What follows belongs to an exercise in optimizing a design on an open flow for small area; a production flow would make more cautious choices. RTL that was checked went through simulation tests only; none was proved equivalent to the original. Not every run is shown, and edits may drop behaviour that the tests do not exercise. No functional check of the RTL was part of runs 1 to 7 and 10 to 12.

==> flow/design.v, too long to show whole: its modules and the start of the top module <==
// module Cordic: 4675 lines
// module FA: 6 lines
// module HA: 6 lines
module Cordic(clk,rst,phase_step,xin,yin,xout,yout);
  // ...
==> flow/run.sh <==
#!/bin/bash
# synth_recipe.tcl (not shown) runs the flow's synth.tcl, then flattens the netlist and writes it again
# the make line also repeats each setting of config.mk as NAME=value (left out here)
make -C /OpenROAD-flow-scripts/flow DESIGN_CONFIG=/design/flow/config.mk WORK_HOME=/design/flow/orfs CLKGATE_MAP_FILE= SYNTH_SCRIPT=/design/flow/synth_recipe.tcl finish
==> flow/config.mk <==
export PLATFORM = sky130hd
export DESIGN_NAME = Cordic
export DESIGN_NICKNAME = Cordic
export VERILOG_FILES = /design/flow/design.v
export SDC_FILE = /design/flow/constraint.sdc
export NUM_CORES = 4
export LEC_CHECK = 0
export CAP_MARGIN = 20
export CORE_MARGIN = 2
export CORE_UTILIZATION = 40
export SLEW_MARGIN = 20
export SYNTH_HIERARCHICAL = 1
export SYNTH_MINIMUM_KEEP_SIZE = 0
==> flow/constraint.sdc <==
create_clock -name core_clock -period 5.0 [get_ports {clk}]
set_input_delay 1.0000 -clock core_clock [delete_from_list [all_inputs] [get_ports {clk}]]
set_output_delay 1.0000 -clock core_clock [all_outputs]
set_load 0.01 [all_outputs]
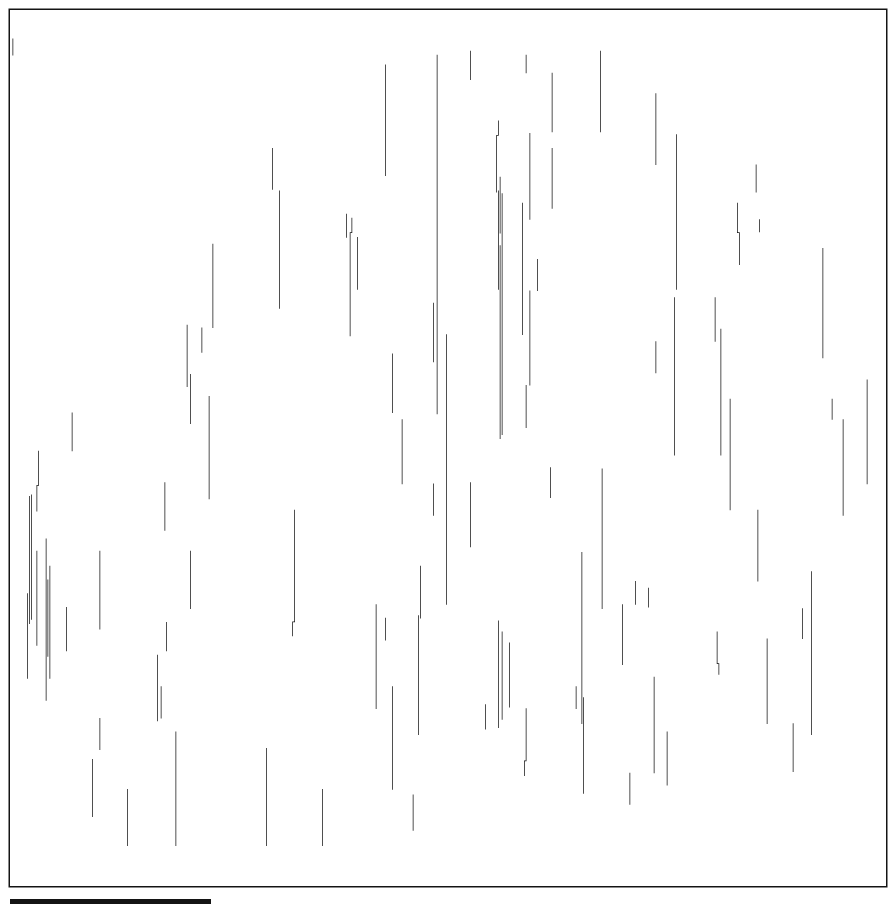
Fig. 1. Met4 routing (run 1).
Scale bar: 100 um.
The wires run mostly vertical. The layer holds 2.9% of the routed length.
drt total wl: 137000 um
routed vias: 38300

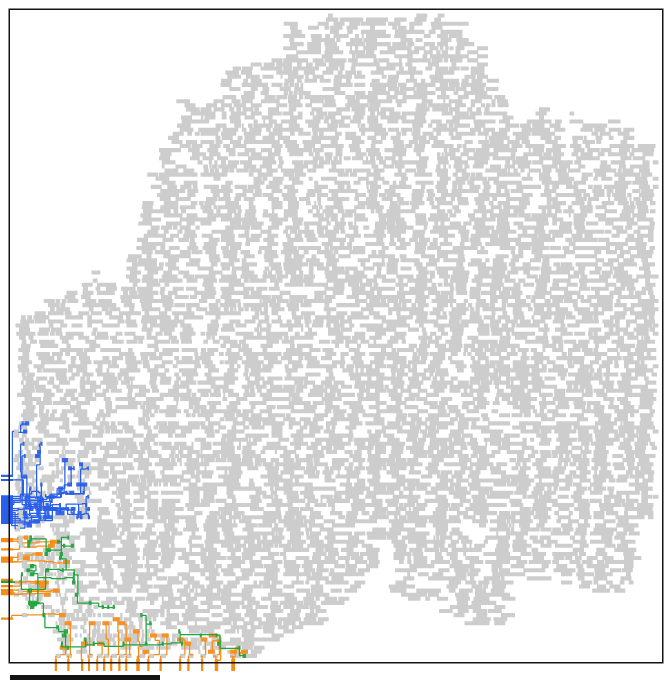
Fig. 2. I/O nets highlighted (run 1).
Scale bar: 100 um.
Key: blue = `yin` [bits 16, direction input, edge left, end cells 65, wire 997 um]; green = `rst` [bits 1, direction input, edge left, end cells 49, wire 536 um]; orange = `phase_step` [bits 32, direction input, edge 20 bottom, 12 left, end cells 33, wire 669 um]

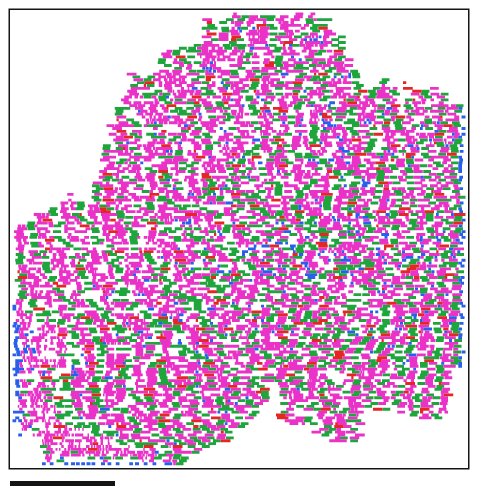
Fig. 3. Placed cells, one colour a class (run 1).
Scale bar: 100 um.
Key: green = flip-flops [cells 1415]; magenta = all other logic [cells 3617]; red = clock drivers and dummy loads [cells 302]; blue = other buffers and delay cells [cells 463]

==> summary.md, run 1 <==
| Metric | Value |
|---|---|
| Fmax | around 0.2 GHz |
| Flop and latch count out of synthesis | ~1400 |
| Clk slew on worst S/H paths | 0.06 ns |
| Unique masters post-synth | 66 |
| Cell Area, Synth | ~74000 sq um |
| Final setup fails | 5 |
| Max reg flops | 32 |
| Layout clock area frac | 0.0604 |
| H-tree levels | 4 |
| Final period util | 1.02 |
| Slowest CP cell | fa_2 |
| GRT busiest layer | met2 |
| Initial antenna violation count | 0 |
| Slowest stage delay, CP | 0.41 ns |
| Initial DRT Pass Iterations | 5 |
| Tot GR Track Use | 0.152 |
| Sequential Area | approximately 28000 sq um |
| Synth warnings | 7 |
| Status | finished with violations |
| Top_reg_cell synth | dfxtp_1 |
| DRT iter0 DRCs | about 1100 |
| Worst Tran Pin Value | slightly below 0.9 ns |
| Setup ws final | -0.109 ns |
| Reg2reg path depth | 20 |
| First-pass GRT wire length | ~230000 um |
| Synth area leaders | dfxtp_1, fa_1, ha_1, xnor2_1, xor2_1 |
| Max Transition Viols Final | 0 |
| Routability cong. | slightly above 0.8 |
| Non-clock buffering overhead | 0.0454 |
| Clk Latency, worst-skew pair | ~0.8 ns |
| Largest net degree at the start of global routing | between 60 and 70 |
| Die height | 435 um |
| Post-Route Skew | around 0.032 ns |
| CP Data Arrival Time | between 5 and 6 ns |
| Layout check faults | setup timing |
| Fillers | between 15000 and 20000 |
| Post-synth top area share | 0.382 |
| Core Area | between 150000 and 200000 sq um |
| Avg WL per Cell | 16.6 um |
| DR WL met3 | 4010 um |
| CTS Sinks | roughly 1400 |
| Max-Slew Margin vs Limit | 0.406 |
| Seq/Total Area, Yosys | 0.382 |
| Worst R2R Setup Slack | -0.11 ns |
| Post-Place Cells | 7876 |
run 1: logic make-up after synthesis:
logic type,after synthesis,share of synthesized area
XOR/XNOR,743,0.0877
flip-flops,1415,0.382
AND/OR/NAND/NOR,354,0.0244
AO/OA/AOI/OAI,382,0.0333
adder cells (fa/ha/maj),2070,0.465
other,1,0.0000505
buffers and inverters,152,0.00784
multiplexers,5,0.000742
run 1: worst reg2reg max path, delay by kind of cell (launching register included):
family / cells / cell delay (ns)
AOI/OAI and AO/OA: 1 / 0.08
adders and majority gates: 14 / 3.91
DFF: 1 / 0.35
buffers and inverters: 2 / 0.21
xor gates and xnor gates: 3 / 0.43
run 1: stage by stage:
| stage | TNS, ns | hold WS, ns | cell area (sq um) | utilization |
|---|---|---|---|---|
| floorplan | -30.56 | 0.334 | 81300 | - |
| global placement | -1.75 | 0.346 | 86400 | 0.467 |
| detailed placement | -2.63 | 0.353 | 86400 | 0.467 |
| CTS | -0.528 | 0.363 | 92700 | 0.501 |
| global route | -3.83 | 0.369 | 94300 | 0.510 |
| finish | -0.176 | 0.361 | 94300 | 0.510 |
Fig. 4: run 1, top view of the die
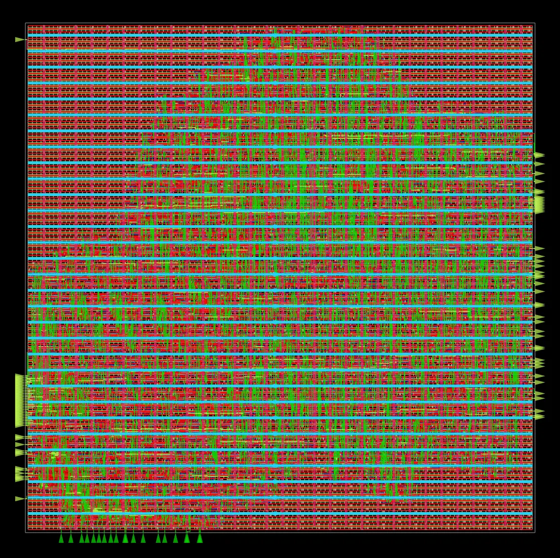

==> run 2: too many edits to list; what changed since run 1 <==
flow/design.v: 4687 -> 6230 lines; modules unchanged: 2
  Cordic: edited, 4675 -> 6213 lines
  XO: new, 5 lines
==> module XO as of run 2 <==
module XO(a,b,y);
input a,b;
output y;
assign y = a ^ b;
endmodule
--- a/flow/config.mk
+++ b/flow/config.mk
@@ -9,4 +9,6 @@
 export CORE_MARGIN = 2
 export CORE_UTILIZATION = 40
+export CTS_BUF_LIST = sky130_fd_sc_hd__clkbuf_4 sky130_fd_sc_hd__clkbuf_8
+export CTS_CLUSTER_SIZE = 40
 export SLEW_MARGIN = 20
 export SYNTH_HIERARCHICAL = 1
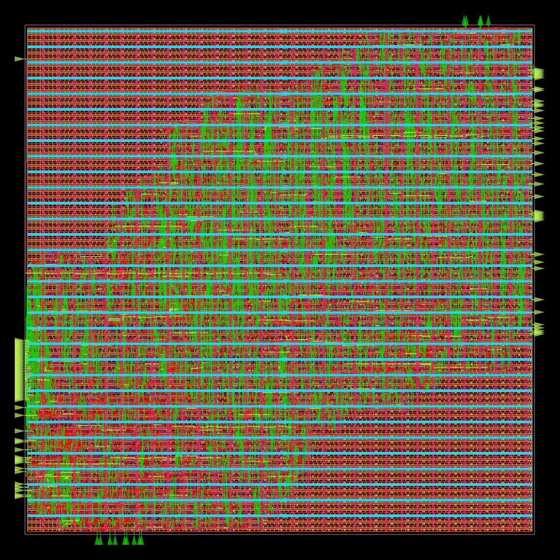
Fig. 5. Top view of the die (run 2).
drt total wl: 135000 um
Cell Rows: 161
die height: 443 um
Die X: 443 um
post-route cell area: 89200 sq um

==> summary.md, run 2 <==
| Metric | Value |
|---|---|
| Flop and latch count out of synthesis | about 1400 |
| Commonest non-fill, non-tap cells in the layout | dfxtp_1, xor2_1, fa_1 |
| Seq/Total Area, Yosys | 0.367 |
| DRT iter0 DRCs | 1164 |
| Final period util | 0.975 |
| Routed vias | between 40000 and 50000 |
| Synth area leaders | dfxtp_1, fa_1, xor2_1, xnor2_1, and2_1 |
| Non-Clock Buffer Count | 295 |
| Final setup fails | 0 |
| Setup TNS | 0 ns |
| Fmax | 0.205 GHz |
| Slowest stage delay, CP | ~0.53 ns |
| Status | finished clean |
| Max reg flops | 32 |
| Startpoint types | flop |
| Worst R2R Setup Slack | roughly 0.12 ns |
| Clk slew on worst S/H paths | approximately 0.060 ns |
| Tot GR Track Use | 0.142 |
| Unique masters post-synth | 65 |
| H-tree levels | 4 |
| Cell Area, Synth | between 70000 and 80000 sq um |
| Initial DRT Pass Iterations | 5 |
| Initial antenna violation count | 2 |
| Logic inverters | about 150 |
| Layout clock area frac | 0.0632 |
| Setup ws final | ~0.12 ns |
| First-pass GRT wire length | roughly 230000 um |
| Max-Slew Margin vs Limit | 0.340 |
| Post-layout util | 0.464 |
| Req. time, crit path | ~5.8 ns |
| Synth warnings | 7 |
| Post-synth top area share | 0.367 |
| Reg2reg path depth | 14 |
| Post-DP Area | 83300 sq um |
| Post-Route Skew | slightly below 0.09 ns |
| Largest net degree at the start of global routing | 62 |
| Core Area | 192000 sq um |
| Post-Place Cells | around 8800 |
| Slowest CP cell | fa_1 |
| Sequential Area | 28400 sq um |
| Non-clock buffering overhead | 0.0286 |
| Avg WL per Cell | approximately 15 um |
| Routability cong. | 0.854 |
| Fillers | 17300 |
| CTS Sinks | 1415 |
| Routed vias/inst | between 4 and 5 |
| Max Transition Viols Final | 0 |
| CP Capture Type | flop |
| Clk Latency, worst-skew pair | roughly 0.98 ns |
| CP Data Arrival Time | about 5.7 ns |
| Hold WS | between 0.3 and 0.4 ns |
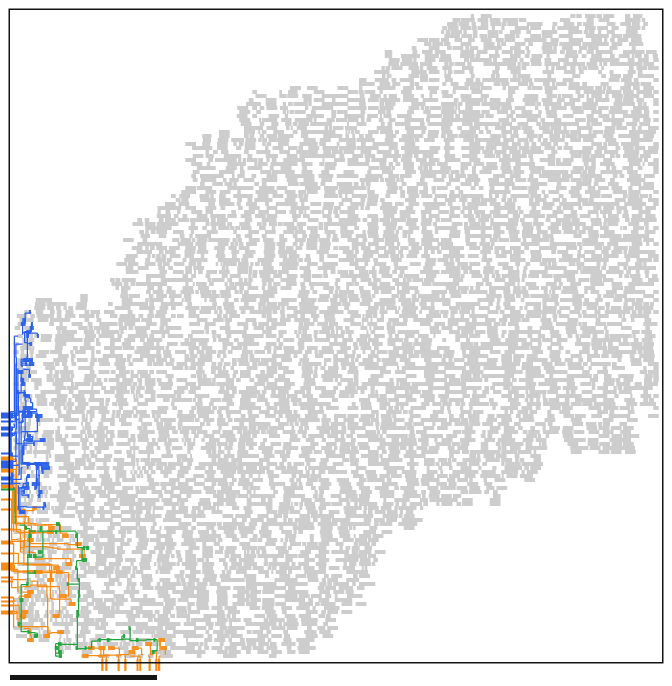
Fig. 6. I/O nets highlighted (run 2).
Scale bar: 100 um.
Key: blue = `yin` [bits 16, direction input, edge left, end cells 64, wire 1050 um]; orange = `phase_step` [bits 32, direction input, edge 23 left, 9 bottom, end cells 33, wire 1280 um]; green = `rst` [bits 1, direction input, edge left, end cells 41, wire 424 um]
Port Buffers: 109
I/O pin total: 110

==> run 2: changes by cell type in the layout (fill, tap and decap cells not counted), sizes merged, moves of 19 or more <==
cell    before   now
xor2       363  1179
ha         926   161
and2         3   381
and3         4   361
buf        352   185
clkbuf     252   371
inv         31   143
xnor2      380   317
and4        10    31
a21oi       40    59
nor2b       10    29
==> run 2: kinds of logic (layout without fill, tap and decap cells) <==
logic type | after synthesis | count (layout) | share of synthesized area
xor+xnor | 1496 | 1496 | 0.170
simple gates | 1145 | 1145 | 0.0881
fa+ha+maj | 1305 | 1305 | 0.323
other cells | 1 | 12 | 0.0000486
flops | 1415 | 1415 | 0.367
buf+inv | 241 | 886 | 0.0119
mux | 10 | 10 | 0.00146
compound gates | 465 | 465 | 0.0392
==> run 2: layer usage <==
metal | vias up | global-route usage | routed length, um
met5 | - | 0 | 0
met4 | 0 | 0.0551 | 4580
met3 | 296 | 0.0242 | 3940
met2 | 576 | 0.298 | 79600
met1 | 21000 | 0.131 | 46700
li1 | 20800 | - | -
Fig. 7: run 2, met4 routing
Scale bar: 100 um.
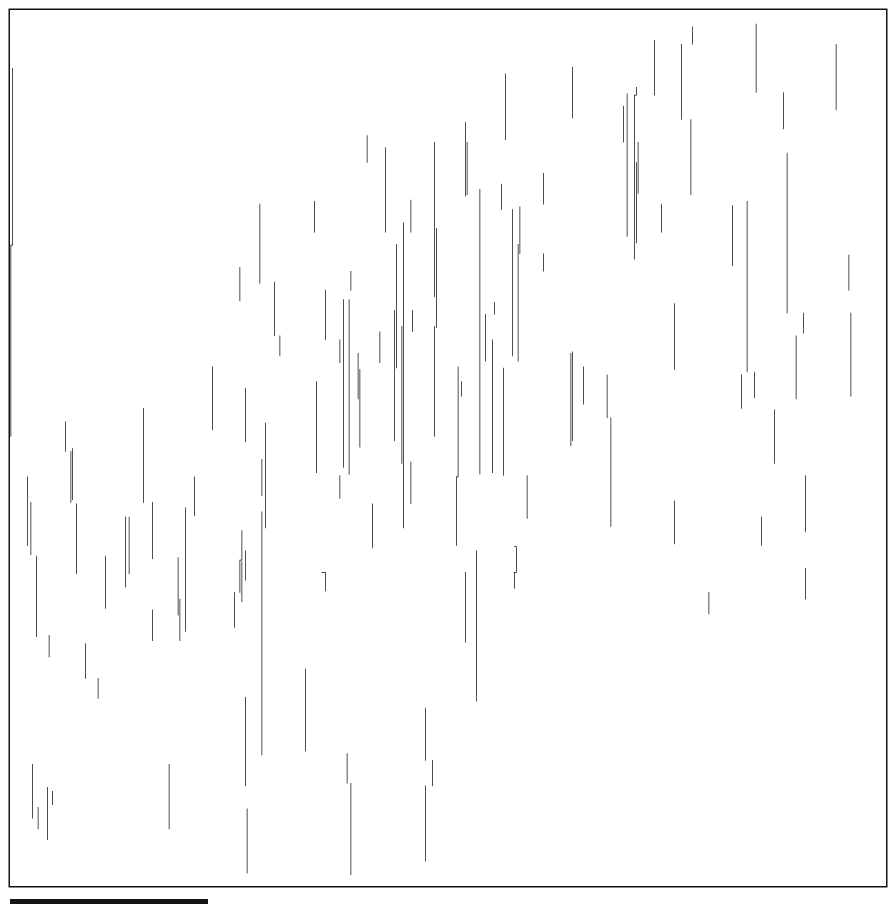

==> run 3: changes to the inputs <==
--- a/flow/config.mk
+++ b/flow/config.mk
@@ -8,8 +8,6 @@
 export CAP_MARGIN = 20
 export CORE_MARGIN = 2
 export CORE_UTILIZATION = 40
-export CTS_BUF_LIST = sky130_fd_sc_hd__clkbuf_4 sky130_fd_sc_hd__clkbuf_8
-export CTS_CLUSTER_SIZE = 40
 export SLEW_MARGIN = 20
 export SYNTH_HIERARCHICAL = 1
 export SYNTH_MINIMUM_KEEP_SIZE = 0
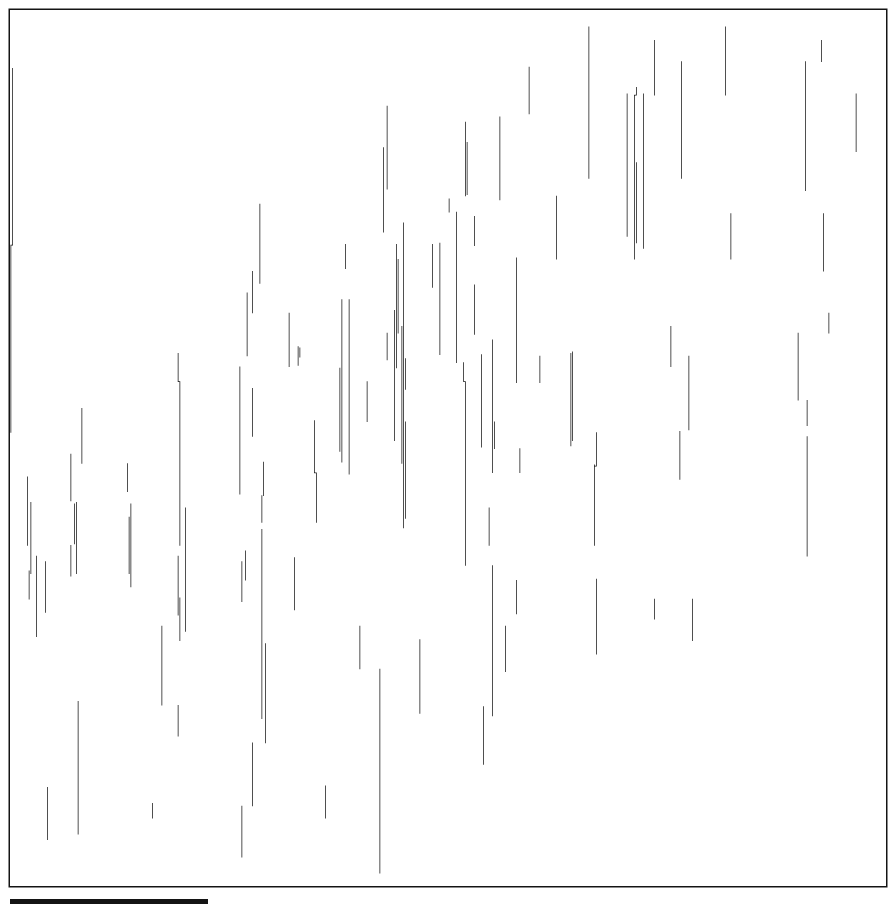
Fig. 8. Met4 routing (run 3).
Scale bar: 100 um.
The layer carries 4370 um of wire. The wires run mostly vertical. 62 nets have wire on it. The layer holds 3.3% of the routed length. The longest straight run is 154 um.
drt total wl: 134000 um
routed vias: 42200

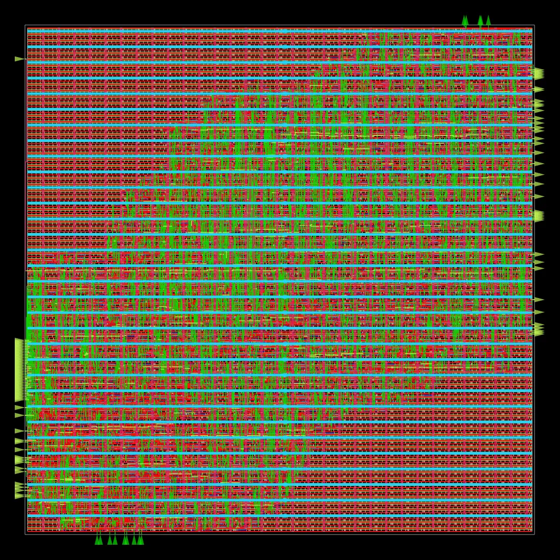
Fig. 9. Top view of the die (run 3).
post-layout util: 0.463
Non-Filler Instances: 9109
post-route cell area: 88900 sq um
die area: 197000 sq um

==> summary.md, run 3 <==
| Metric | Value |
|---|---|
| First-pass GRT wire length | between 200000 and 250000 um |
| Max-Slew Margin vs Limit | 0.326 |
| Post-synth top area share | 0.367 |
| Initial DRT Pass Iterations | 5 |
| Commonest non-fill, non-tap cells in the layout | dfxtp_1, xor2_1, fa_1 |
| Clk Latency, worst-skew pair | 0.78 ns |
| CTS Sinks | about 1400 |
| Adder-Cell Fraction of Synth Area | 0.323 |
| Final period util | 0.969 |
| Post-Route Skew | roughly 0.048 ns |
| Top_reg_cell synth | dfxtp_1 |
| Req. time, crit path | 5.67 ns |
| Largest net degree at the start of global routing | 62 |
| Setup TNS | 0 ns |
| Met2 WL | slightly below 80000 um |
| Routed vias/inst | between 4 and 5 |
| DR WL met3 | approximately 3700 um |
| Status | finished clean |
| Dominant combinational cell family by area after synthesis | adder cells |
| Max reg flops | 32 |
| Synth area leaders | dfxtp_1, fa_1, xor2_1, xnor2_1, and2_1 |
| H-tree levels | 4 |
| Worst Tran Pin Value | 1.01 ns |
| GR Layer Usage met3 | 0.0237 |
| Reg2reg path depth | 14 |
| Simple-gate area share of the yosys netlist | 0.0881 |
| Worst R2R Setup Slack | 0.15 ns |
| M1 WL | 46500 um |
| GRT busiest layer | met2 |
| Startpoint types | flop |
| Met2 usage | 0.297 |
| Setup ws final | 0.155 ns |
| Routability cong. | about 0.85 |
| Initial antenna violation count | 1 |
| Final setup fails | 0 |
| Synth Area in Compound Gates | 0.0392 |
| Die height | ~440 um |
| Tot GR Track Use | 0.141 |
| Max Transition Viols Final | 0 |
| Flop and latch count out of synthesis | between 1000 and 1500 |
## run 3: layout make-up
cell class / instances / area [sq um] / share of cell area
antenna: 1 / 2.50 / 0.0000281
clock buffer: 226 / 4570 / 0.0514
timing repair buffer: 300 / 2600 / 0.0292
inverter: 151 / 623 / 0.00701
sequential: 1415 / 28400 / 0.319
tap: 2526 / 3160 / 0.0355
clock inverter: 59 / 757 / 0.00851
multi-input combinational: 4431 / 48800 / 0.549
## run 3: worst max-delay path: stages, from the launching register on
cell and delay [ns]:
dfxtp_4 0.34, buf_4 0.17, xnor2_1 0.15, fa_1 0.41, fa_1 0.39, fa_1 0.43, fa_1 0.40, fa_1 0.42
fa_1 0.40, fa_1 0.51, a31oi_1 0.37, nor2_1 0.17, and3_1 0.23, and2_1 0.16, xor2_1 0.15
## run 3: what timing repair did
item                       CTS  global route
pin swaps                    0             1
cloned                       0             0
hold buffers                 0             0
gates resized for setup      6            17
setup endpoints to repair    6            23
setup buffers                2            29
Fig. 10: run 3, placed cells, one colour a class
Scale bar: 100 um.
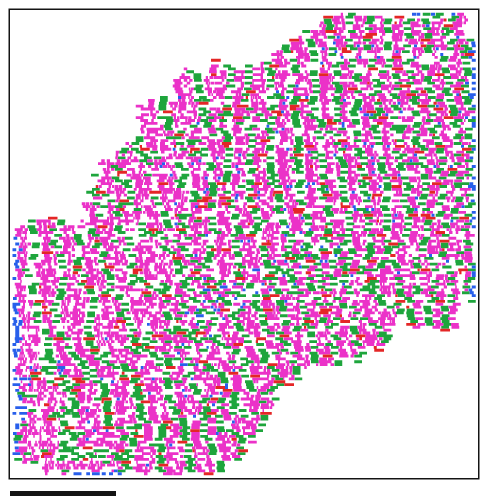

==> run 4: changes to the inputs <==
--- a/flow/config.mk
+++ b/flow/config.mk
@@ -8,6 +8,8 @@
 export CAP_MARGIN = 20
 export CORE_MARGIN = 2
 export CORE_UTILIZATION = 40
+export CTS_CLUSTER_DIAMETER = 100
+export CTS_CLUSTER_SIZE = 30
 export SLEW_MARGIN = 20
 export SYNTH_HIERARCHICAL = 1
 export SYNTH_MINIMUM_KEEP_SIZE = 0
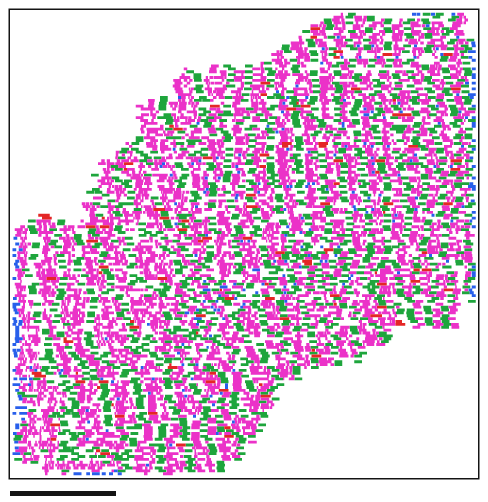
Fig. 11. Placed cells, one colour a class (run 4).
Scale bar: 100 um.
Key: green = flip-flops [cells 1415]; red = clock drivers and dummy loads [cells 113]; blue = other buffers and delay cells [cells 297]; magenta = all other logic [cells 4582]
Core Area: 192000 sq um
Seq/total area: 0.331
post-route cell area: 85900 sq um
post-layout util: 0.447

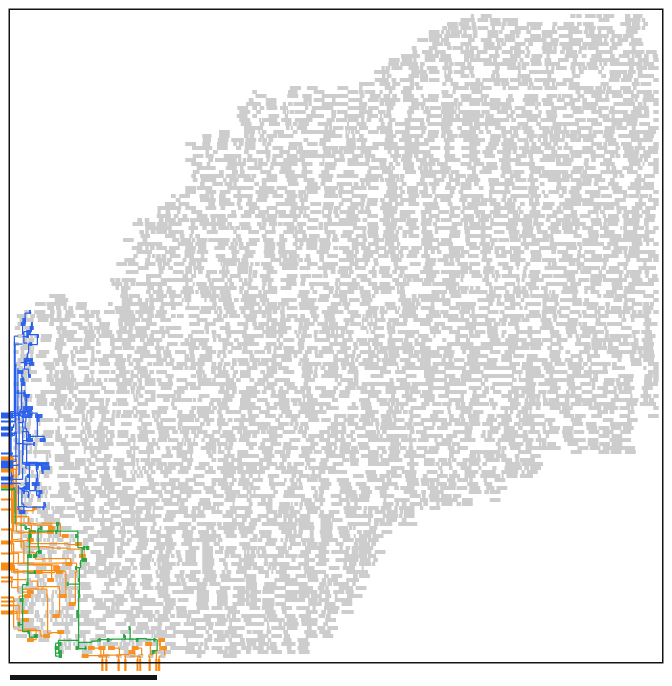
Fig. 12. I/O nets highlighted (run 4).
Scale bar: 100 um.

==> summary.md, run 4 <==
| Metric | Value |
|---|---|
| Top_reg_cell synth | dfxtp_1 |
| Avg WL per Cell | 14.8 um |
| Drt total wl | between 100000 and 150000 um |
| Routability cong. | roughly 0.85 |
| Status | finished clean |
| CP Data Arrival Time | 5.47 ns |
| Routed vias/inst | around 4.6 |
| CP Capture Type | flop |
| Synth area leaders | dfxtp_1, fa_1, xor2_1, xnor2_1, and2_1 |
| GR Layer Usage met3 | 0.0165 |
| Routed vias | just over 40000 |
| Final period util | 0.971 |
| # diodes | 0 |
| Initial DRT Pass Iterations | 7 |
| Final setup fails | 0 |
| Cell Rows | ~160 |
| Clk slew on worst S/H paths | between 0.1 and 0.15 ns |
| Non-Filler Instances | about 8900 |
| Synth warnings | 7 |
| Met1 usage | 0.133 |
| Worst Tran Pin Value | about 1 ns |
| Largest net degree at the start of global routing | 62 |
| I/O pin total | 110 |
| Max reg flops | 32 |
| Die area | 197000 sq um |
| Worst R2R Setup Slack | roughly 0.15 ns |
| Post-Place Cells | 8792 |
| Die X | roughly 440 um |
| Simple-gate area share of the yosys netlist | 0.0881 |
| Hold WS | around 0.35 ns |
| Hold buffers post-CTS | 0 |
| Adder-Cell Fraction of Synth Area | 0.323 |
| GRT busiest layer | met2 |
==> run 4: cell counts after synthesis <==
No cell type changed its count.
==> run 4: metal layers <==
metal,routed length (um),part of all wire,up-vias
li1,-,-,20300
met1,46500,0.35,20600
met2,78900,0.60,412
met3,2720,0.021,176
met4,3590,0.027,0
met5,0,0,-
==> run 4: worst max-delay path, cell delays in order, from the launching register on <==
cell      delay (ns)
dfxtp_4         0.42
clkbuf_4        0.21
buf_4           0.16
fa_1            0.38
fa_1            0.40
fa_1            0.40
fa_1            0.40
fa_1            0.40
fa_1            0.40
fa_2            0.42
inv_1           0.08
o21bai_1        0.11
and3_1          0.23
and3_1          0.22
and3_1          0.21
and2_1          0.17
xor2_1          0.15
==> run 4: timing repair <==
item,4_1_cts,5_1_grt
setup buffers,2,26
resized for setup,7,20
endpoints found under the setup margin,7,28
pin swaps,0,1
cloned,0,0
==> run 4: layout make-up <==
cell class | instances | area [sq um]
well taps | 2526 | 3160
flip-flops and latches | 1415 | 28400
inverters | 151 | 623
clock buffers | 78 | 1730
repair buffers | 297 | 2550
multi-input cells | 4431 | 48800
fillers | 17500 | 106000
clock inverters | 35 | 574
Fig. 13: run 4, top view of the die
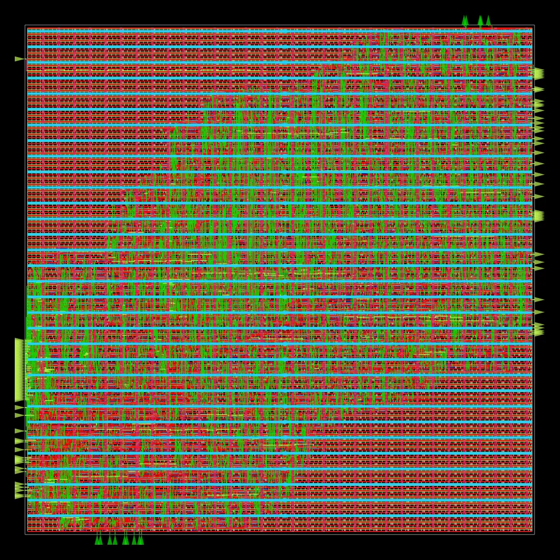

==> run 5: changes to the inputs <==
--- a/flow/config.mk
+++ b/flow/config.mk
@@ -7,7 +7,7 @@
 export LEC_CHECK = 0
 export CAP_MARGIN = 20
 export CORE_MARGIN = 2
-export CORE_UTILIZATION = 40
+export CORE_UTILIZATION = 60
 export CTS_CLUSTER_DIAMETER = 100
 export CTS_CLUSTER_SIZE = 30
 export SLEW_MARGIN = 20
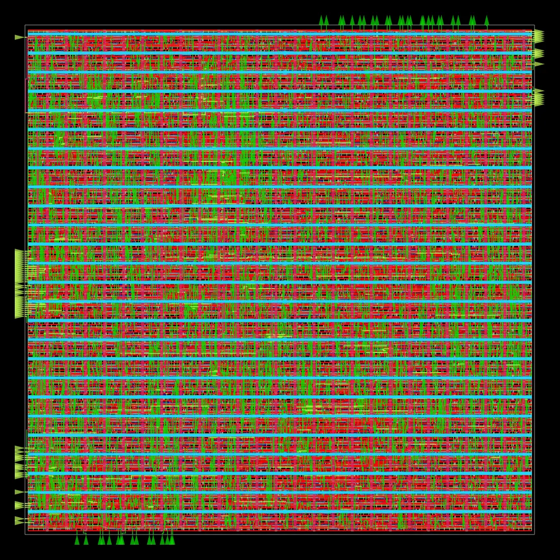
Fig. 14. Top view of the die (run 5).
die height: 363 um
post-route cell area: 83900 sq um
Cell Rows: 131

==> summary.md, run 5 <==
| Metric | Value |
|---|---|
| Status | finished clean |
| Post CTS Setup Buffer Count | 2 |
| Fillers | 9762 |
| Max Transition Viols Final | 0 |
| Dominant combinational cell family by area after synthesis | adder cells |
| GRT busiest layer | met2 |
| Final setup fails | 0 |
| Final period util | 0.969 |
| Port Buffers | approximately 110 |
| Post-CTS sizing | 0 |
| Post-DP Area | 82000 sq um |
| Worst R2R Setup Slack | roughly 0.15 ns |
| Met2 WL | 72900 um |
| Clk Latency, worst-skew pair | roughly 0.70 ns |
| Post-synthesis mux area share | 0.00146 |
| Post-Route Skew | about 0.029 ns |
| Hold WS | around 0.37 ns |
| Routed vias | around 42000 |
| Die area | approximately 130000 sq um |
| Synth Area in Compound Gates | 0.0392 |
| Largest net degree at the start of global routing | between 60 and 70 |
| Drt total wl | between 100000 and 150000 um |
| Met2 usage | 0.408 |
| H-tree levels | 2 |
| Clk slew on worst S/H paths | about 0.11 ns |
| M1 WL | about 60000 um |
| Req. time, crit path | around 5.6 ns |
| I/O pin total | 110 |
| Post-layout util | 0.657 |
| Die X | about 360 um |
| Hold buffers post-CTS | 0 |
| Max-Slew Margin vs Limit | 0.356 |
| Unique masters post-synth | 65 |
| Synth area leaders | dfxtp_1, fa_1, xor2_1, xnor2_1, and2_1 |
| Flop and latch count out of synthesis | 1415 |
| Initial antenna violation count | 1 |
| Avg WL per Cell | around 17 um |
| Simple-gate area share of the yosys netlist | 0.0881 |
| Synth warnings | 7 |
| Met1 usage | 0.284 |
| Cell Area, Synth | 77200 sq um |
| Tot GR Track Use | 0.223 |
| Routed vias/inst | around 5.2 |
| Setup ws final | ~0.15 ns |
| Commonest non-fill, non-tap cells in the layout | dfxtp_1, xor2_1, fa_1 |
| CP Data Arrival Time | 5.44 ns |
| First-pass GRT wire length | ~240000 um |
| Top_reg_cell synth | dfxtp_1 |
| GR Layer Usage met3 | 0.0197 |
| Fmax | about 0.21 GHz |
| Highest metal used | met4 |
| DRT iter0 DRCs | 1615 |
| DR WL met3 | 3190 um |
| # diodes | 0 |
| Non-Filler Instances | roughly 8000 |
| Startpoint types | flop |
| Max reg flops | 32 |
| CP Capture Type | flop |
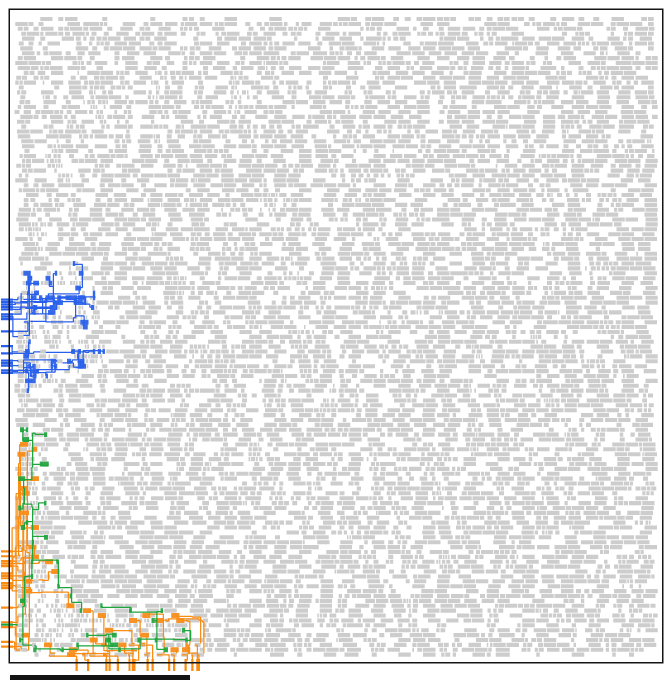
Fig. 15. I/O nets highlighted (run 5).
Scale bar: 100 um.

run 5: cell counts after synthesis:
No cell type changed its count.
run 5: critical path, stage by stage, from the launching register on:
cell and delay (ns):
dfxtp_4 0.44, clkinvlp_4 0.23, fa_1 0.43, fa_1 0.39, fa_1 0.39, fa_1 0.38
fa_1 0.39, fa_1 0.39, fa_1 0.49, o21ai_0 0.15, o21bai_1 0.20, and3_1 0.29
and4_1 0.23, and2_1 0.17, xor2_1 0.17
run 5: cells by family after synthesis:
group | Yosys count
xor gates and xnor gates | 1496
DFF | 1415
adders and majority gates | 1305
and+or+nand+nor | 1145
AOI/OAI and AO/OA | 465
buffers and inverters | 241
muxes | 10
other | 1
run 5: cell type report:
type	instances	area (sq um)	share of cell area
Tap cell	1662	2080	0.0248
Multi-Input combinational cell	4431	48800	0.581
Timing Repair Buffer	271	2400	0.0286
Inverter	151	619	0.00738
Clock buffer	72	1530	0.0183
Clock inverter	8	118	0.00140
Sequential cell	1415	28400	0.338
Fig. 16: run 5, placed cells, one colour a class
Scale bar: 100 um.
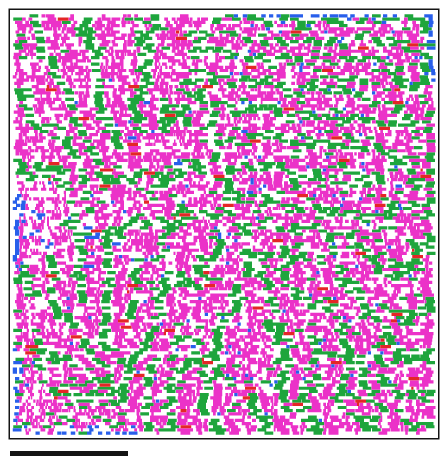

==> run 6: too many edits to list; what changed since run 5 <==
flow/design.v: 6230 -> 5191 lines; modules unchanged: 3
  Cordic: edited, 6213 -> 5174 lines
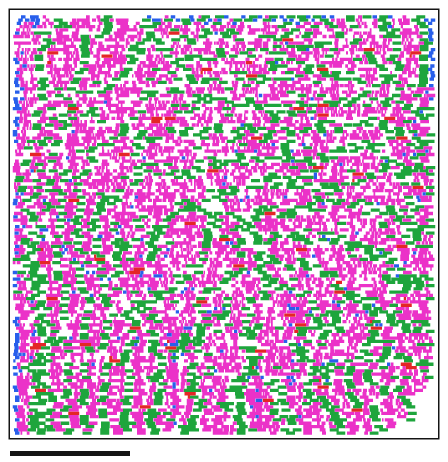
Fig. 17. Placed cells, one colour a class (run 6).
Scale bar: 100 um.
Key: blue = other buffers and delay cells [cells 273]; red = clock drivers and dummy loads [cells 76]; green = flip-flops [cells 1415]; magenta = all other logic [cells 5036]

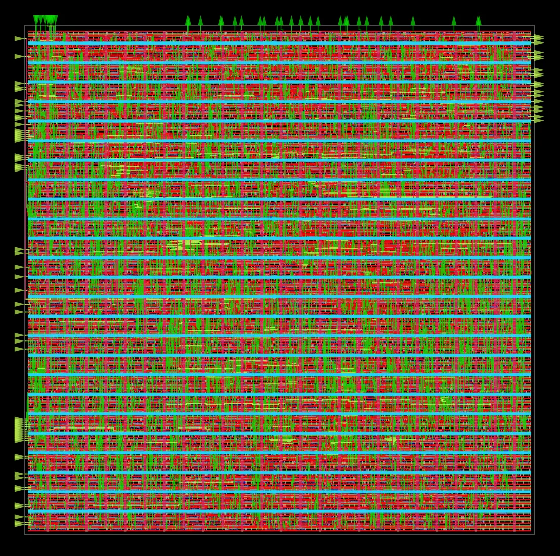
Fig. 18. Top view of the die (run 6).
post-route cell area: 80300 sq um
Die X: 355 um
die area: 126000 sq um
drt total wl: 139000 um

==> summary.md, run 6 <==
| Metric | Value |
|---|---|
| Core Area | between 100000 and 150000 sq um |
| Unique masters post-synth | 80 |
| Most used cell, CP | fa_1 |
| Worst R2R Setup Slack | about 0.14 ns |
| Reg2reg path depth | 13 |
| Dominant combinational cell family by area after synthesis | adder cells |
| Tot GR Track Use | 0.225 |
| Cell Area, Synth | between 70000 and 80000 sq um |
| Final period util | 0.971 |
| Synth Area in Compound Gates | 0.0542 |
| Post-synthesis mux area share | 0.00544 |
| Sequential Area | 28400 sq um |
| First-pass GRT wire length | ~230000 um |
| Post CTS Setup Buffer Count | 0 |
| Max Transition Viols Final | 0 |
| Met1 usage | 0.300 |
| M1 WL | a little over 60000 um |
| Initial antenna violation count | 0 |
| Req. time, crit path | between 5 and 6 ns |
| Fillers | 9662 |
| Startpoint types | flop |
| Synth Area in XOR/XNOR | 0.186 |
| Hold WS | about 0.30 ns |
| Max reg flops | 32 |
| Top_reg_cell synth | dfxtp_1 |
| Fmax | roughly 0.21 GHz |
| Routability cong. | roughly 0.86 |
| CP cell instances | xor2_1, fa_1, fa_1, fa_1, fa_1, fa_1, fa_1, fa_1, o21ai_0, o311ai_0, or3_1, o21ai_0, xor2_1 |
| Clk Latency, worst-skew pair | between 0.7 and 0.8 ns |
| Met2 usage | 0.395 |
| DRT iter0 DRCs | between 2000 and 2500 |
| Synth area leaders | dfxtp_1, fa_1, xor2_1, xnor2_1, and3_1 |
| Status | finished clean |
| Simple-gate area share of the yosys netlist | 0.117 |
| CP Data Arrival Time | around 5.5 ns |
| Post-synth top area share | 0.383 |
| Slowest CP cell | fa_1 |
| DR WL met3 | 4570 um |
| CP Capture Type | flop |
| Routed vias/inst | ~5.3 |
| Initial DRT Pass Iterations | 5 |
| I/O pin total | 110 |
| Avg WL per Cell | 16.5 um |
| Max-Slew Margin vs Limit | 0.323 |
| Clk slew on worst S/H paths | between 0.1 and 0.15 ns |
## run 6: cell types whose count changed in the layout (fill, tap and decap cells not counted), moves of 40 or more
cell / change
nor2_1: +198
and3_1: -98
fa_1: -335
o22ai_1: +40
ha_1: -58
nand2_1: +98
nand3_1: +97
and2_1: -151
or3_1: +90
xor2_1: +53
nor3_1: +92
inv_1: +125
a21oi_1: +99
## run 6: area by class of cell
type,instances,area share
Multi-Input combinational cell,4757,0.558
Sequential cell,1415,0.354
Timing Repair Buffer,273,0.0298
Tap cell,1625,0.0253
Clock buffer,70,0.0186
Inverter,279,0.0136
Clock inverter,6,0.000998
## run 6: metrics by stage
stage               area (sq um)  setup WS (ns)   util
CTS                        79800         0.0251  0.654
global placement           78200         -0.492  0.641
detailed placement         78200         -0.529  0.641
floorplan                  75000         -0.141      -
global route               80300        -0.0317  0.658
finish                     80300          0.145  0.658
## run 6: worst reg2reg max path: cells and delay by family (launching register included)
family | cells | cell delay, ns
XOR/XNOR | 2 | 0.39
AO/OA/AOI/OAI | 3 | 0.72
AND/OR/NAND/NOR | 1 | 0.43
adder cells (fa/ha/maj) | 7 | 2.84
flip-flops | 1 | 0.41
Fig. 19: run 6, I/O nets highlighted
Scale bar: 100 um.
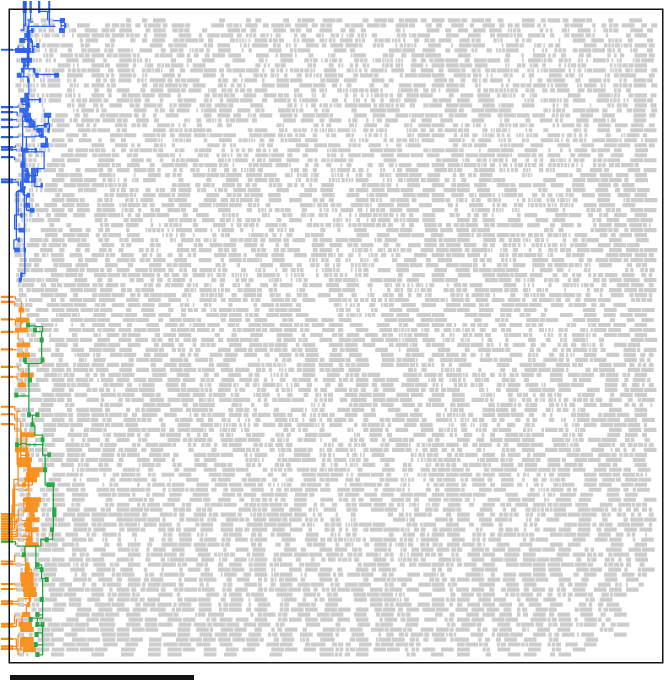

==> run 7: changes to the inputs <==
--- a/flow/config.mk
+++ b/flow/config.mk
@@ -7,9 +7,9 @@
 export LEC_CHECK = 0
 export CAP_MARGIN = 20
 export CORE_MARGIN = 2
-export CORE_UTILIZATION = 60
-export CTS_CLUSTER_DIAMETER = 100
-export CTS_CLUSTER_SIZE = 30
+export CORE_UTILIZATION = 70
+export CTS_CLUSTER_DIAMETER = 80
+export CTS_CLUSTER_SIZE = 25
 export SLEW_MARGIN = 20
 export SYNTH_HIERARCHICAL = 1
 export SYNTH_MINIMUM_KEEP_SIZE = 0
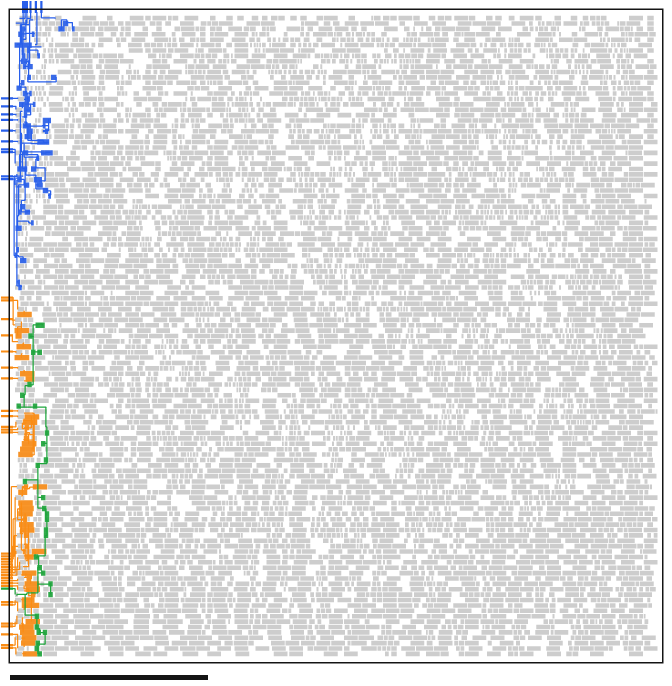
Fig. 20. I/O nets highlighted (run 7).
Scale bar: 100 um.
Key: orange = `phase_step` [bits 32, direction input, edge left, end cells 44, wire 591 um]; blue = `yin` [bits 16, direction input, edge 10 left, 6 top, end cells 60, wire 720 um]; green = `rst` [bits 1, direction input, edge left, end cells 32, wire 277 um]

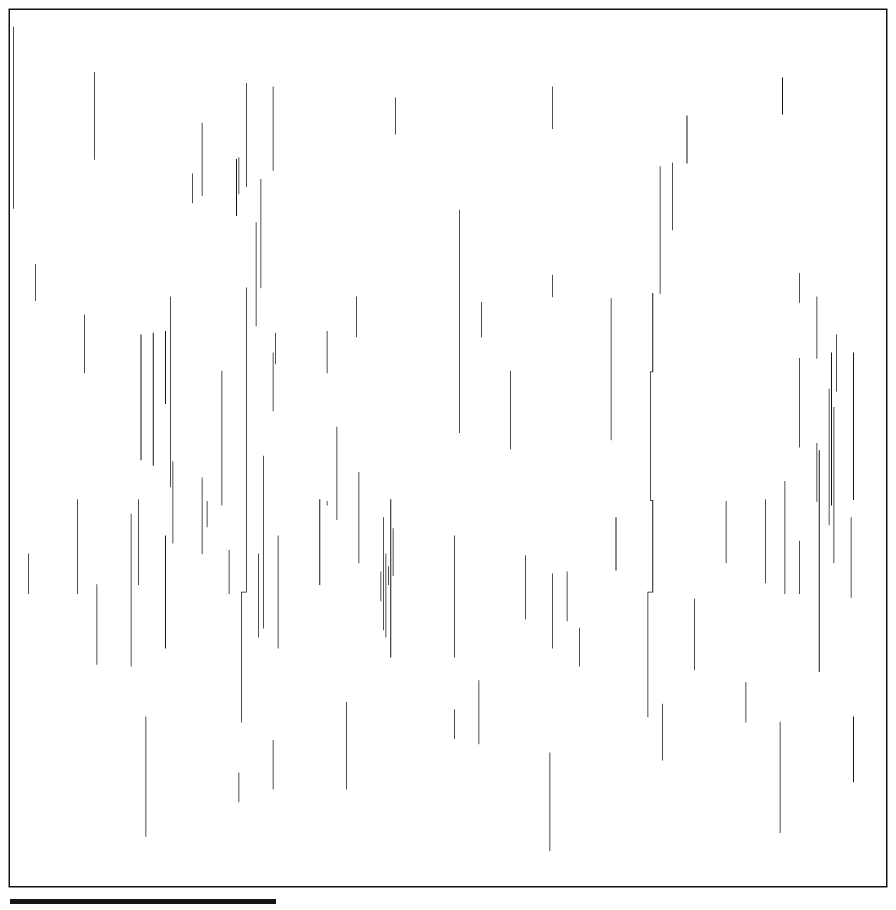
Fig. 21. Met4 routing (run 7).
Scale bar: 100 um.
The layer holds 2.2% of the routed length. The wires run mostly vertical. 64 nets have wire on it. The layer carries 3040 um of wire. The longest straight run is 114 um.

==> summary.md, run 7 <==
| Metric | Value |
|---|---|
| Max Transition Viols Final | 0 |
| Clk Latency, worst-skew pair | around 0.7 ns |
| Seq/total area | 0.354 |
| Fraction of area in multi-input gates | 0.558 |
| Reg2reg path depth | 14 |
| Tot GR Track Use | 0.266 |
| # diodes | 0 |
| CTS Sinks | 1415 |
| DR WL met3 | ~5000 um |
| DRT iter0 DRCs | between 2000 and 3000 |
| Layout clock area frac | 0.0249 |
| GRT busiest layer | met2 |
| Sequential Area | roughly 28000 sq um |
| Max-Slew Margin vs Limit | 0.305 |
| H-tree levels | 3 |
| Largest net degree at the start of global routing | 63 |
| Die X | 329 um |
| Core Area | roughly 110000 sq um |
| Routability cong. | about 0.9 |
| Final period util | 0.978 |
| Die area | ~110000 sq um |
| Worst Tran Pin Value | 1.04 ns |
| Synth warnings | 7 |
| GR Layer Usage met3 | 0.0278 |
| Hold buffers post-CTS | 0 |
| M1 WL | ~60000 um |
| Highest metal used | met4 |
| Die height | 329 um |
| Largest class | multi-input gates |
| Post-synth top area share | 0.383 |
| Status | finished clean |
| Commonest non-fill, non-tap cells in the layout | dfxtp_1, xor2_1, fa_1 |
| Avg WL per Cell | ~17 um |
| N_taps | 1391 |
| Drt total wl | about 140000 um |
| Fmax | just over 0.2 GHz |
| Met2 WL | between 70000 and 80000 um |
| Routed vias/inst | approximately 5.6 |
| Multi-input gate count | around 4800 |
| Req. time, crit path | 5.59 ns |
| Non-Clock Buffer Count | around 250 |
| Top_reg_cell synth | dfxtp_1 |
| Seq cells | 1415 |
| Final setup fails | 0 |
| Routed vias | between 40000 and 50000 |
| Max reg flops | 32 |
| Synth area leaders | dfxtp_1, fa_1, xor2_1, xnor2_1, and3_1 |
| Dpl ws | -0.444 ns |
| CP Capture Type | flop |
| Met1 usage | 0.348 |
-- run 7: per-stage QoR --
step | cells | hold WS [ns]
2_1_floorplan | 6584 | 0.310
3_3_place_gp | 8069 | 0.310
3_5_place_dp | 8069 | 0.312
4_1_cts | 8164 | 0.334
5_1_grt | 8188 | 0.339
6_report | 8188 | 0.332
-- run 7: repair_timing --
item | 4_1_cts | 5_1_grt
buffers inserted | 1 | 24
resized for setup | 1 | 28
pin swaps | 1 | 4
endpoints found under the setup margin | 1 | 59
-- run 7: critical path, cell delays in order, from the launching register on --
cell	delay (ns)
dfxtp_4	0.41
xor2_1	0.19
fa_1	0.42
fa_1	0.40
fa_1	0.39
fa_1	0.39
fa_1	0.40
fa_1	0.41
fa_2	0.45
o21ai_0	0.13
o21bai_2	0.14
or4_4	0.52
o32ai_4	0.18
a21boi_2	0.23
xor2_1	0.16
-- run 7: cells by family after synthesis --
group | share of synthesized area
simple gates | 0.117
xor+xnor | 0.186
flops | 0.383
fa+ha+maj | 0.233
compound gates | 0.0542
buf+inv | 0.0212
mux | 0.00544
other cells | 0.0000507
Fig. 22: run 7, top view of the die
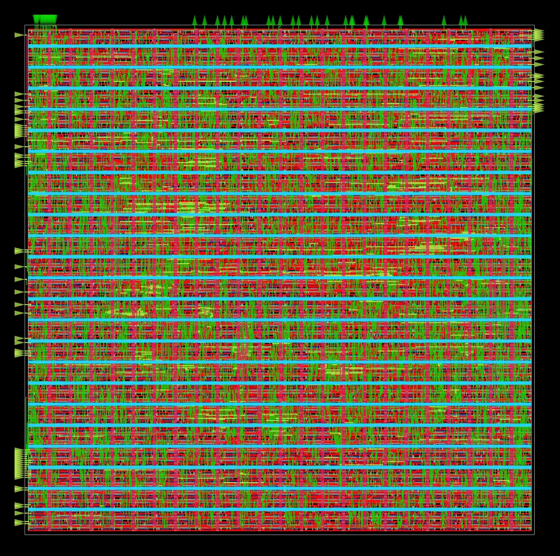

## Run 8: large edit since run 7, in outline
flow/design.v: 5191 -> 5161 lines; modules unchanged: 3
  Cordic: edited, 5174 -> 5144 lines
--- a/flow/config.mk
+++ b/flow/config.mk
@@ -9,6 +9,6 @@
 export CORE_MARGIN = 2
 export CORE_UTILIZATION = 70
-export CTS_CLUSTER_DIAMETER = 80
-export CTS_CLUSTER_SIZE = 25
+export CTS_CLUSTER_DIAMETER = 100
+export CTS_CLUSTER_SIZE = 30
 export SLEW_MARGIN = 20
 export SYNTH_HIERARCHICAL = 1
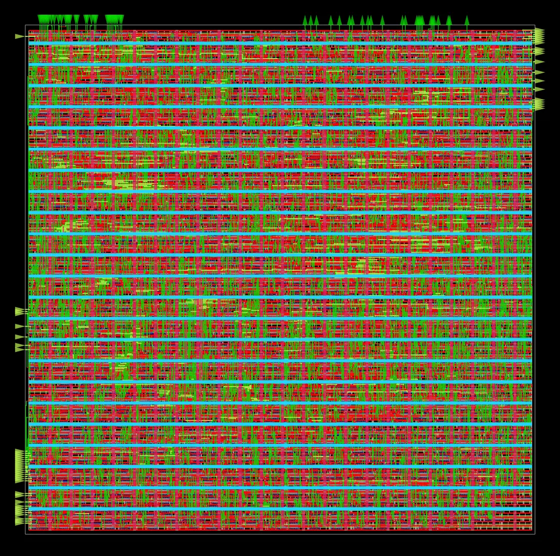
Fig. 23. Top view of the die (run 8).
Non-Filler Instances: 7814
post-route cell area: 78700 sq um
post-layout util: 0.759
Cell Rows: 118
die area: 107000 sq um

==> summary.md, run 8 <==
| Metric | Value |
|---|---|
| Status | finished clean |
| DR WL met3 | roughly 5400 um |
| Die height | 327 um |
| Met1 usage | 0.377 |
| Reg2reg path depth | 16 |
| Top_reg_cell synth | dfxtp_1 |
| Tot GR Track Use | 0.266 |
| M1 WL | approximately 64000 um |
| Core Area | slightly above 100000 sq um |
| Post-Route Skew | around 0.024 ns |
| Post-synth top area share | 0.386 |
| Synth area leaders | dfxtp_1, fa_1, xor2_1, ha_1, xnor2_1 |
| Slowest stage delay, CP | about 0.43 ns |
| Met2 usage | 0.445 |
| H-tree levels | 2 |
| Hold WS | ~0.32 ns |
| Initial antenna violation count | 0 |
| Seq/total area | 0.360 |
| Commonest non-fill, non-tap cells in the layout | dfxtp_1, xor2_1, fa_1 |
| Fmax | 0.205 GHz |
| Final period util | 0.976 |
| Routability cong. | between 0.9 and 1 |
| Max Transition Viols Final | 0 |
| Final setup fails | 0 |
| Slowest CP cell | fa_1 |
| # diodes | 0 |
| CP cell instances | xor2_1, fa_1, fa_1, fa_1, fa_1, fa_1, fa_1, fa_2, nor4_4, a21oi_2, or2_2, inv_1, o21ai_2, a21o_1, nor2_1, xor2_1 |
| Non-clock buffering overhead | 0.0288 |
| Fraction of area in multi-input gates | 0.557 |
| CP Data Arrival Time | ~5.5 ns |
| Req. time, crit path | approximately 5.6 ns |
| Post-Place Cells | between 7000 and 8000 |
| Port Buffers | about 110 |
| Largest class | multi-input gates |
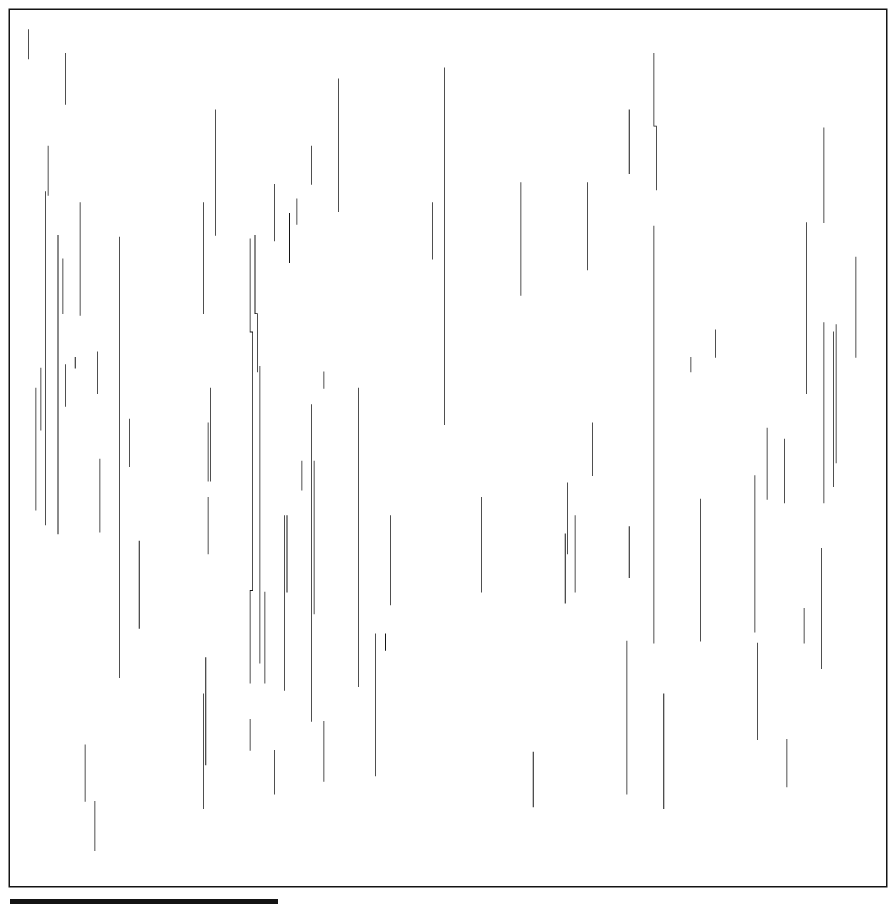
Fig. 24. Met4 routing (run 8).
Scale bar: 100 um.
The wires run mostly vertical. The longest straight run is 165 um.

-- run 8: cell count changes after synthesis, moves of 11 or more --
cell / previous run / this run
and4_1: 7 / 119
xor2_1: 1218 / 916
nand2_1: 204 / 180
clkbuf_1: 89 / 59
ha_1: 93 / 392
and2_1: 226 / 40
and3_1: 252 / 62
buf_2: 13 / 34
o31ai_1: 18 / 29
-- run 8: worst reg2reg max path: stages (launching register included) --
cell and delay (ns):
dfxtp_4 0.39, xor2_1 0.20, fa_1 0.43, fa_1 0.39
fa_1 0.39, fa_1 0.39, fa_1 0.38, fa_1 0.41
fa_2 0.43, nor4_4 0.31, a21oi_2 0.07, or2_2 0.34
inv_1 0.12, o21ai_2 0.09, a21o_1 0.20, nor2_1 0.13
xor2_1 0.15
-- run 8: logic make-up (layout without fill, tap and decap cells) --
group,count (synthesis),in the layout,share of synthesized area
buffers and inverters,402,597,0.0215
other,1,11,0.0000513
adders and majority gates,1184,1184,0.284
DFF,1412,1412,0.386
muxes,36,36,0.00508
and+or+nand+nor,1290,1290,0.0955
AOI/OAI and AO/OA,629,629,0.0547
xor gates and xnor gates,1275,1275,0.153
Fig. 25: run 8, placed cells, one colour a class
Scale bar: 100 um.
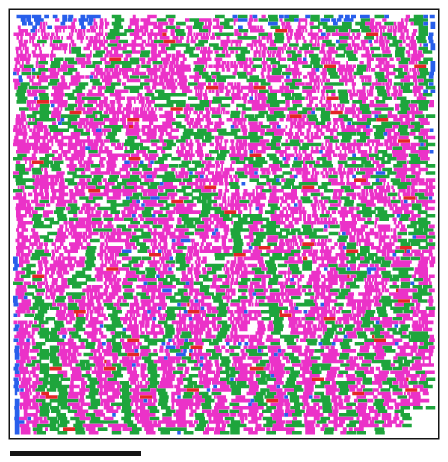

==> run 9: changes to the inputs <==
--- a/flow/config.mk
+++ b/flow/config.mk
@@ -8,8 +8,8 @@
 export CAP_MARGIN = 20
 export CORE_MARGIN = 2
 export CORE_UTILIZATION = 70
-export CTS_CLUSTER_DIAMETER = 100
-export CTS_CLUSTER_SIZE = 30
+export CTS_CLUSTER_DIAMETER = 80
+export CTS_CLUSTER_SIZE = 25
 export SLEW_MARGIN = 20
 export SYNTH_HIERARCHICAL = 1
 export SYNTH_MINIMUM_KEEP_SIZE = 0
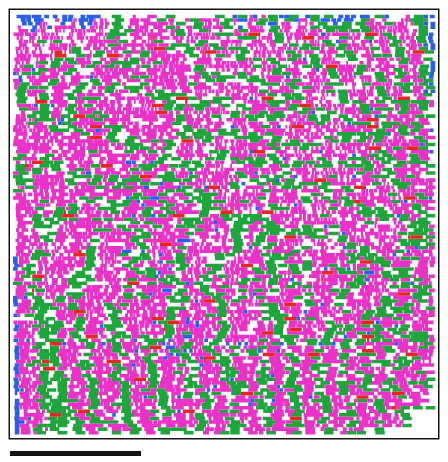
Fig. 26. Placed cells, one colour a class (run 9).
Scale bar: 100 um.
Key: magenta = all other logic [cells 4700]; green = flip-flops [cells 1412]; blue = other buffers and delay cells [cells 252]; red = clock drivers and dummy loads [cells 95]
Seq/total area: 0.358
post-route cell area: 79100 sq um
Core Area: 104000 sq um

==> summary.md, run 9 <==
| Metric | Value |
|---|---|
| Fmax | roughly 0.21 GHz |
| Cell Area, Synth | between 70000 and 80000 sq um |
| GR Layer Usage met3 | 0.0352 |
| Most used cell, CP | fa_1 |
| GRT busiest layer | met2 |
| Final period util | 0.973 |
| Avg WL per Cell | between 15 and 20 um |
| Initial DRT Pass Iterations | 6 |
| I/O pin total | 110 |
| Port Buffers | ~110 |
| Hold WS | about 0.32 ns |
| CP delay by family, top | adder cells |
| Max reg flops | 32 |
| Commonest non-fill, non-tap cells in the layout | dfxtp_1, xor2_1, fa_1 |
| Status | finished clean |
| Unique masters post-synth | 79 |
| Seq/Total Area, Yosys | 0.386 |
| Setup TNS | 0 ns |
| H-tree levels | 3 |
| Clk Latency, worst-skew pair | around 0.67 ns |
| Met2 usage | 0.440 |
| Startpoint types | flop |
| Slowest CP cell | dfxtp_4 |
| Tot GR Track Use | 0.268 |
| Initial antenna violation count | 0 |
| Post-Route Skew | about 0.024 ns |
| Dpl ws | -0.389 ns |
| Routability cong. | approximately 0.9 |
| Largest net degree at the start of global routing | 65 |
| Die X | 327 um |
| # diodes | 0 |
| DRT iter0 DRCs | between 2000 and 3000 |
| Top_reg_cell synth | dfxtp_1 |
| Post-DP Area | between 70000 and 80000 sq um |
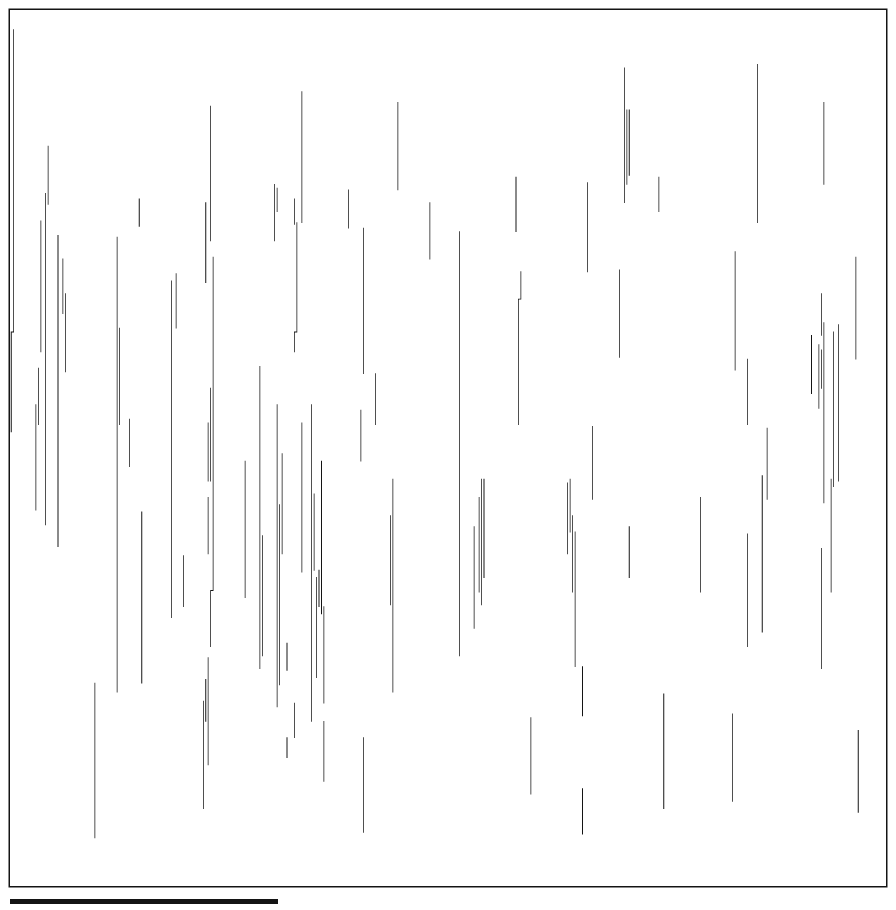
Fig. 27. Met4 routing (run 9).
Scale bar: 100 um.
The longest straight run is 170 um. The layer carries 4390 um of wire.
drt total wl: 140000 um
routed vias: 44300

==> run 9: layout make-up <==
cell class | instances | area [sq um]
Fill cell | 7024 | 24500
Multi-Input combinational cell | 4425 | 43700
Tap cell | 1380 | 1730
Clock inverter | 8 | 72.6
Timing Repair Buffer | 252 | 2260
Clock buffer | 87 | 1930
Inverter | 275 | 1070
Sequential cell | 1412 | 28300
==> run 9: cells by family (layout without fill, tap and decap cells) <==
family / count (synthesis) / in the layout / share of synthesized area
flip-flops: 1412 / 1412 / 0.386
XOR/XNOR: 1275 / 1275 / 0.153
adder cells (fa/ha/maj): 1184 / 1184 / 0.284
multiplexers: 36 / 36 / 0.00508
buffers and inverters: 402 / 622 / 0.0215
AO/OA/AOI/OAI: 629 / 629 / 0.0547
other: 1 / 11 / 0.0000513
AND/OR/NAND/NOR: 1290 / 1290 / 0.0955
==> run 9: repair_timing <==
action,in CTS,in global routing
endpoints found under the setup margin,3,99
buffers inserted,3,39
resized for setup,1,52
pin swaps,0,7
==> run 9: layer usage <==
metal  share of wire  routed length, um
met2            0.47              66000
met5               0                  0
met4           0.031               4390
met3           0.046               6480
met1            0.45              62800
Fig. 28: run 9, top view of the die
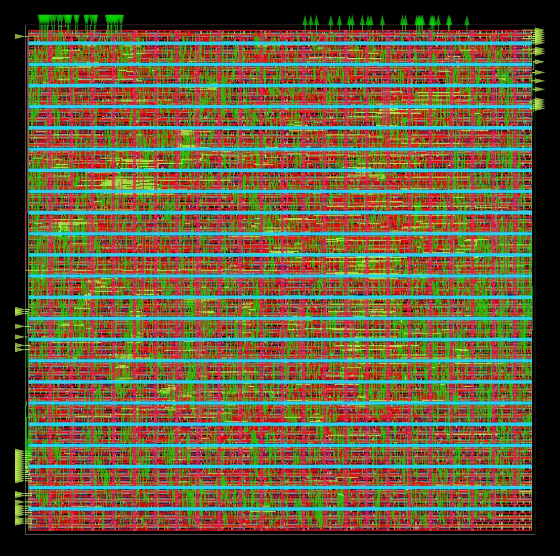

==> run 10: too many edits to list; what changed since run 9 <==
flow/design.v: 5161 -> 5113 lines; modules unchanged: 3
  Cordic: edited, 5144 -> 5096 lines
--- a/flow/config.mk
+++ b/flow/config.mk
@@ -9,6 +9,6 @@
 export CORE_MARGIN = 2
 export CORE_UTILIZATION = 70
-export CTS_CLUSTER_DIAMETER = 80
-export CTS_CLUSTER_SIZE = 25
+export CTS_CLUSTER_DIAMETER = 100
+export CTS_CLUSTER_SIZE = 30
 export SLEW_MARGIN = 20
 export SYNTH_HIERARCHICAL = 1
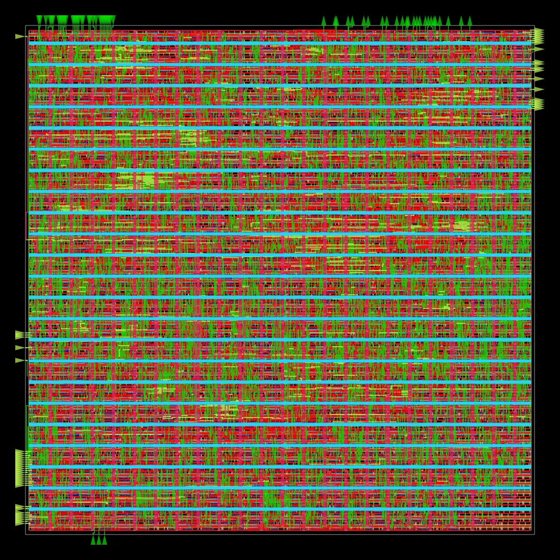
Fig. 29. Top view of the die (run 10).
post-route cell area: 78900 sq um
die area: 107000 sq um
drt total wl: 138000 um
die height: 327 um

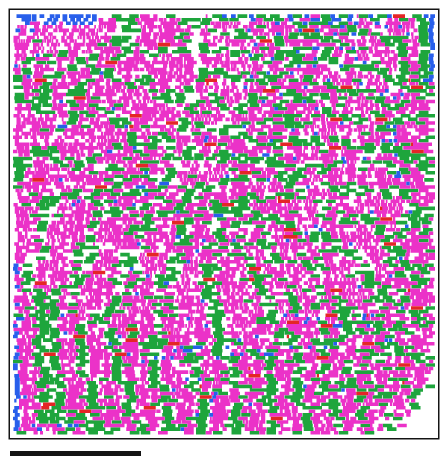
Fig. 30. Placed cells, one colour a class (run 10).
Scale bar: 100 um.
Key: green = flip-flops [cells 1412]; magenta = all other logic [cells 4587]; blue = other buffers and delay cells [cells 271]; red = clock drivers and dummy loads [cells 73]

==> summary.md, run 10 <==
| Metric | Value |
|---|---|
| Status | finished clean |
| Routed vias | approximately 44000 |
| Core Area | slightly above 100000 sq um |
| Req. time, crit path | 5.62 ns |
| Seq/Total Area, Yosys | 0.387 |
| Clk Latency, worst-skew pair | around 0.7 ns |
| Simple-gate area share of the yosys netlist | 0.0903 |
| Dpl ws | -0.399 ns |
| CP Data Arrival Time | 5.49 ns |
| Most used cell, CP | fa_2 |
| Die X | 327 um |
| Post-layout util | 0.762 |
| Post-synthesis mux area share | 0.00451 |
| Worst Tran Pin Value | approximately 1.1 ns |
| Cell Area, Synth | 73000 sq um |
| Commonest non-fill, non-tap cells in the layout | dfxtp_1, xor2_1, fa_1 |
| Routed vias/inst | ~5.6 |
| Max Transition Viols Final | 0 |
| Slowest stage delay, CP | ~0.46 ns |
| Final setup fails | 0 |
| Largest net degree at the start of global routing | 64 |
| Slowest CP cell | dfxtp_4 |
| Clk slew on worst S/H paths | between 0.1 and 0.15 ns |
| Synth Area in XOR/XNOR | 0.146 |
| Port Buffers | around 110 |
| Worst R2R Setup Slack | roughly 0.13 ns |
| Post-Route Skew | 0.0174 ns |
| Max reg flops | 32 |
run 10: layout make-up:
class,instances,area (sq um),area share
Inverter,259,1020,0.0130
Clock inverter,5,71.3,0.000904
Sequential cell,1412,28400,0.359
Timing Repair Buffer,271,2410,0.0306
Tap cell,1380,1730,0.0219
Clock buffer,68,1430,0.0181
Multi-Input combinational cell,4328,43900,0.556
run 10: what timing repair did:
action | in CTS | in global routing
setup endpoints to repair | 26 | 127
hold buffers | 0 | 0
gates resized for setup | 12 | 90
pin swaps | 1 | 15
buffers inserted | 6 | 23
run 10: per-stage QoR:
stage	hold WS (ns)	area, sq um	std cells
floorplan	0.310	73800	6125
global placement	0.311	76800	7621
detailed placement	0.312	76800	7621
CTS	0.334	78400	7700
global route	0.340	78900	7723
finish	0.333	78900	7723
run 10: metal layers:
layer,track usage,share of wire,vias up
met2,0.446,0.48,926
met1,0.373,0.45,21500
li1,-,-,20900
met5,0,0,-
met4,0.0674,0.025,0
met3,0.0307,0.042,171
Fig. 31: run 10, met4 routing
Scale bar: 100 um.
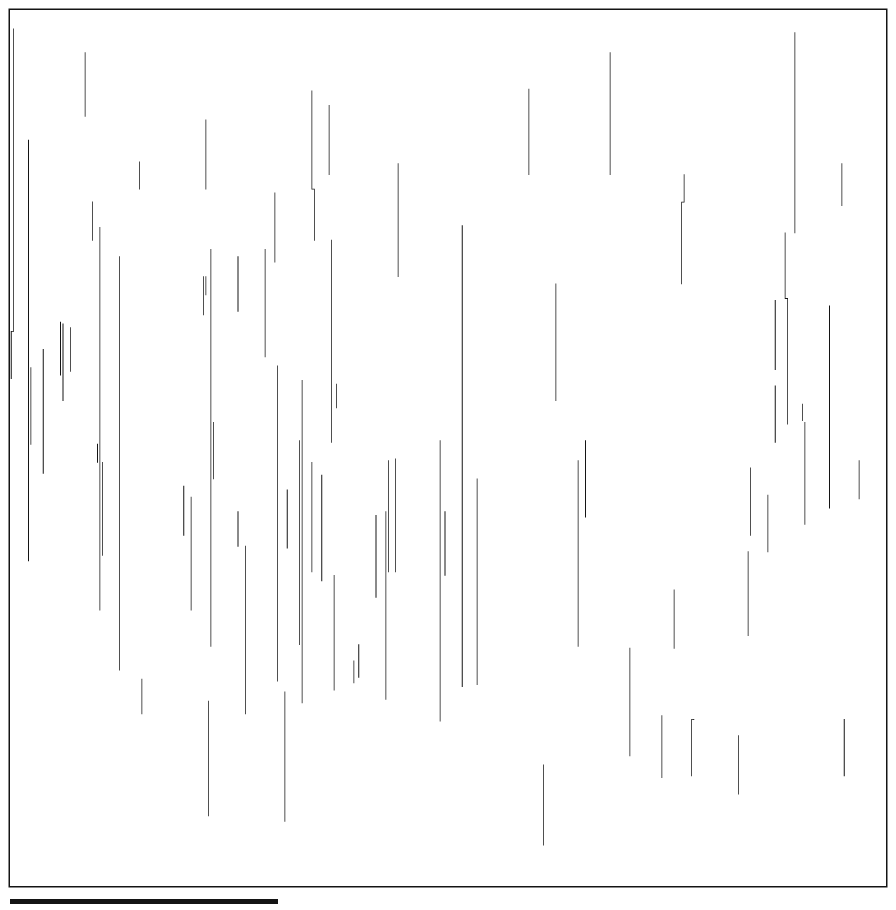

==> run 11: too many edits to list; what changed since run 10 <==
flow/design.v: 5113 -> 5113 lines; modules unchanged: 3
  Cordic: edited, 5096 -> 5096 lines
--- a/flow/config.mk
+++ b/flow/config.mk
@@ -9,6 +9,6 @@
 export CORE_MARGIN = 2
 export CORE_UTILIZATION = 70
-export CTS_CLUSTER_DIAMETER = 100
-export CTS_CLUSTER_SIZE = 30
+export CTS_CLUSTER_DIAMETER = 80
+export CTS_CLUSTER_SIZE = 25
 export SLEW_MARGIN = 20
 export SYNTH_HIERARCHICAL = 1
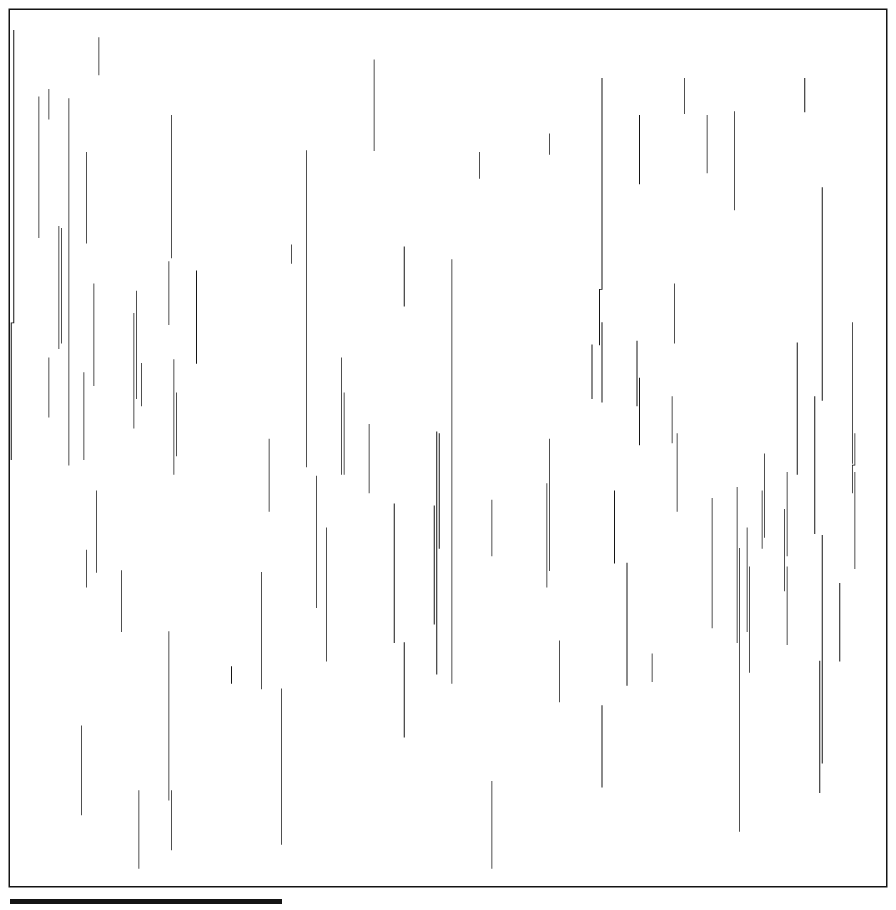
Fig. 32. Met4 routing (run 11).
Scale bar: 100 um.
The longest straight run is 156 um. The layer holds 2.7% of the routed length. The wires run mostly vertical. The layer carries 3520 um of wire. 65 nets have wire on it.

==> summary.md, run 11 <==
| Metric | Value |
|---|---|
| Max Transition Viols Final | 0 |
| Status | finished clean |
| Top_reg_cell synth | dfxtp_1 |
| Core Area | 100000 sq um |
| Non-Filler Instances | between 7000 and 8000 |
| I/O pin total | 110 |
| GRT busiest layer | met2 |
| Worst Tran Pin Value | roughly 0.95 ns |
| Crit path buffers/inverters | 1 |
| Hold buffers post-CTS | 0 |
| Post-Place Cells | just over 7000 |
| GR Layer Usage met3 | 0.0321 |
| Synth warnings | 7 |
| Worst R2R Setup Slack | between 0.08 and 0.09 ns |
| Met1 usage | 0.341 |
| Setup TNS | 0 ns |
| DR WL met3 | between 4000 and 5000 um |
| First-pass GRT wire length | around 220000 um |
| Setup ws final | 0.0828 ns |
| Seq/Total Area, Yosys | 0.399 |
| Req. time, crit path | between 5 and 6 ns |
| Unique masters post-synth | 91 |
| Largest net degree at the start of global routing | 33 |
| Routability cong. | between 0.8 and 0.9 |
| Fillers | ~6300 |
| Clk slew on worst S/H paths | 0.10 ns |
| CTS Sinks | ~1400 |
| Die X | between 300 and 400 um |
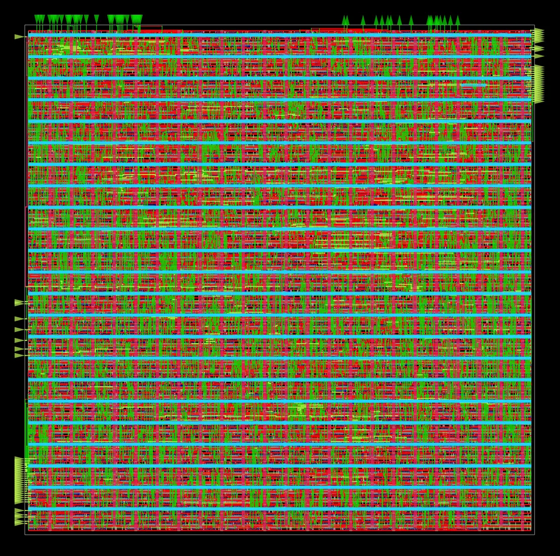
Fig. 33. Top view of the die (run 11).
die height: 322 um
post-route cell area: 78500 sq um
drt total wl: 130000 um
post-layout util: 0.783

==> run 11: kinds of logic (layout without fill, tap and decap cells) <==
group                    Yosys count  count (layout)  share of synthesized area
buffers and inverters            292             596                     0.0172
adder cells (fa/ha/maj)         1226            1226                      0.305
XOR/XNOR                        1203            1203                      0.150
flip-flops                      1412            1412                      0.399
multiplexers                      39              39                    0.00596
AND/OR/NAND/NOR                 1145            1145                     0.0871
AO/OA/AOI/OAI                    373             373                     0.0347
other                              1              11                  0.0000530
==> run 11: cell type report <==
cell class | count | area (sq um) | area share
tap | 1298 | 1620 | 0.0207
sequential | 1412 | 28300 | 0.361
clock inverter | 11 | 70.1 | 0.000893
timing repair buffer | 315 | 2820 | 0.0359
clock buffer | 94 | 1980 | 0.0252
inverter | 176 | 724 | 0.00923
multi-input combinational | 3997 | 42900 | 0.547
==> run 11: timing repair <==
| item | CTS | global route |
|---|---|---|
| gates cloned | 0 | 1 |
| setup endpoints to repair | 27 | 185 |
| buffers inserted | 1 | 31 |
| gates resized for setup | 19 | 132 |
| pin swaps | 7 | 36 |
Fig. 34: run 11, placed cells, one colour a class
Scale bar: 100 um.
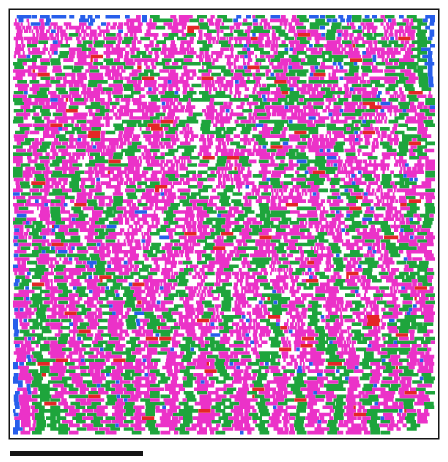

--- run 12: outline of the changes from run 11 ---
flow/design.v: 5113 -> 5131 lines; modules unchanged: 3
  Cordic: edited, 5096 -> 5114 lines
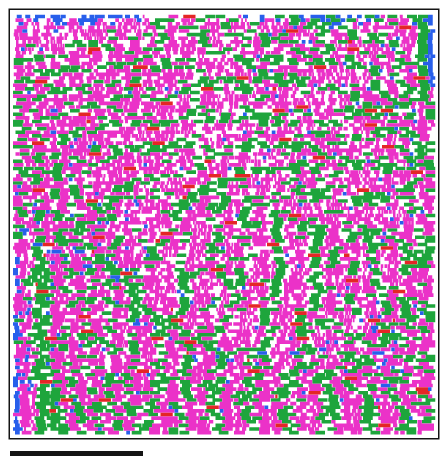
Fig. 35. Placed cells, one colour a class (run 12).
Scale bar: 100 um.
Seq/total area: 0.363
post-layout util: 0.779
post-route cell area: 78000 sq um

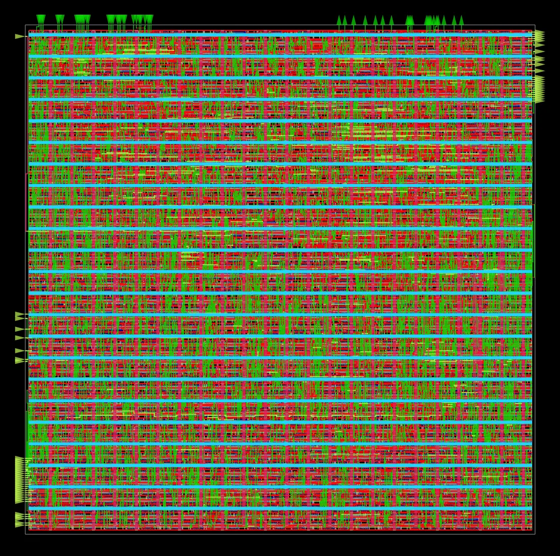
Fig. 36. Top view of the die (run 12).
Cell Rows: 116
die area: 104000 sq um

==> summary.md, run 12 <==
| Metric | Value |
|---|---|
| Max-Slew Margin vs Limit | 0.345 |
| Drt total wl | 130000 um |
| Non-clock buffering overhead | 0.0358 |
| Routed vias/inst | approximately 5.5 |
| Final setup fails | 0 |
| Flop and latch count out of synthesis | around 1400 |
| Cell Area, Synth | 70700 sq um |
| CP cell instances | buf_4, buf_4, fa_1, fa_1, fa_1, fa_1, fa_1, fa_1, fa_1, and4_1, a31oi_2, buf_4, nor2_1, a21oi_2, mux2i_1, xor2_1 |
| Fillers | roughly 6400 |
| Max reg flops | 32 |
| Largest class | multi-input gates |
| N_taps | ~1300 |
| Tot GR Track Use | 0.260 |
| Routed vias | between 40000 and 50000 |
| Unique masters post-synth | 85 |
| Sequential Area | between 20000 and 30000 sq um |
| Synth area leaders | dfxtp_1, fa_1, xor2_1, ha_1, xnor2_1 |
| Worst R2R Setup Slack | 0.11 ns |
| Worst Tran Pin Value | ~1 ns |
| M1 WL | between 50000 and 60000 um |
| Clk slew on worst S/H paths | about 0.090 ns |
| CTS Sinks | about 1400 |
| Reg2reg path depth | 16 |
| Initial antenna violation count | 0 |
| Met1 usage | 0.346 |
| GRT busiest layer | met2 |
| Die height | about 320 um |
| Setup TNS | 0 ns |
| GR Layer Usage met3 | 0.0280 |
| Max Transition Viols Final | 0 |
| Slowest stage delay, CP | approximately 0.43 ns |
| I/O pin total | 110 |
| Die X | 322 um |
| DRT iter0 DRCs | approximately 2100 |
| Worst path depth | 16 |
| H-tree levels | 3 |
| Multi-input gate count | 4009 |
| Layout clock area frac | 0.0257 |
| Post-Route Skew | 0.0286 ns |
| Synth warnings | 7 |
| Highest metal used | met4 |
| Port Buffers | about 110 |
| Fmax | between 0.2 and 0.25 GHz |
| Initial DRT Pass Iterations | 5 |
| Clk Latency, worst-skew pair | just under 0.7 ns |
| Slowest CP cell | fa_1 |
| Met2 usage | 0.458 |
| Avg WL per Cell | 17.7 um |
| First-pass GRT wire length | roughly 220000 um |
| CP delay by family, top | adder cells |
| Status | finished clean |
| Largest net degree at the start of global routing | 33 |
| Crit path buffers/inverters | 3 |
## run 12: worst reg2reg max path: cells and delay by family (launching register included)
family | cells | cell delay (ns)
simple gates | 2 | 0.34
mux | 1 | 0.25
compound gates | 2 | 0.43
fa+ha+maj | 7 | 2.83
buf+inv | 3 | 0.42
xor+xnor | 1 | 0.16
flops | 1 | 0.39
## run 12: per-stage QoR
step           instance area, sq um  setup WS [ns]  hold WS (ns)
6_report                      78000          0.114         0.330
5_1_grt                       78000       -0.00600         0.339
4_1_cts                       77300        0.00334         0.334
3_5_place_dp                  75200         -0.732         0.312
3_3_place_gp                  75200         -0.662         0.310
2_1_floorplan                 72000         -0.468         0.310
## run 12: timing repair
item	CTS	global route
pin swaps	0	16
setup endpoints to repair	15	128
setup buffers	9	45
cloned	0	1
resized for setup	6	72
## run 12: cell families after synthesis
kind of cell    synth area share
simple gates              0.0866
mux                      0.00600
buf+inv                   0.0165
flops                      0.400
compound gates            0.0358
fa+ha+maj                  0.302
xor+xnor                   0.153
other cells            0.0000530
Fig. 37: run 12, selected gate families
Scale bar: 100 um.
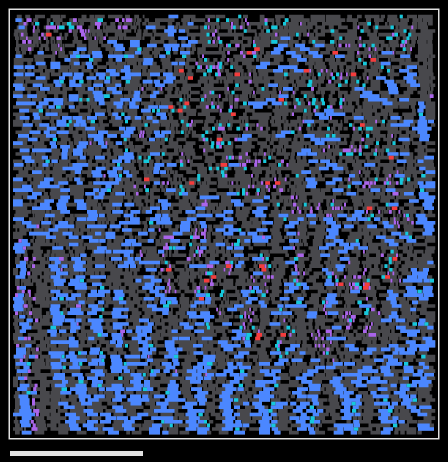

## Run 13: large edit since run 12, in outline
flow/design.v: 5131 -> 5249 lines; modules unchanged: 3
  Cordic: edited, 5114 -> 5232 lines
--- a/flow/config.mk
+++ b/flow/config.mk
@@ -11,4 +11,5 @@
 export CTS_CLUSTER_DIAMETER = 80
 export CTS_CLUSTER_SIZE = 25
+export GPL_TIMING_DRIVEN = 0
 export SLEW_MARGIN = 20
 export SYNTH_HIERARCHICAL = 1
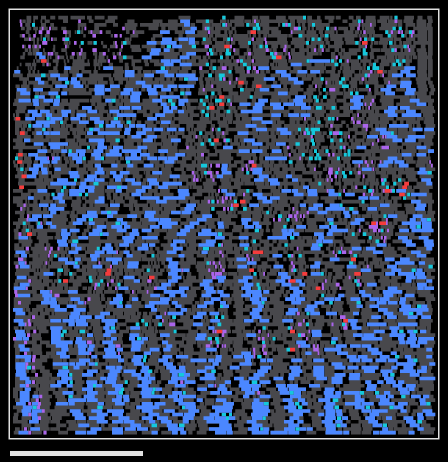
Fig. 38. Selected gate families (run 13).
Scale bar: 100 um.
Key: cyan = AND and OR gates [cells 358, most used or3_1, where widely spread]; purple = NOR gates [cells 397, most used nor2_1, where widely spread]; blue = adder and majority cells [cells 1234, most used fa_1, where widely spread]; red = multiplexers [cells 44, most used mux2i_1]

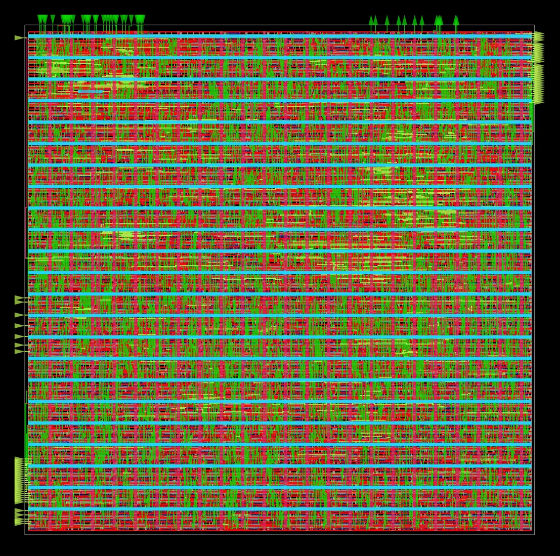
Fig. 39. Top view of the die (run 13).
Die X: 323 um
die height: 323 um

==> summary.md, run 13 <==
| Metric | Value |
|---|---|
| Status | finished clean |
| Initial antenna violation count | 2 |
| Setup ws final | between 0.04 and 0.05 ns |
| Crit path buffers/inverters | 4 |
| Routability cong. | just over 0.9 |
| Flop and latch count out of synthesis | approximately 1400 |
| # diodes | 0 |
| Slowest CP cell | or4_4 |
| Fmax | 0.202 GHz |
| Dpl ws | -1.21 ns |
| CP Data Arrival Time | between 5 and 6 ns |
| CP delay by family, top | adder cells |
| Final period util | 0.992 |
| Reg2reg path depth | 16 |
| Post-synth top area share | 0.398 |
| Synth Area in XOR/XNOR | 0.153 |
| Clk slew on worst S/H paths | 0.10 ns |
| Post CTS Setup Buffer Count | 78 |
| Unique masters post-synth | 78 |
| Seq/Total Area, Yosys | 0.398 |
| Cell Area, Synth | ~71000 sq um |
| Largest net degree at the start of global routing | 27 |
| Worst Tran Pin Value | between 0.9 and 1 ns |
| Max Transition Viols Final | 0 |
| Post-Place Cells | roughly 7200 |
| Post-synthesis mux area share | 0.00650 |
| Post-Route Skew | approximately 0.024 ns |
| Initial DRT Pass Iterations | 6 |
| Post-route cell area | 79300 sq um |
| Startpoint types | flop |
| Req. time, crit path | approximately 5.6 ns |
| H-tree levels | 3 |
| Simple-gate area share of the yosys netlist | 0.0866 |
| Routed vias | 41800 |
| First-pass GRT wire length | 231000 um |
| DRT iter0 DRCs | ~2600 |
| Post-layout util | 0.789 |
| Hold buffers post-CTS | 0 |
| Tot GR Track Use | 0.283 |
| Cell Rows | between 100 and 150 |
| Most used cell, CP | fa_2 |
| I/O pin total | 110 |
| Worst R2R Setup Slack | ~0.041 ns |
run 13: cell types whose count changed after synthesis, sizes merged, moves of 14 or more:
cell   delta
ha       +22
nor4     -20
nor3     -17
inv      -16
a21oi    -15
o21ai    +14
run 13: final cells by class:
class | count | area (sq um)
buffer | 105 | 933
clock inverter | 7 | 83.8
multi-input combinational | 4058 | 43400
timing repair buffer | 252 | 2260
clock buffer | 84 | 1810
fill | 6230 | 21100
sequential | 1412 | 28300
inverter | 167 | 711
timing repair inverter | 1 | 5.00
tap | 1357 | 1700
run 13: cell families after synthesis:
kind of cell	Yosys count
AOI/OAI and AO/OA	400
xor gates and xnor gates	1240
adders and majority gates	1234
buffers and inverters	284
DFF	1412
muxes	44
other	1
and+or+nand+nor	1129
run 13: metal layers:
metal | wire (um) | track usage | vias to the layer above
met5 | 13 | 0 | -
li1 | - | - | 19800
met2 | 70300 | 0.481 | 888
met3 | 6540 | 0.0341 | 194
met4 | 4080 | 0.0729 | 2
met1 | 62900 | 0.389 | 20900
Fig. 40: run 13, placed cells, one colour a class
Scale bar: 100 um.
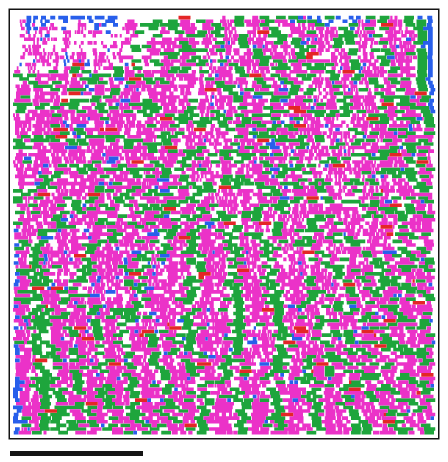

==> run 14: changes to the inputs <==
--- a/flow/config.mk
+++ b/flow/config.mk
@@ -10,7 +10,6 @@
 export CORE_UTILIZATION = 70
 export CTS_CLUSTER_DIAMETER = 80
 export CTS_CLUSTER_SIZE = 25
-export GPL_TIMING_DRIVEN = 0
 export SLEW_MARGIN = 20
 export SYNTH_HIERARCHICAL = 1
 export SYNTH_MINIMUM_KEEP_SIZE = 0
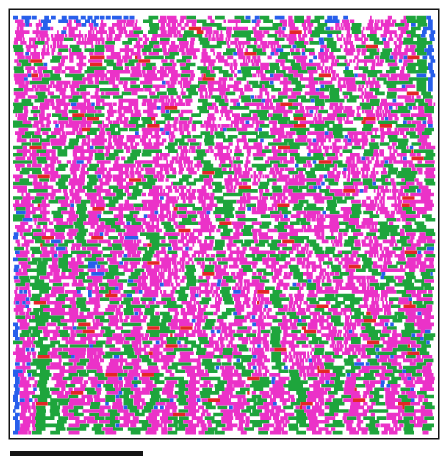
Fig. 41. Placed cells, one colour a class (run 14).
Scale bar: 100 um.
Seq/total area: 0.364
post-layout util: 0.776
Core Area: 100000 sq um
post-route cell area: 77900 sq um

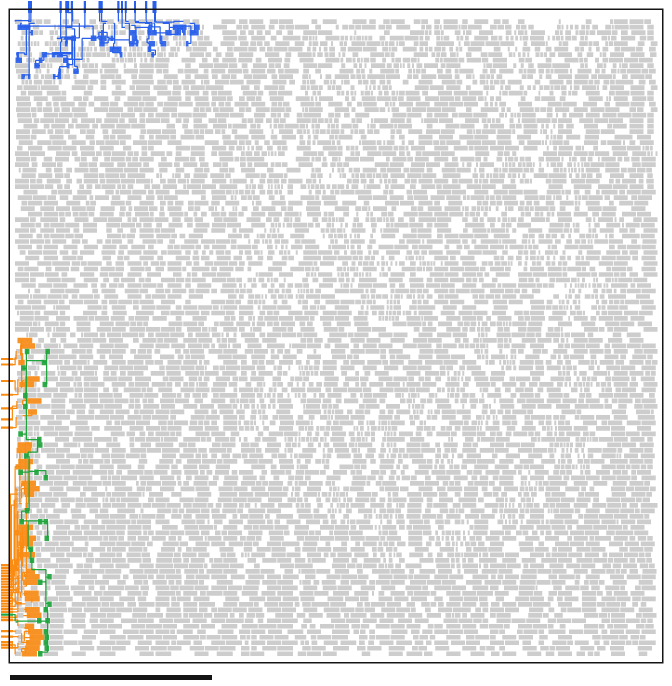
Fig. 42. I/O nets highlighted (run 14).
Scale bar: 100 um.
Key: blue = `yin` [bits 16, direction input, edge top, end cells 55, wire 666 um]; orange = `phase_step` [bits 32, direction input, edge left, end cells 32, wire 813 um]; green = `rst` [bits 1, direction input, edge left, end cells 32, wire 288 um]

==> summary.md, run 14 <==
| Metric | Value |
|---|---|
| Status | finished clean |
| Max Transition Viols Final | 0 |
| CTS Sinks | 1412 |
| Die X | approximately 320 um |
| Port Buffers | 109 |
| Non-Filler Instances | between 7000 and 8000 |
| Initial antenna violation count | 1 |
| Clk Latency, worst-skew pair | about 0.67 ns |
| Seq cells | ~1400 |
| Max reg flops | 32 |
| Routability cong. | a little under 0.9 |
| # diodes | 0 |
| Post-Route Skew | 0.0211 ns |
| CP Data Arrival Time | about 5.4 ns |
| Non-clock buffering overhead | 0.0347 |
| Final period util | 0.968 |
| Non-Clock Buffer Count | 308 |
| Flop and latch count out of synthesis | approximately 1400 |
| Cell Area, Synth | just over 70000 sq um |
| Clk slew on worst S/H paths | roughly 0.090 ns |
| DRT iter0 DRCs | 1867 |
| Largest class | multi-input gates |
| Unique masters post-synth | 78 |
| Fraction of area in multi-input gates | 0.546 |
| Worst R2R Setup Slack | about 0.16 ns |
| Dpl ws | -0.741 ns |
| Tot GR Track Use | 0.259 |
| Cell Rows | ~120 |
| First-pass GRT wire length | approximately 220000 um |
| Top_reg_cell synth | dfxtp_1 |
| Commonest non-fill, non-tap cells in the layout | dfxtp_1, xor2_1, fa_1 |
| Reg2reg path depth | 14 |
| Largest net degree at the start of global routing | 52 |
| Max-Slew Margin vs Limit | 0.496 |
| Multi-input gate count | between 4000 and 5000 |
| Synth area leaders | dfxtp_1, fa_1, xor2_1, ha_1, xnor2_1 |
| H-tree levels | 3 |
| Req. time, crit path | roughly 5.6 ns |
| Fmax | around 0.21 GHz |
| Die area | 104000 sq um |
| Synth warnings | 7 |
| Initial DRT Pass Iterations | 6 |
| Seq/Total Area, Yosys | 0.398 |
| Sequential Area | 28300 sq um |
| Layout clock area frac | 0.0245 |
| Hold buffers post-CTS | 0 |
| Startpoint types | flop |
| Hold WS | 0.332 ns |
==> run 14: cells by family (layout without fill, tap and decap cells) <==
kind of cell    after synthesis  after routing  share of synthesized area
xor+xnor                   1240           1240                      0.153
compound gates              400            400                     0.0368
flops                      1412           1412                      0.398
fa+ha+maj                  1234           1234                      0.304
simple gates               1129           1129                     0.0866
buf+inv                     284            570                     0.0155
other cells                   1             11                  0.0000528
mux                          44             44                    0.00650
==> run 14: repair_timing <==
action,CTS,global route
pin swaps,0,9
buffers inserted,6,36
gates resized for setup,0,44
setup endpoints to repair,2,100
==> run 14: critical path, stage by stage (launching register included) <==
cell     delay, ns
dfxtp_4       0.41
xor2_1        0.21
fa_1          0.44
fa_1          0.39
fa_1          0.40
fa_1          0.41
fa_1          0.40
fa_1          0.40
fa_1          0.48
or3_1         0.39
and2_1        0.18
inv_1         0.09
nand2_1       0.12
nor3b_1       0.26
xor2_1        0.19
==> run 14: layer usage <==
| layer | track usage | vias to the layer above | routed length [um] |
|---|---|---|---|
| li1 | - | 19700 | - |
| met1 | 0.347 | 20100 | 57200 |
| met2 | 0.455 | 606 | 65400 |
| met3 | 0.0291 | 153 | 4130 |
| met4 | 0.0596 | 0 | 2950 |
| met5 | 0 | - | 0 |
Fig. 43: run 14, met4 routing
Scale bar: 100 um.
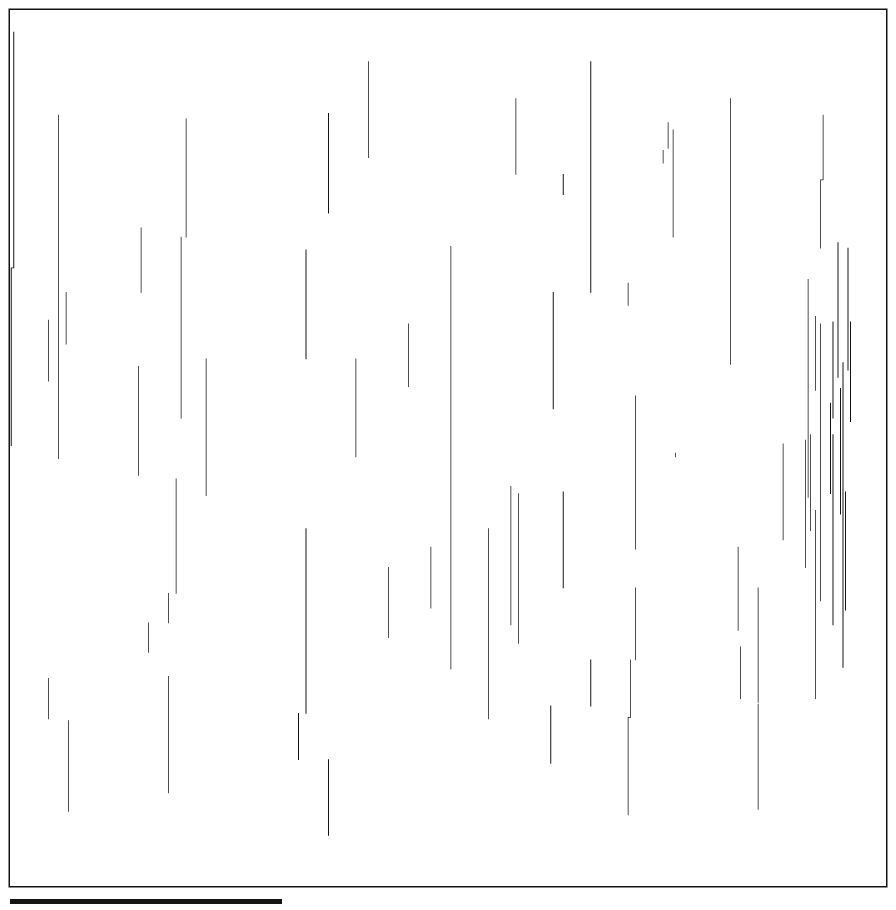

==> run 15: changes to the inputs <==
==> flow/flow/run.sh (new file) <==
#!/bin/bash
# Standard layout, but remove the synthesis buffers at floorplan instead of running the
# floorplan-stage timing repair (which upsizes cells against an unplaced, unbuffered netlist).
set -euo pipefail
bash standard.sh REMOVE_ABC_BUFFERS=1 finish > flow_make.log 2>&1
==> flow/standard.sh (new file) <==
#!/bin/bash
# synth_recipe.tcl (not shown) runs the flow's synth.tcl, then flattens the netlist and writes it again
# the make line also repeats each setting of config.mk as NAME=value (left out here)
make -C /OpenROAD-flow-scripts/flow DESIGN_CONFIG=/design/flow/config.mk WORK_HOME=/design/flow/orfs CLKGATE_MAP_FILE= SYNTH_SCRIPT=/design/flow/synth_recipe.tcl "${@:-finish}"
removed: flow/run.sh
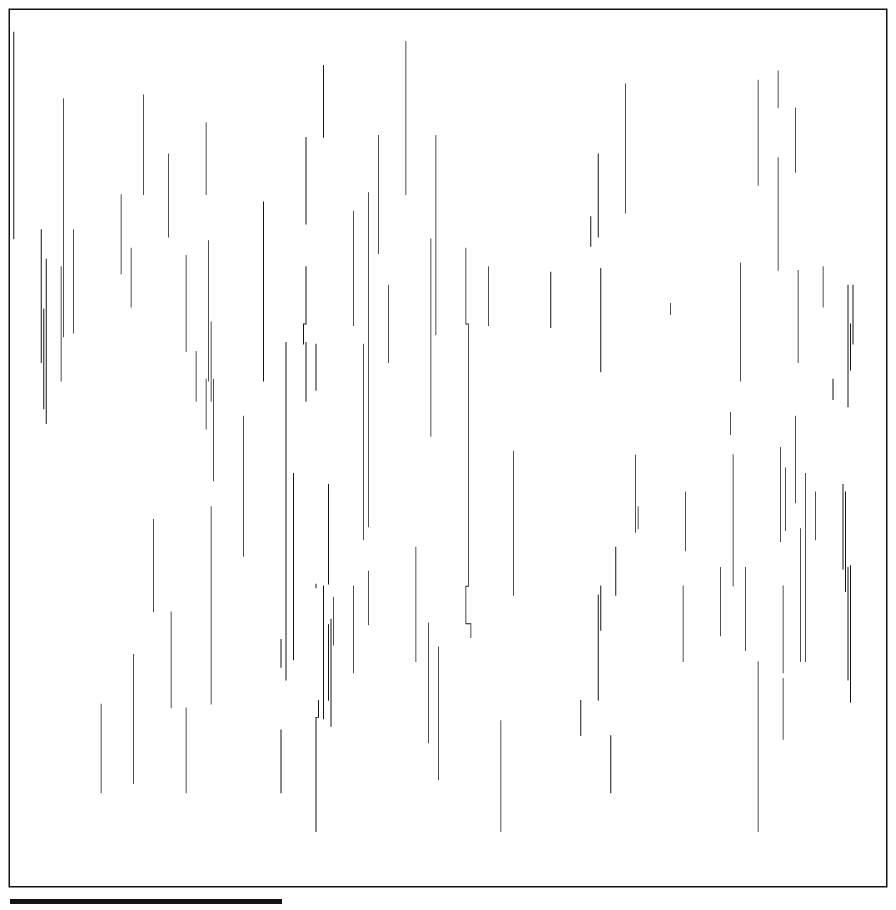
Fig. 44. Met4 routing (run 15).
Scale bar: 100 um.
71 nets have wire on it. The longest straight run is 124 um.
routed vias: 40700
drt total wl: 130000 um

==> summary.md, run 15 <==
| Metric | Value |
|---|---|
| DRT iter0 DRCs | about 1800 |
| Final period util | 0.988 |
| CTS Sinks | between 1000 and 1500 |
| Initial DRT Pass Iterations | 7 |
| Routability cong. | around 0.86 |
| Max Transition Viols Final | 0 |
| Unique masters post-synth | just under 80 |
| Setup TNS | 0 ns |
| CP delay by family, top | adder cells |
| Flop and latch count out of synthesis | around 1400 |
| Tot GR Track Use | 0.259 |
| Clk slew on worst S/H paths | 0.09 ns |
| First-pass GRT wire length | between 200000 and 250000 um |
| Seq/Total Area, Yosys | 0.398 |
| Initial antenna violation count | 0 |
| Status | finished clean |
| CP Data Arrival Time | roughly 5.5 ns |
| I/O pin total | 110 |
| Crit path buffers/inverters | 2 |
| CP Capture Type | flop |
| Core Area | approximately 100000 sq um |
| Post-DP Area | about 75000 sq um |
| Slowest CP cell | fa_1 |
| Worst path depth | 15 |
| Commonest non-fill, non-tap cells in the layout | dfxtp_1, xor2_1, fa_1 |
| Synth Area in Compound Gates | 0.0368 |
| Dominant combinational cell family by area after synthesis | adder cells |
| Routed vias/inst | 5.50 |
| Post-Route Skew | 0.0208 ns |
| Clk Latency, worst-skew pair | around 0.66 ns |
| CP cell instances | inv_1, buf_4, fa_1, fa_1, fa_1, fa_1, fa_1, fa_1, fa_1, a41oi_2, nor2_1, and4_1, a31o_2, ha_1, xor2_1 |
| Cell Rows | about 120 |
| Avg WL per Cell | around 18 um |
| Setup ws final | 0.0576 ns |
| Fmax | 0.202 GHz |
| Port Buffers | 109 |
| Top_reg_cell synth | dfxtp_1 |
| Hold WS | 0.333 ns |
| H-tree levels | 3 |
| Synth area leaders | dfxtp_1, fa_1, xor2_1, ha_1, xnor2_1 |
| Worst R2R Setup Slack | 0.06 ns |
| Post-synthesis mux area share | 0.00650 |
| Most used cell, CP | fa_1 |
| Post-Place Cells | around 7300 |
| Reg2reg path depth | 15 |
| Largest net degree at the start of global routing | 52 |
| Final setup fails | 0 |
| Worst Tran Pin Value | 0.724 ns |
| Adder-Cell Fraction of Synth Area | 0.304 |
| Max-Slew Margin vs Limit | 0.517 |
| # diodes | 0 |
| Hold buffers post-CTS | 0 |
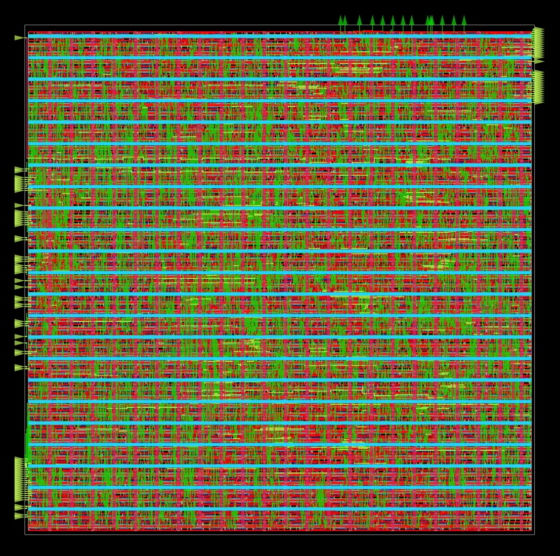
Fig. 45. Top view of the die (run 15).
Non-Filler Instances: 7387
die area: 104000 sq um
post-route cell area: 77400 sq um
post-layout util: 0.770

-- run 15: layer usage --
metal	wire, um	share of wire	up-vias	track usage
li1	-	-	19600	-
met1	53200	0.41	20100	0.318
met2	68500	0.53	649	0.480
met3	4110	0.032	228	0.0298
met4	3890	0.030	0	0.0718
met5	0	0	-	0
-- run 15: layout make-up --
class | instances | area (sq um) | area share
Clock buffer | 76 | 1810 | 0.0233
Clock inverter | 12 | 140 | 0.00181
Inverter | 167 | 627 | 0.00810
Multi-Input combinational cell | 4058 | 42100 | 0.543
Sequential cell | 1412 | 28300 | 0.366
Tap cell | 1357 | 1700 | 0.0219
Timing Repair Buffer | 305 | 2740 | 0.0354
-- run 15: repair_timing --
| action | CTS | global route |
|---|---|---|
| gates cloned | 0 | 2 |
| buffers inserted | 0 | 11 |
| endpoints found under the setup margin | 38 | 141 |
| gates resized for setup | 21 | 99 |
| pin swaps | 2 | 9 |
Fig. 46: run 15, placed cells, one colour a class
Scale bar: 100 um.
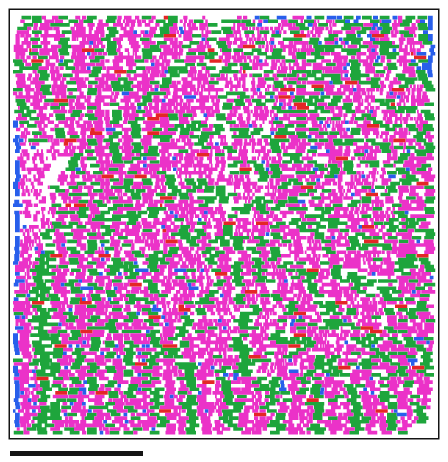

## Run 16: large edit since run 15, in outline
flow/design.v: 5249 -> 5153 lines; modules unchanged: 3
  Cordic: edited, 5232 -> 5136 lines
==> flow/flow/run.sh (replaced) <==
#!/bin/bash
# The standard layout (standard.sh, standard synthesis) with two changes to how
# cells are sized: the synthesis buffers are removed at floorplan instead of running the
# floorplan-stage timing repair on the unplaced netlist, and after global routing cells on
# paths with positive slack are downsized again (RECOVER_POWER). ORFS writes each step's
# full log under orfs/logs; make's own output goes to flow_make.log here.
set -euo pipefail
bash standard.sh REMOVE_ABC_BUFFERS=1 RECOVER_POWER=100 finish > flow_make.log 2>&1
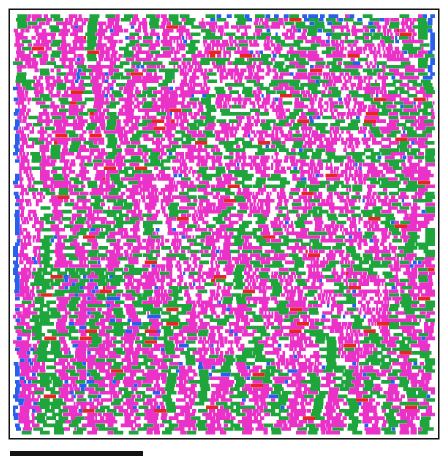
Fig. 47. Placed cells, one colour a class (run 16).
Scale bar: 100 um.
Key: green = flip-flops [cells 1409]; blue = other buffers and delay cells [cells 302]; red = clock drivers and dummy loads [cells 84]; magenta = all other logic [cells 4195]
Core Area: 100000 sq um
Seq/total area: 0.370
post-layout util: 0.764
post-route cell area: 76400 sq um

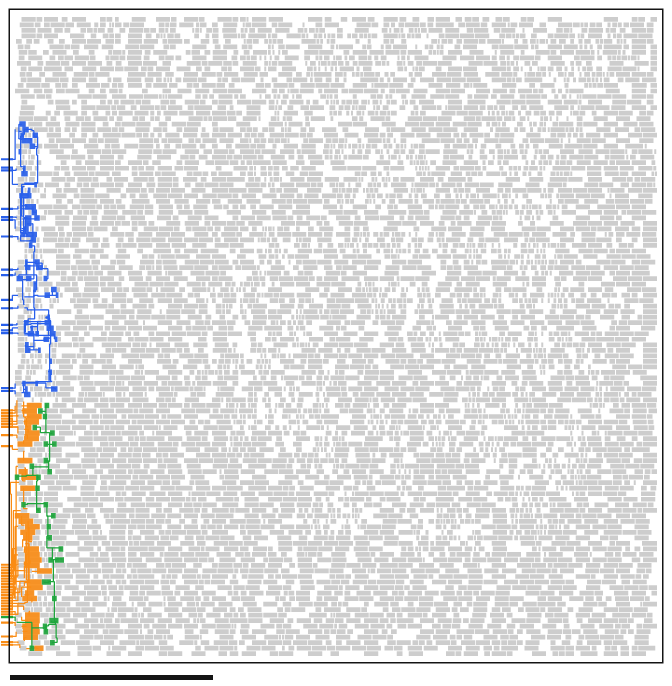
Fig. 48. I/O nets highlighted (run 16).
Scale bar: 100 um.
Key: orange = `phase_step` [bits 32, direction input, edge left, end cells 32, wire 636 um]; green = `rst` [bits 1, direction input, edge left, end cells 32, wire 252 um]; blue = `yin` [bits 16, direction input, edge left, end cells 62, wire 659 um]

==> summary.md, run 16 <==
| Metric | Value |
|---|---|
| Largest net degree at the start of global routing | 49 |
| Synth Area in Compound Gates | 0.0351 |
| Cell Area, Synth | a little over 70000 sq um |
| First-pass GRT wire length | approximately 210000 um |
| Worst R2R Setup Slack | approximately 0.12 ns |
| CP Capture Type | flop |
| Status | finished clean |
| Die height | between 300 and 400 um |
| Tot GR Track Use | 0.257 |
| I/O pin total | 110 |
| Post-synth top area share | 0.400 |
| Clk Latency, worst-skew pair | 0.67 ns |
| Flop and latch count out of synthesis | 1409 |
| H-tree levels | 3 |
| Routed vias | 40000 |
| Startpoint types | flop |
| Hold WS | approximately 0.33 ns |
| Fillers | 6684 |
| Avg WL per Cell | around 18 um |
| CTS Sinks | roughly 1400 |
| Cell Rows | between 100 and 150 |
| Simple-gate area share of the yosys netlist | 0.0879 |
| Die area | slightly above 100000 sq um |
| Synth warnings | 7 |
| Max-Slew Margin vs Limit | 0.195 |
| Hold buffers post-CTS | 0 |
| Synth Area in XOR/XNOR | 0.154 |
| Seq/Total Area, Yosys | 0.400 |
| CP delay by family, top | adder cells |
| Dominant combinational cell family by area after synthesis | adder cells |
| Top_reg_cell synth | dfxtp_1 |
| Clk slew on worst S/H paths | 0.09 ns |
| Initial antenna violation count | 2 |
| Crit path buffers/inverters | 2 |
| Die X | about 320 um |
| Max Transition Viols Final | 0 |
| Initial DRT Pass Iterations | 5 |
| Worst Tran Pin Value | 1.21 ns |
| DRT iter0 DRCs | 1939 |
| Req. time, crit path | about 5.6 ns |
| Slowest CP cell | fa_1 |
| Setup TNS | 0 ns |
| CP Data Arrival Time | ~5.4 ns |
==> run 16: final cells by class <==
class                   instances  area share
multi-input cells            4017       0.542
well taps                    1298      0.0213
clock inverters                 7    0.000721
inverters                     178     0.00879
repair buffers                302      0.0332
clock buffers                  77      0.0238
flip-flops and latches       1409       0.370
==> run 16: routing by layer <==
metal  up-vias  part of all wire  global-route usage  wire, um
met5         -           0.00021                   0        27
met4         4             0.033              0.0816      4150
met3       237             0.035              0.0323      4450
met2       656              0.52               0.469     66400
met1     19700              0.41               0.315     52600
li1      19400                 -                   -         -
==> run 16: through the flow <==
step | area (sq um)
global route | 76400
floorplan | 70100
finish | 76400
global placement | 74200
detailed placement | 74200
CTS | 76200
==> run 16: timing repair <==
action | in CTS | in global routing
buffers inserted | 5 | 11
resized for setup | 15 | 83
pin swaps | 2 | 14
endpoints found under the setup margin | 11 | 93

static timing again, ports no longer ideal:
Ports are ideal in the flow. The routed layouts listed here were re-timed in OpenROAD. Step 1: set_driving_cell puts a clkbuf_16 on clk and a buf_2 on each other input, an assumption about the parent block. Step 2 adds t to the input delays and takes it off the output delays; t is the mean of the earliest and latest rising clock arrival at the registers after step 1. Input paths then give back, and output paths get back, about the clock's delay inside the block. Slacks: no drivers / after step 1 / after step 2; pairs: no drivers / after step 1.
| run | t (ns) | setup slack, ns | worst setup path at the end |
|---|---|---|---|
| run 1 | 0.859 | -0.109 / -0.109 / -0.109 | register to register |
| run 2 | 1.010 | 0.123 / 0.123 / 0.123 | register to register |
| run 3 | 0.839 | 0.155 / 0.155 / 0.155 | register to register |
| run 4 | 0.790 | 0.145 / 0.145 / 0.145 | register to register |
| run 5 | 0.768 | 0.153 / 0.153 / 0.153 | register to register |
| run 6 | 0.774 | 0.145 / 0.145 / -0.473 | input to register |
| run 7 | 0.736 | 0.109 / 0.109 / -0.337 | input to register |
| run 8 | 0.766 | 0.118 / 0.118 / -0.343 | input to register |
| run 9 | 0.728 | 0.135 / 0.135 / -0.359 | input to register |
| run 10 | 0.768 | 0.128 / 0.128 / -0.355 | input to register |
| run 11 | 0.728 | 0.083 / 0.083 / -0.484 | input to register |
| run 12 | 0.741 | 0.114 / 0.114 / -0.493 | input to register |
| run 13 | 0.726 | 0.041 / 0.041 / -0.466 | input to register |
| run 14 | 0.732 | 0.162 / 0.162 / -0.503 | input to register |
| run 15 | 0.726 | 0.058 / 0.058 / -0.486 | input to register |
| run 16 | 0.730 | 0.118 / 0.118 / -0.475 | input to register |
Met with ideal ports but missed after step 2: setup timing in 11 of these runs. For run 14, which loses most, drivers alone change the setup slack by 0.000 ns; drivers and shift together by -0.665 ns.
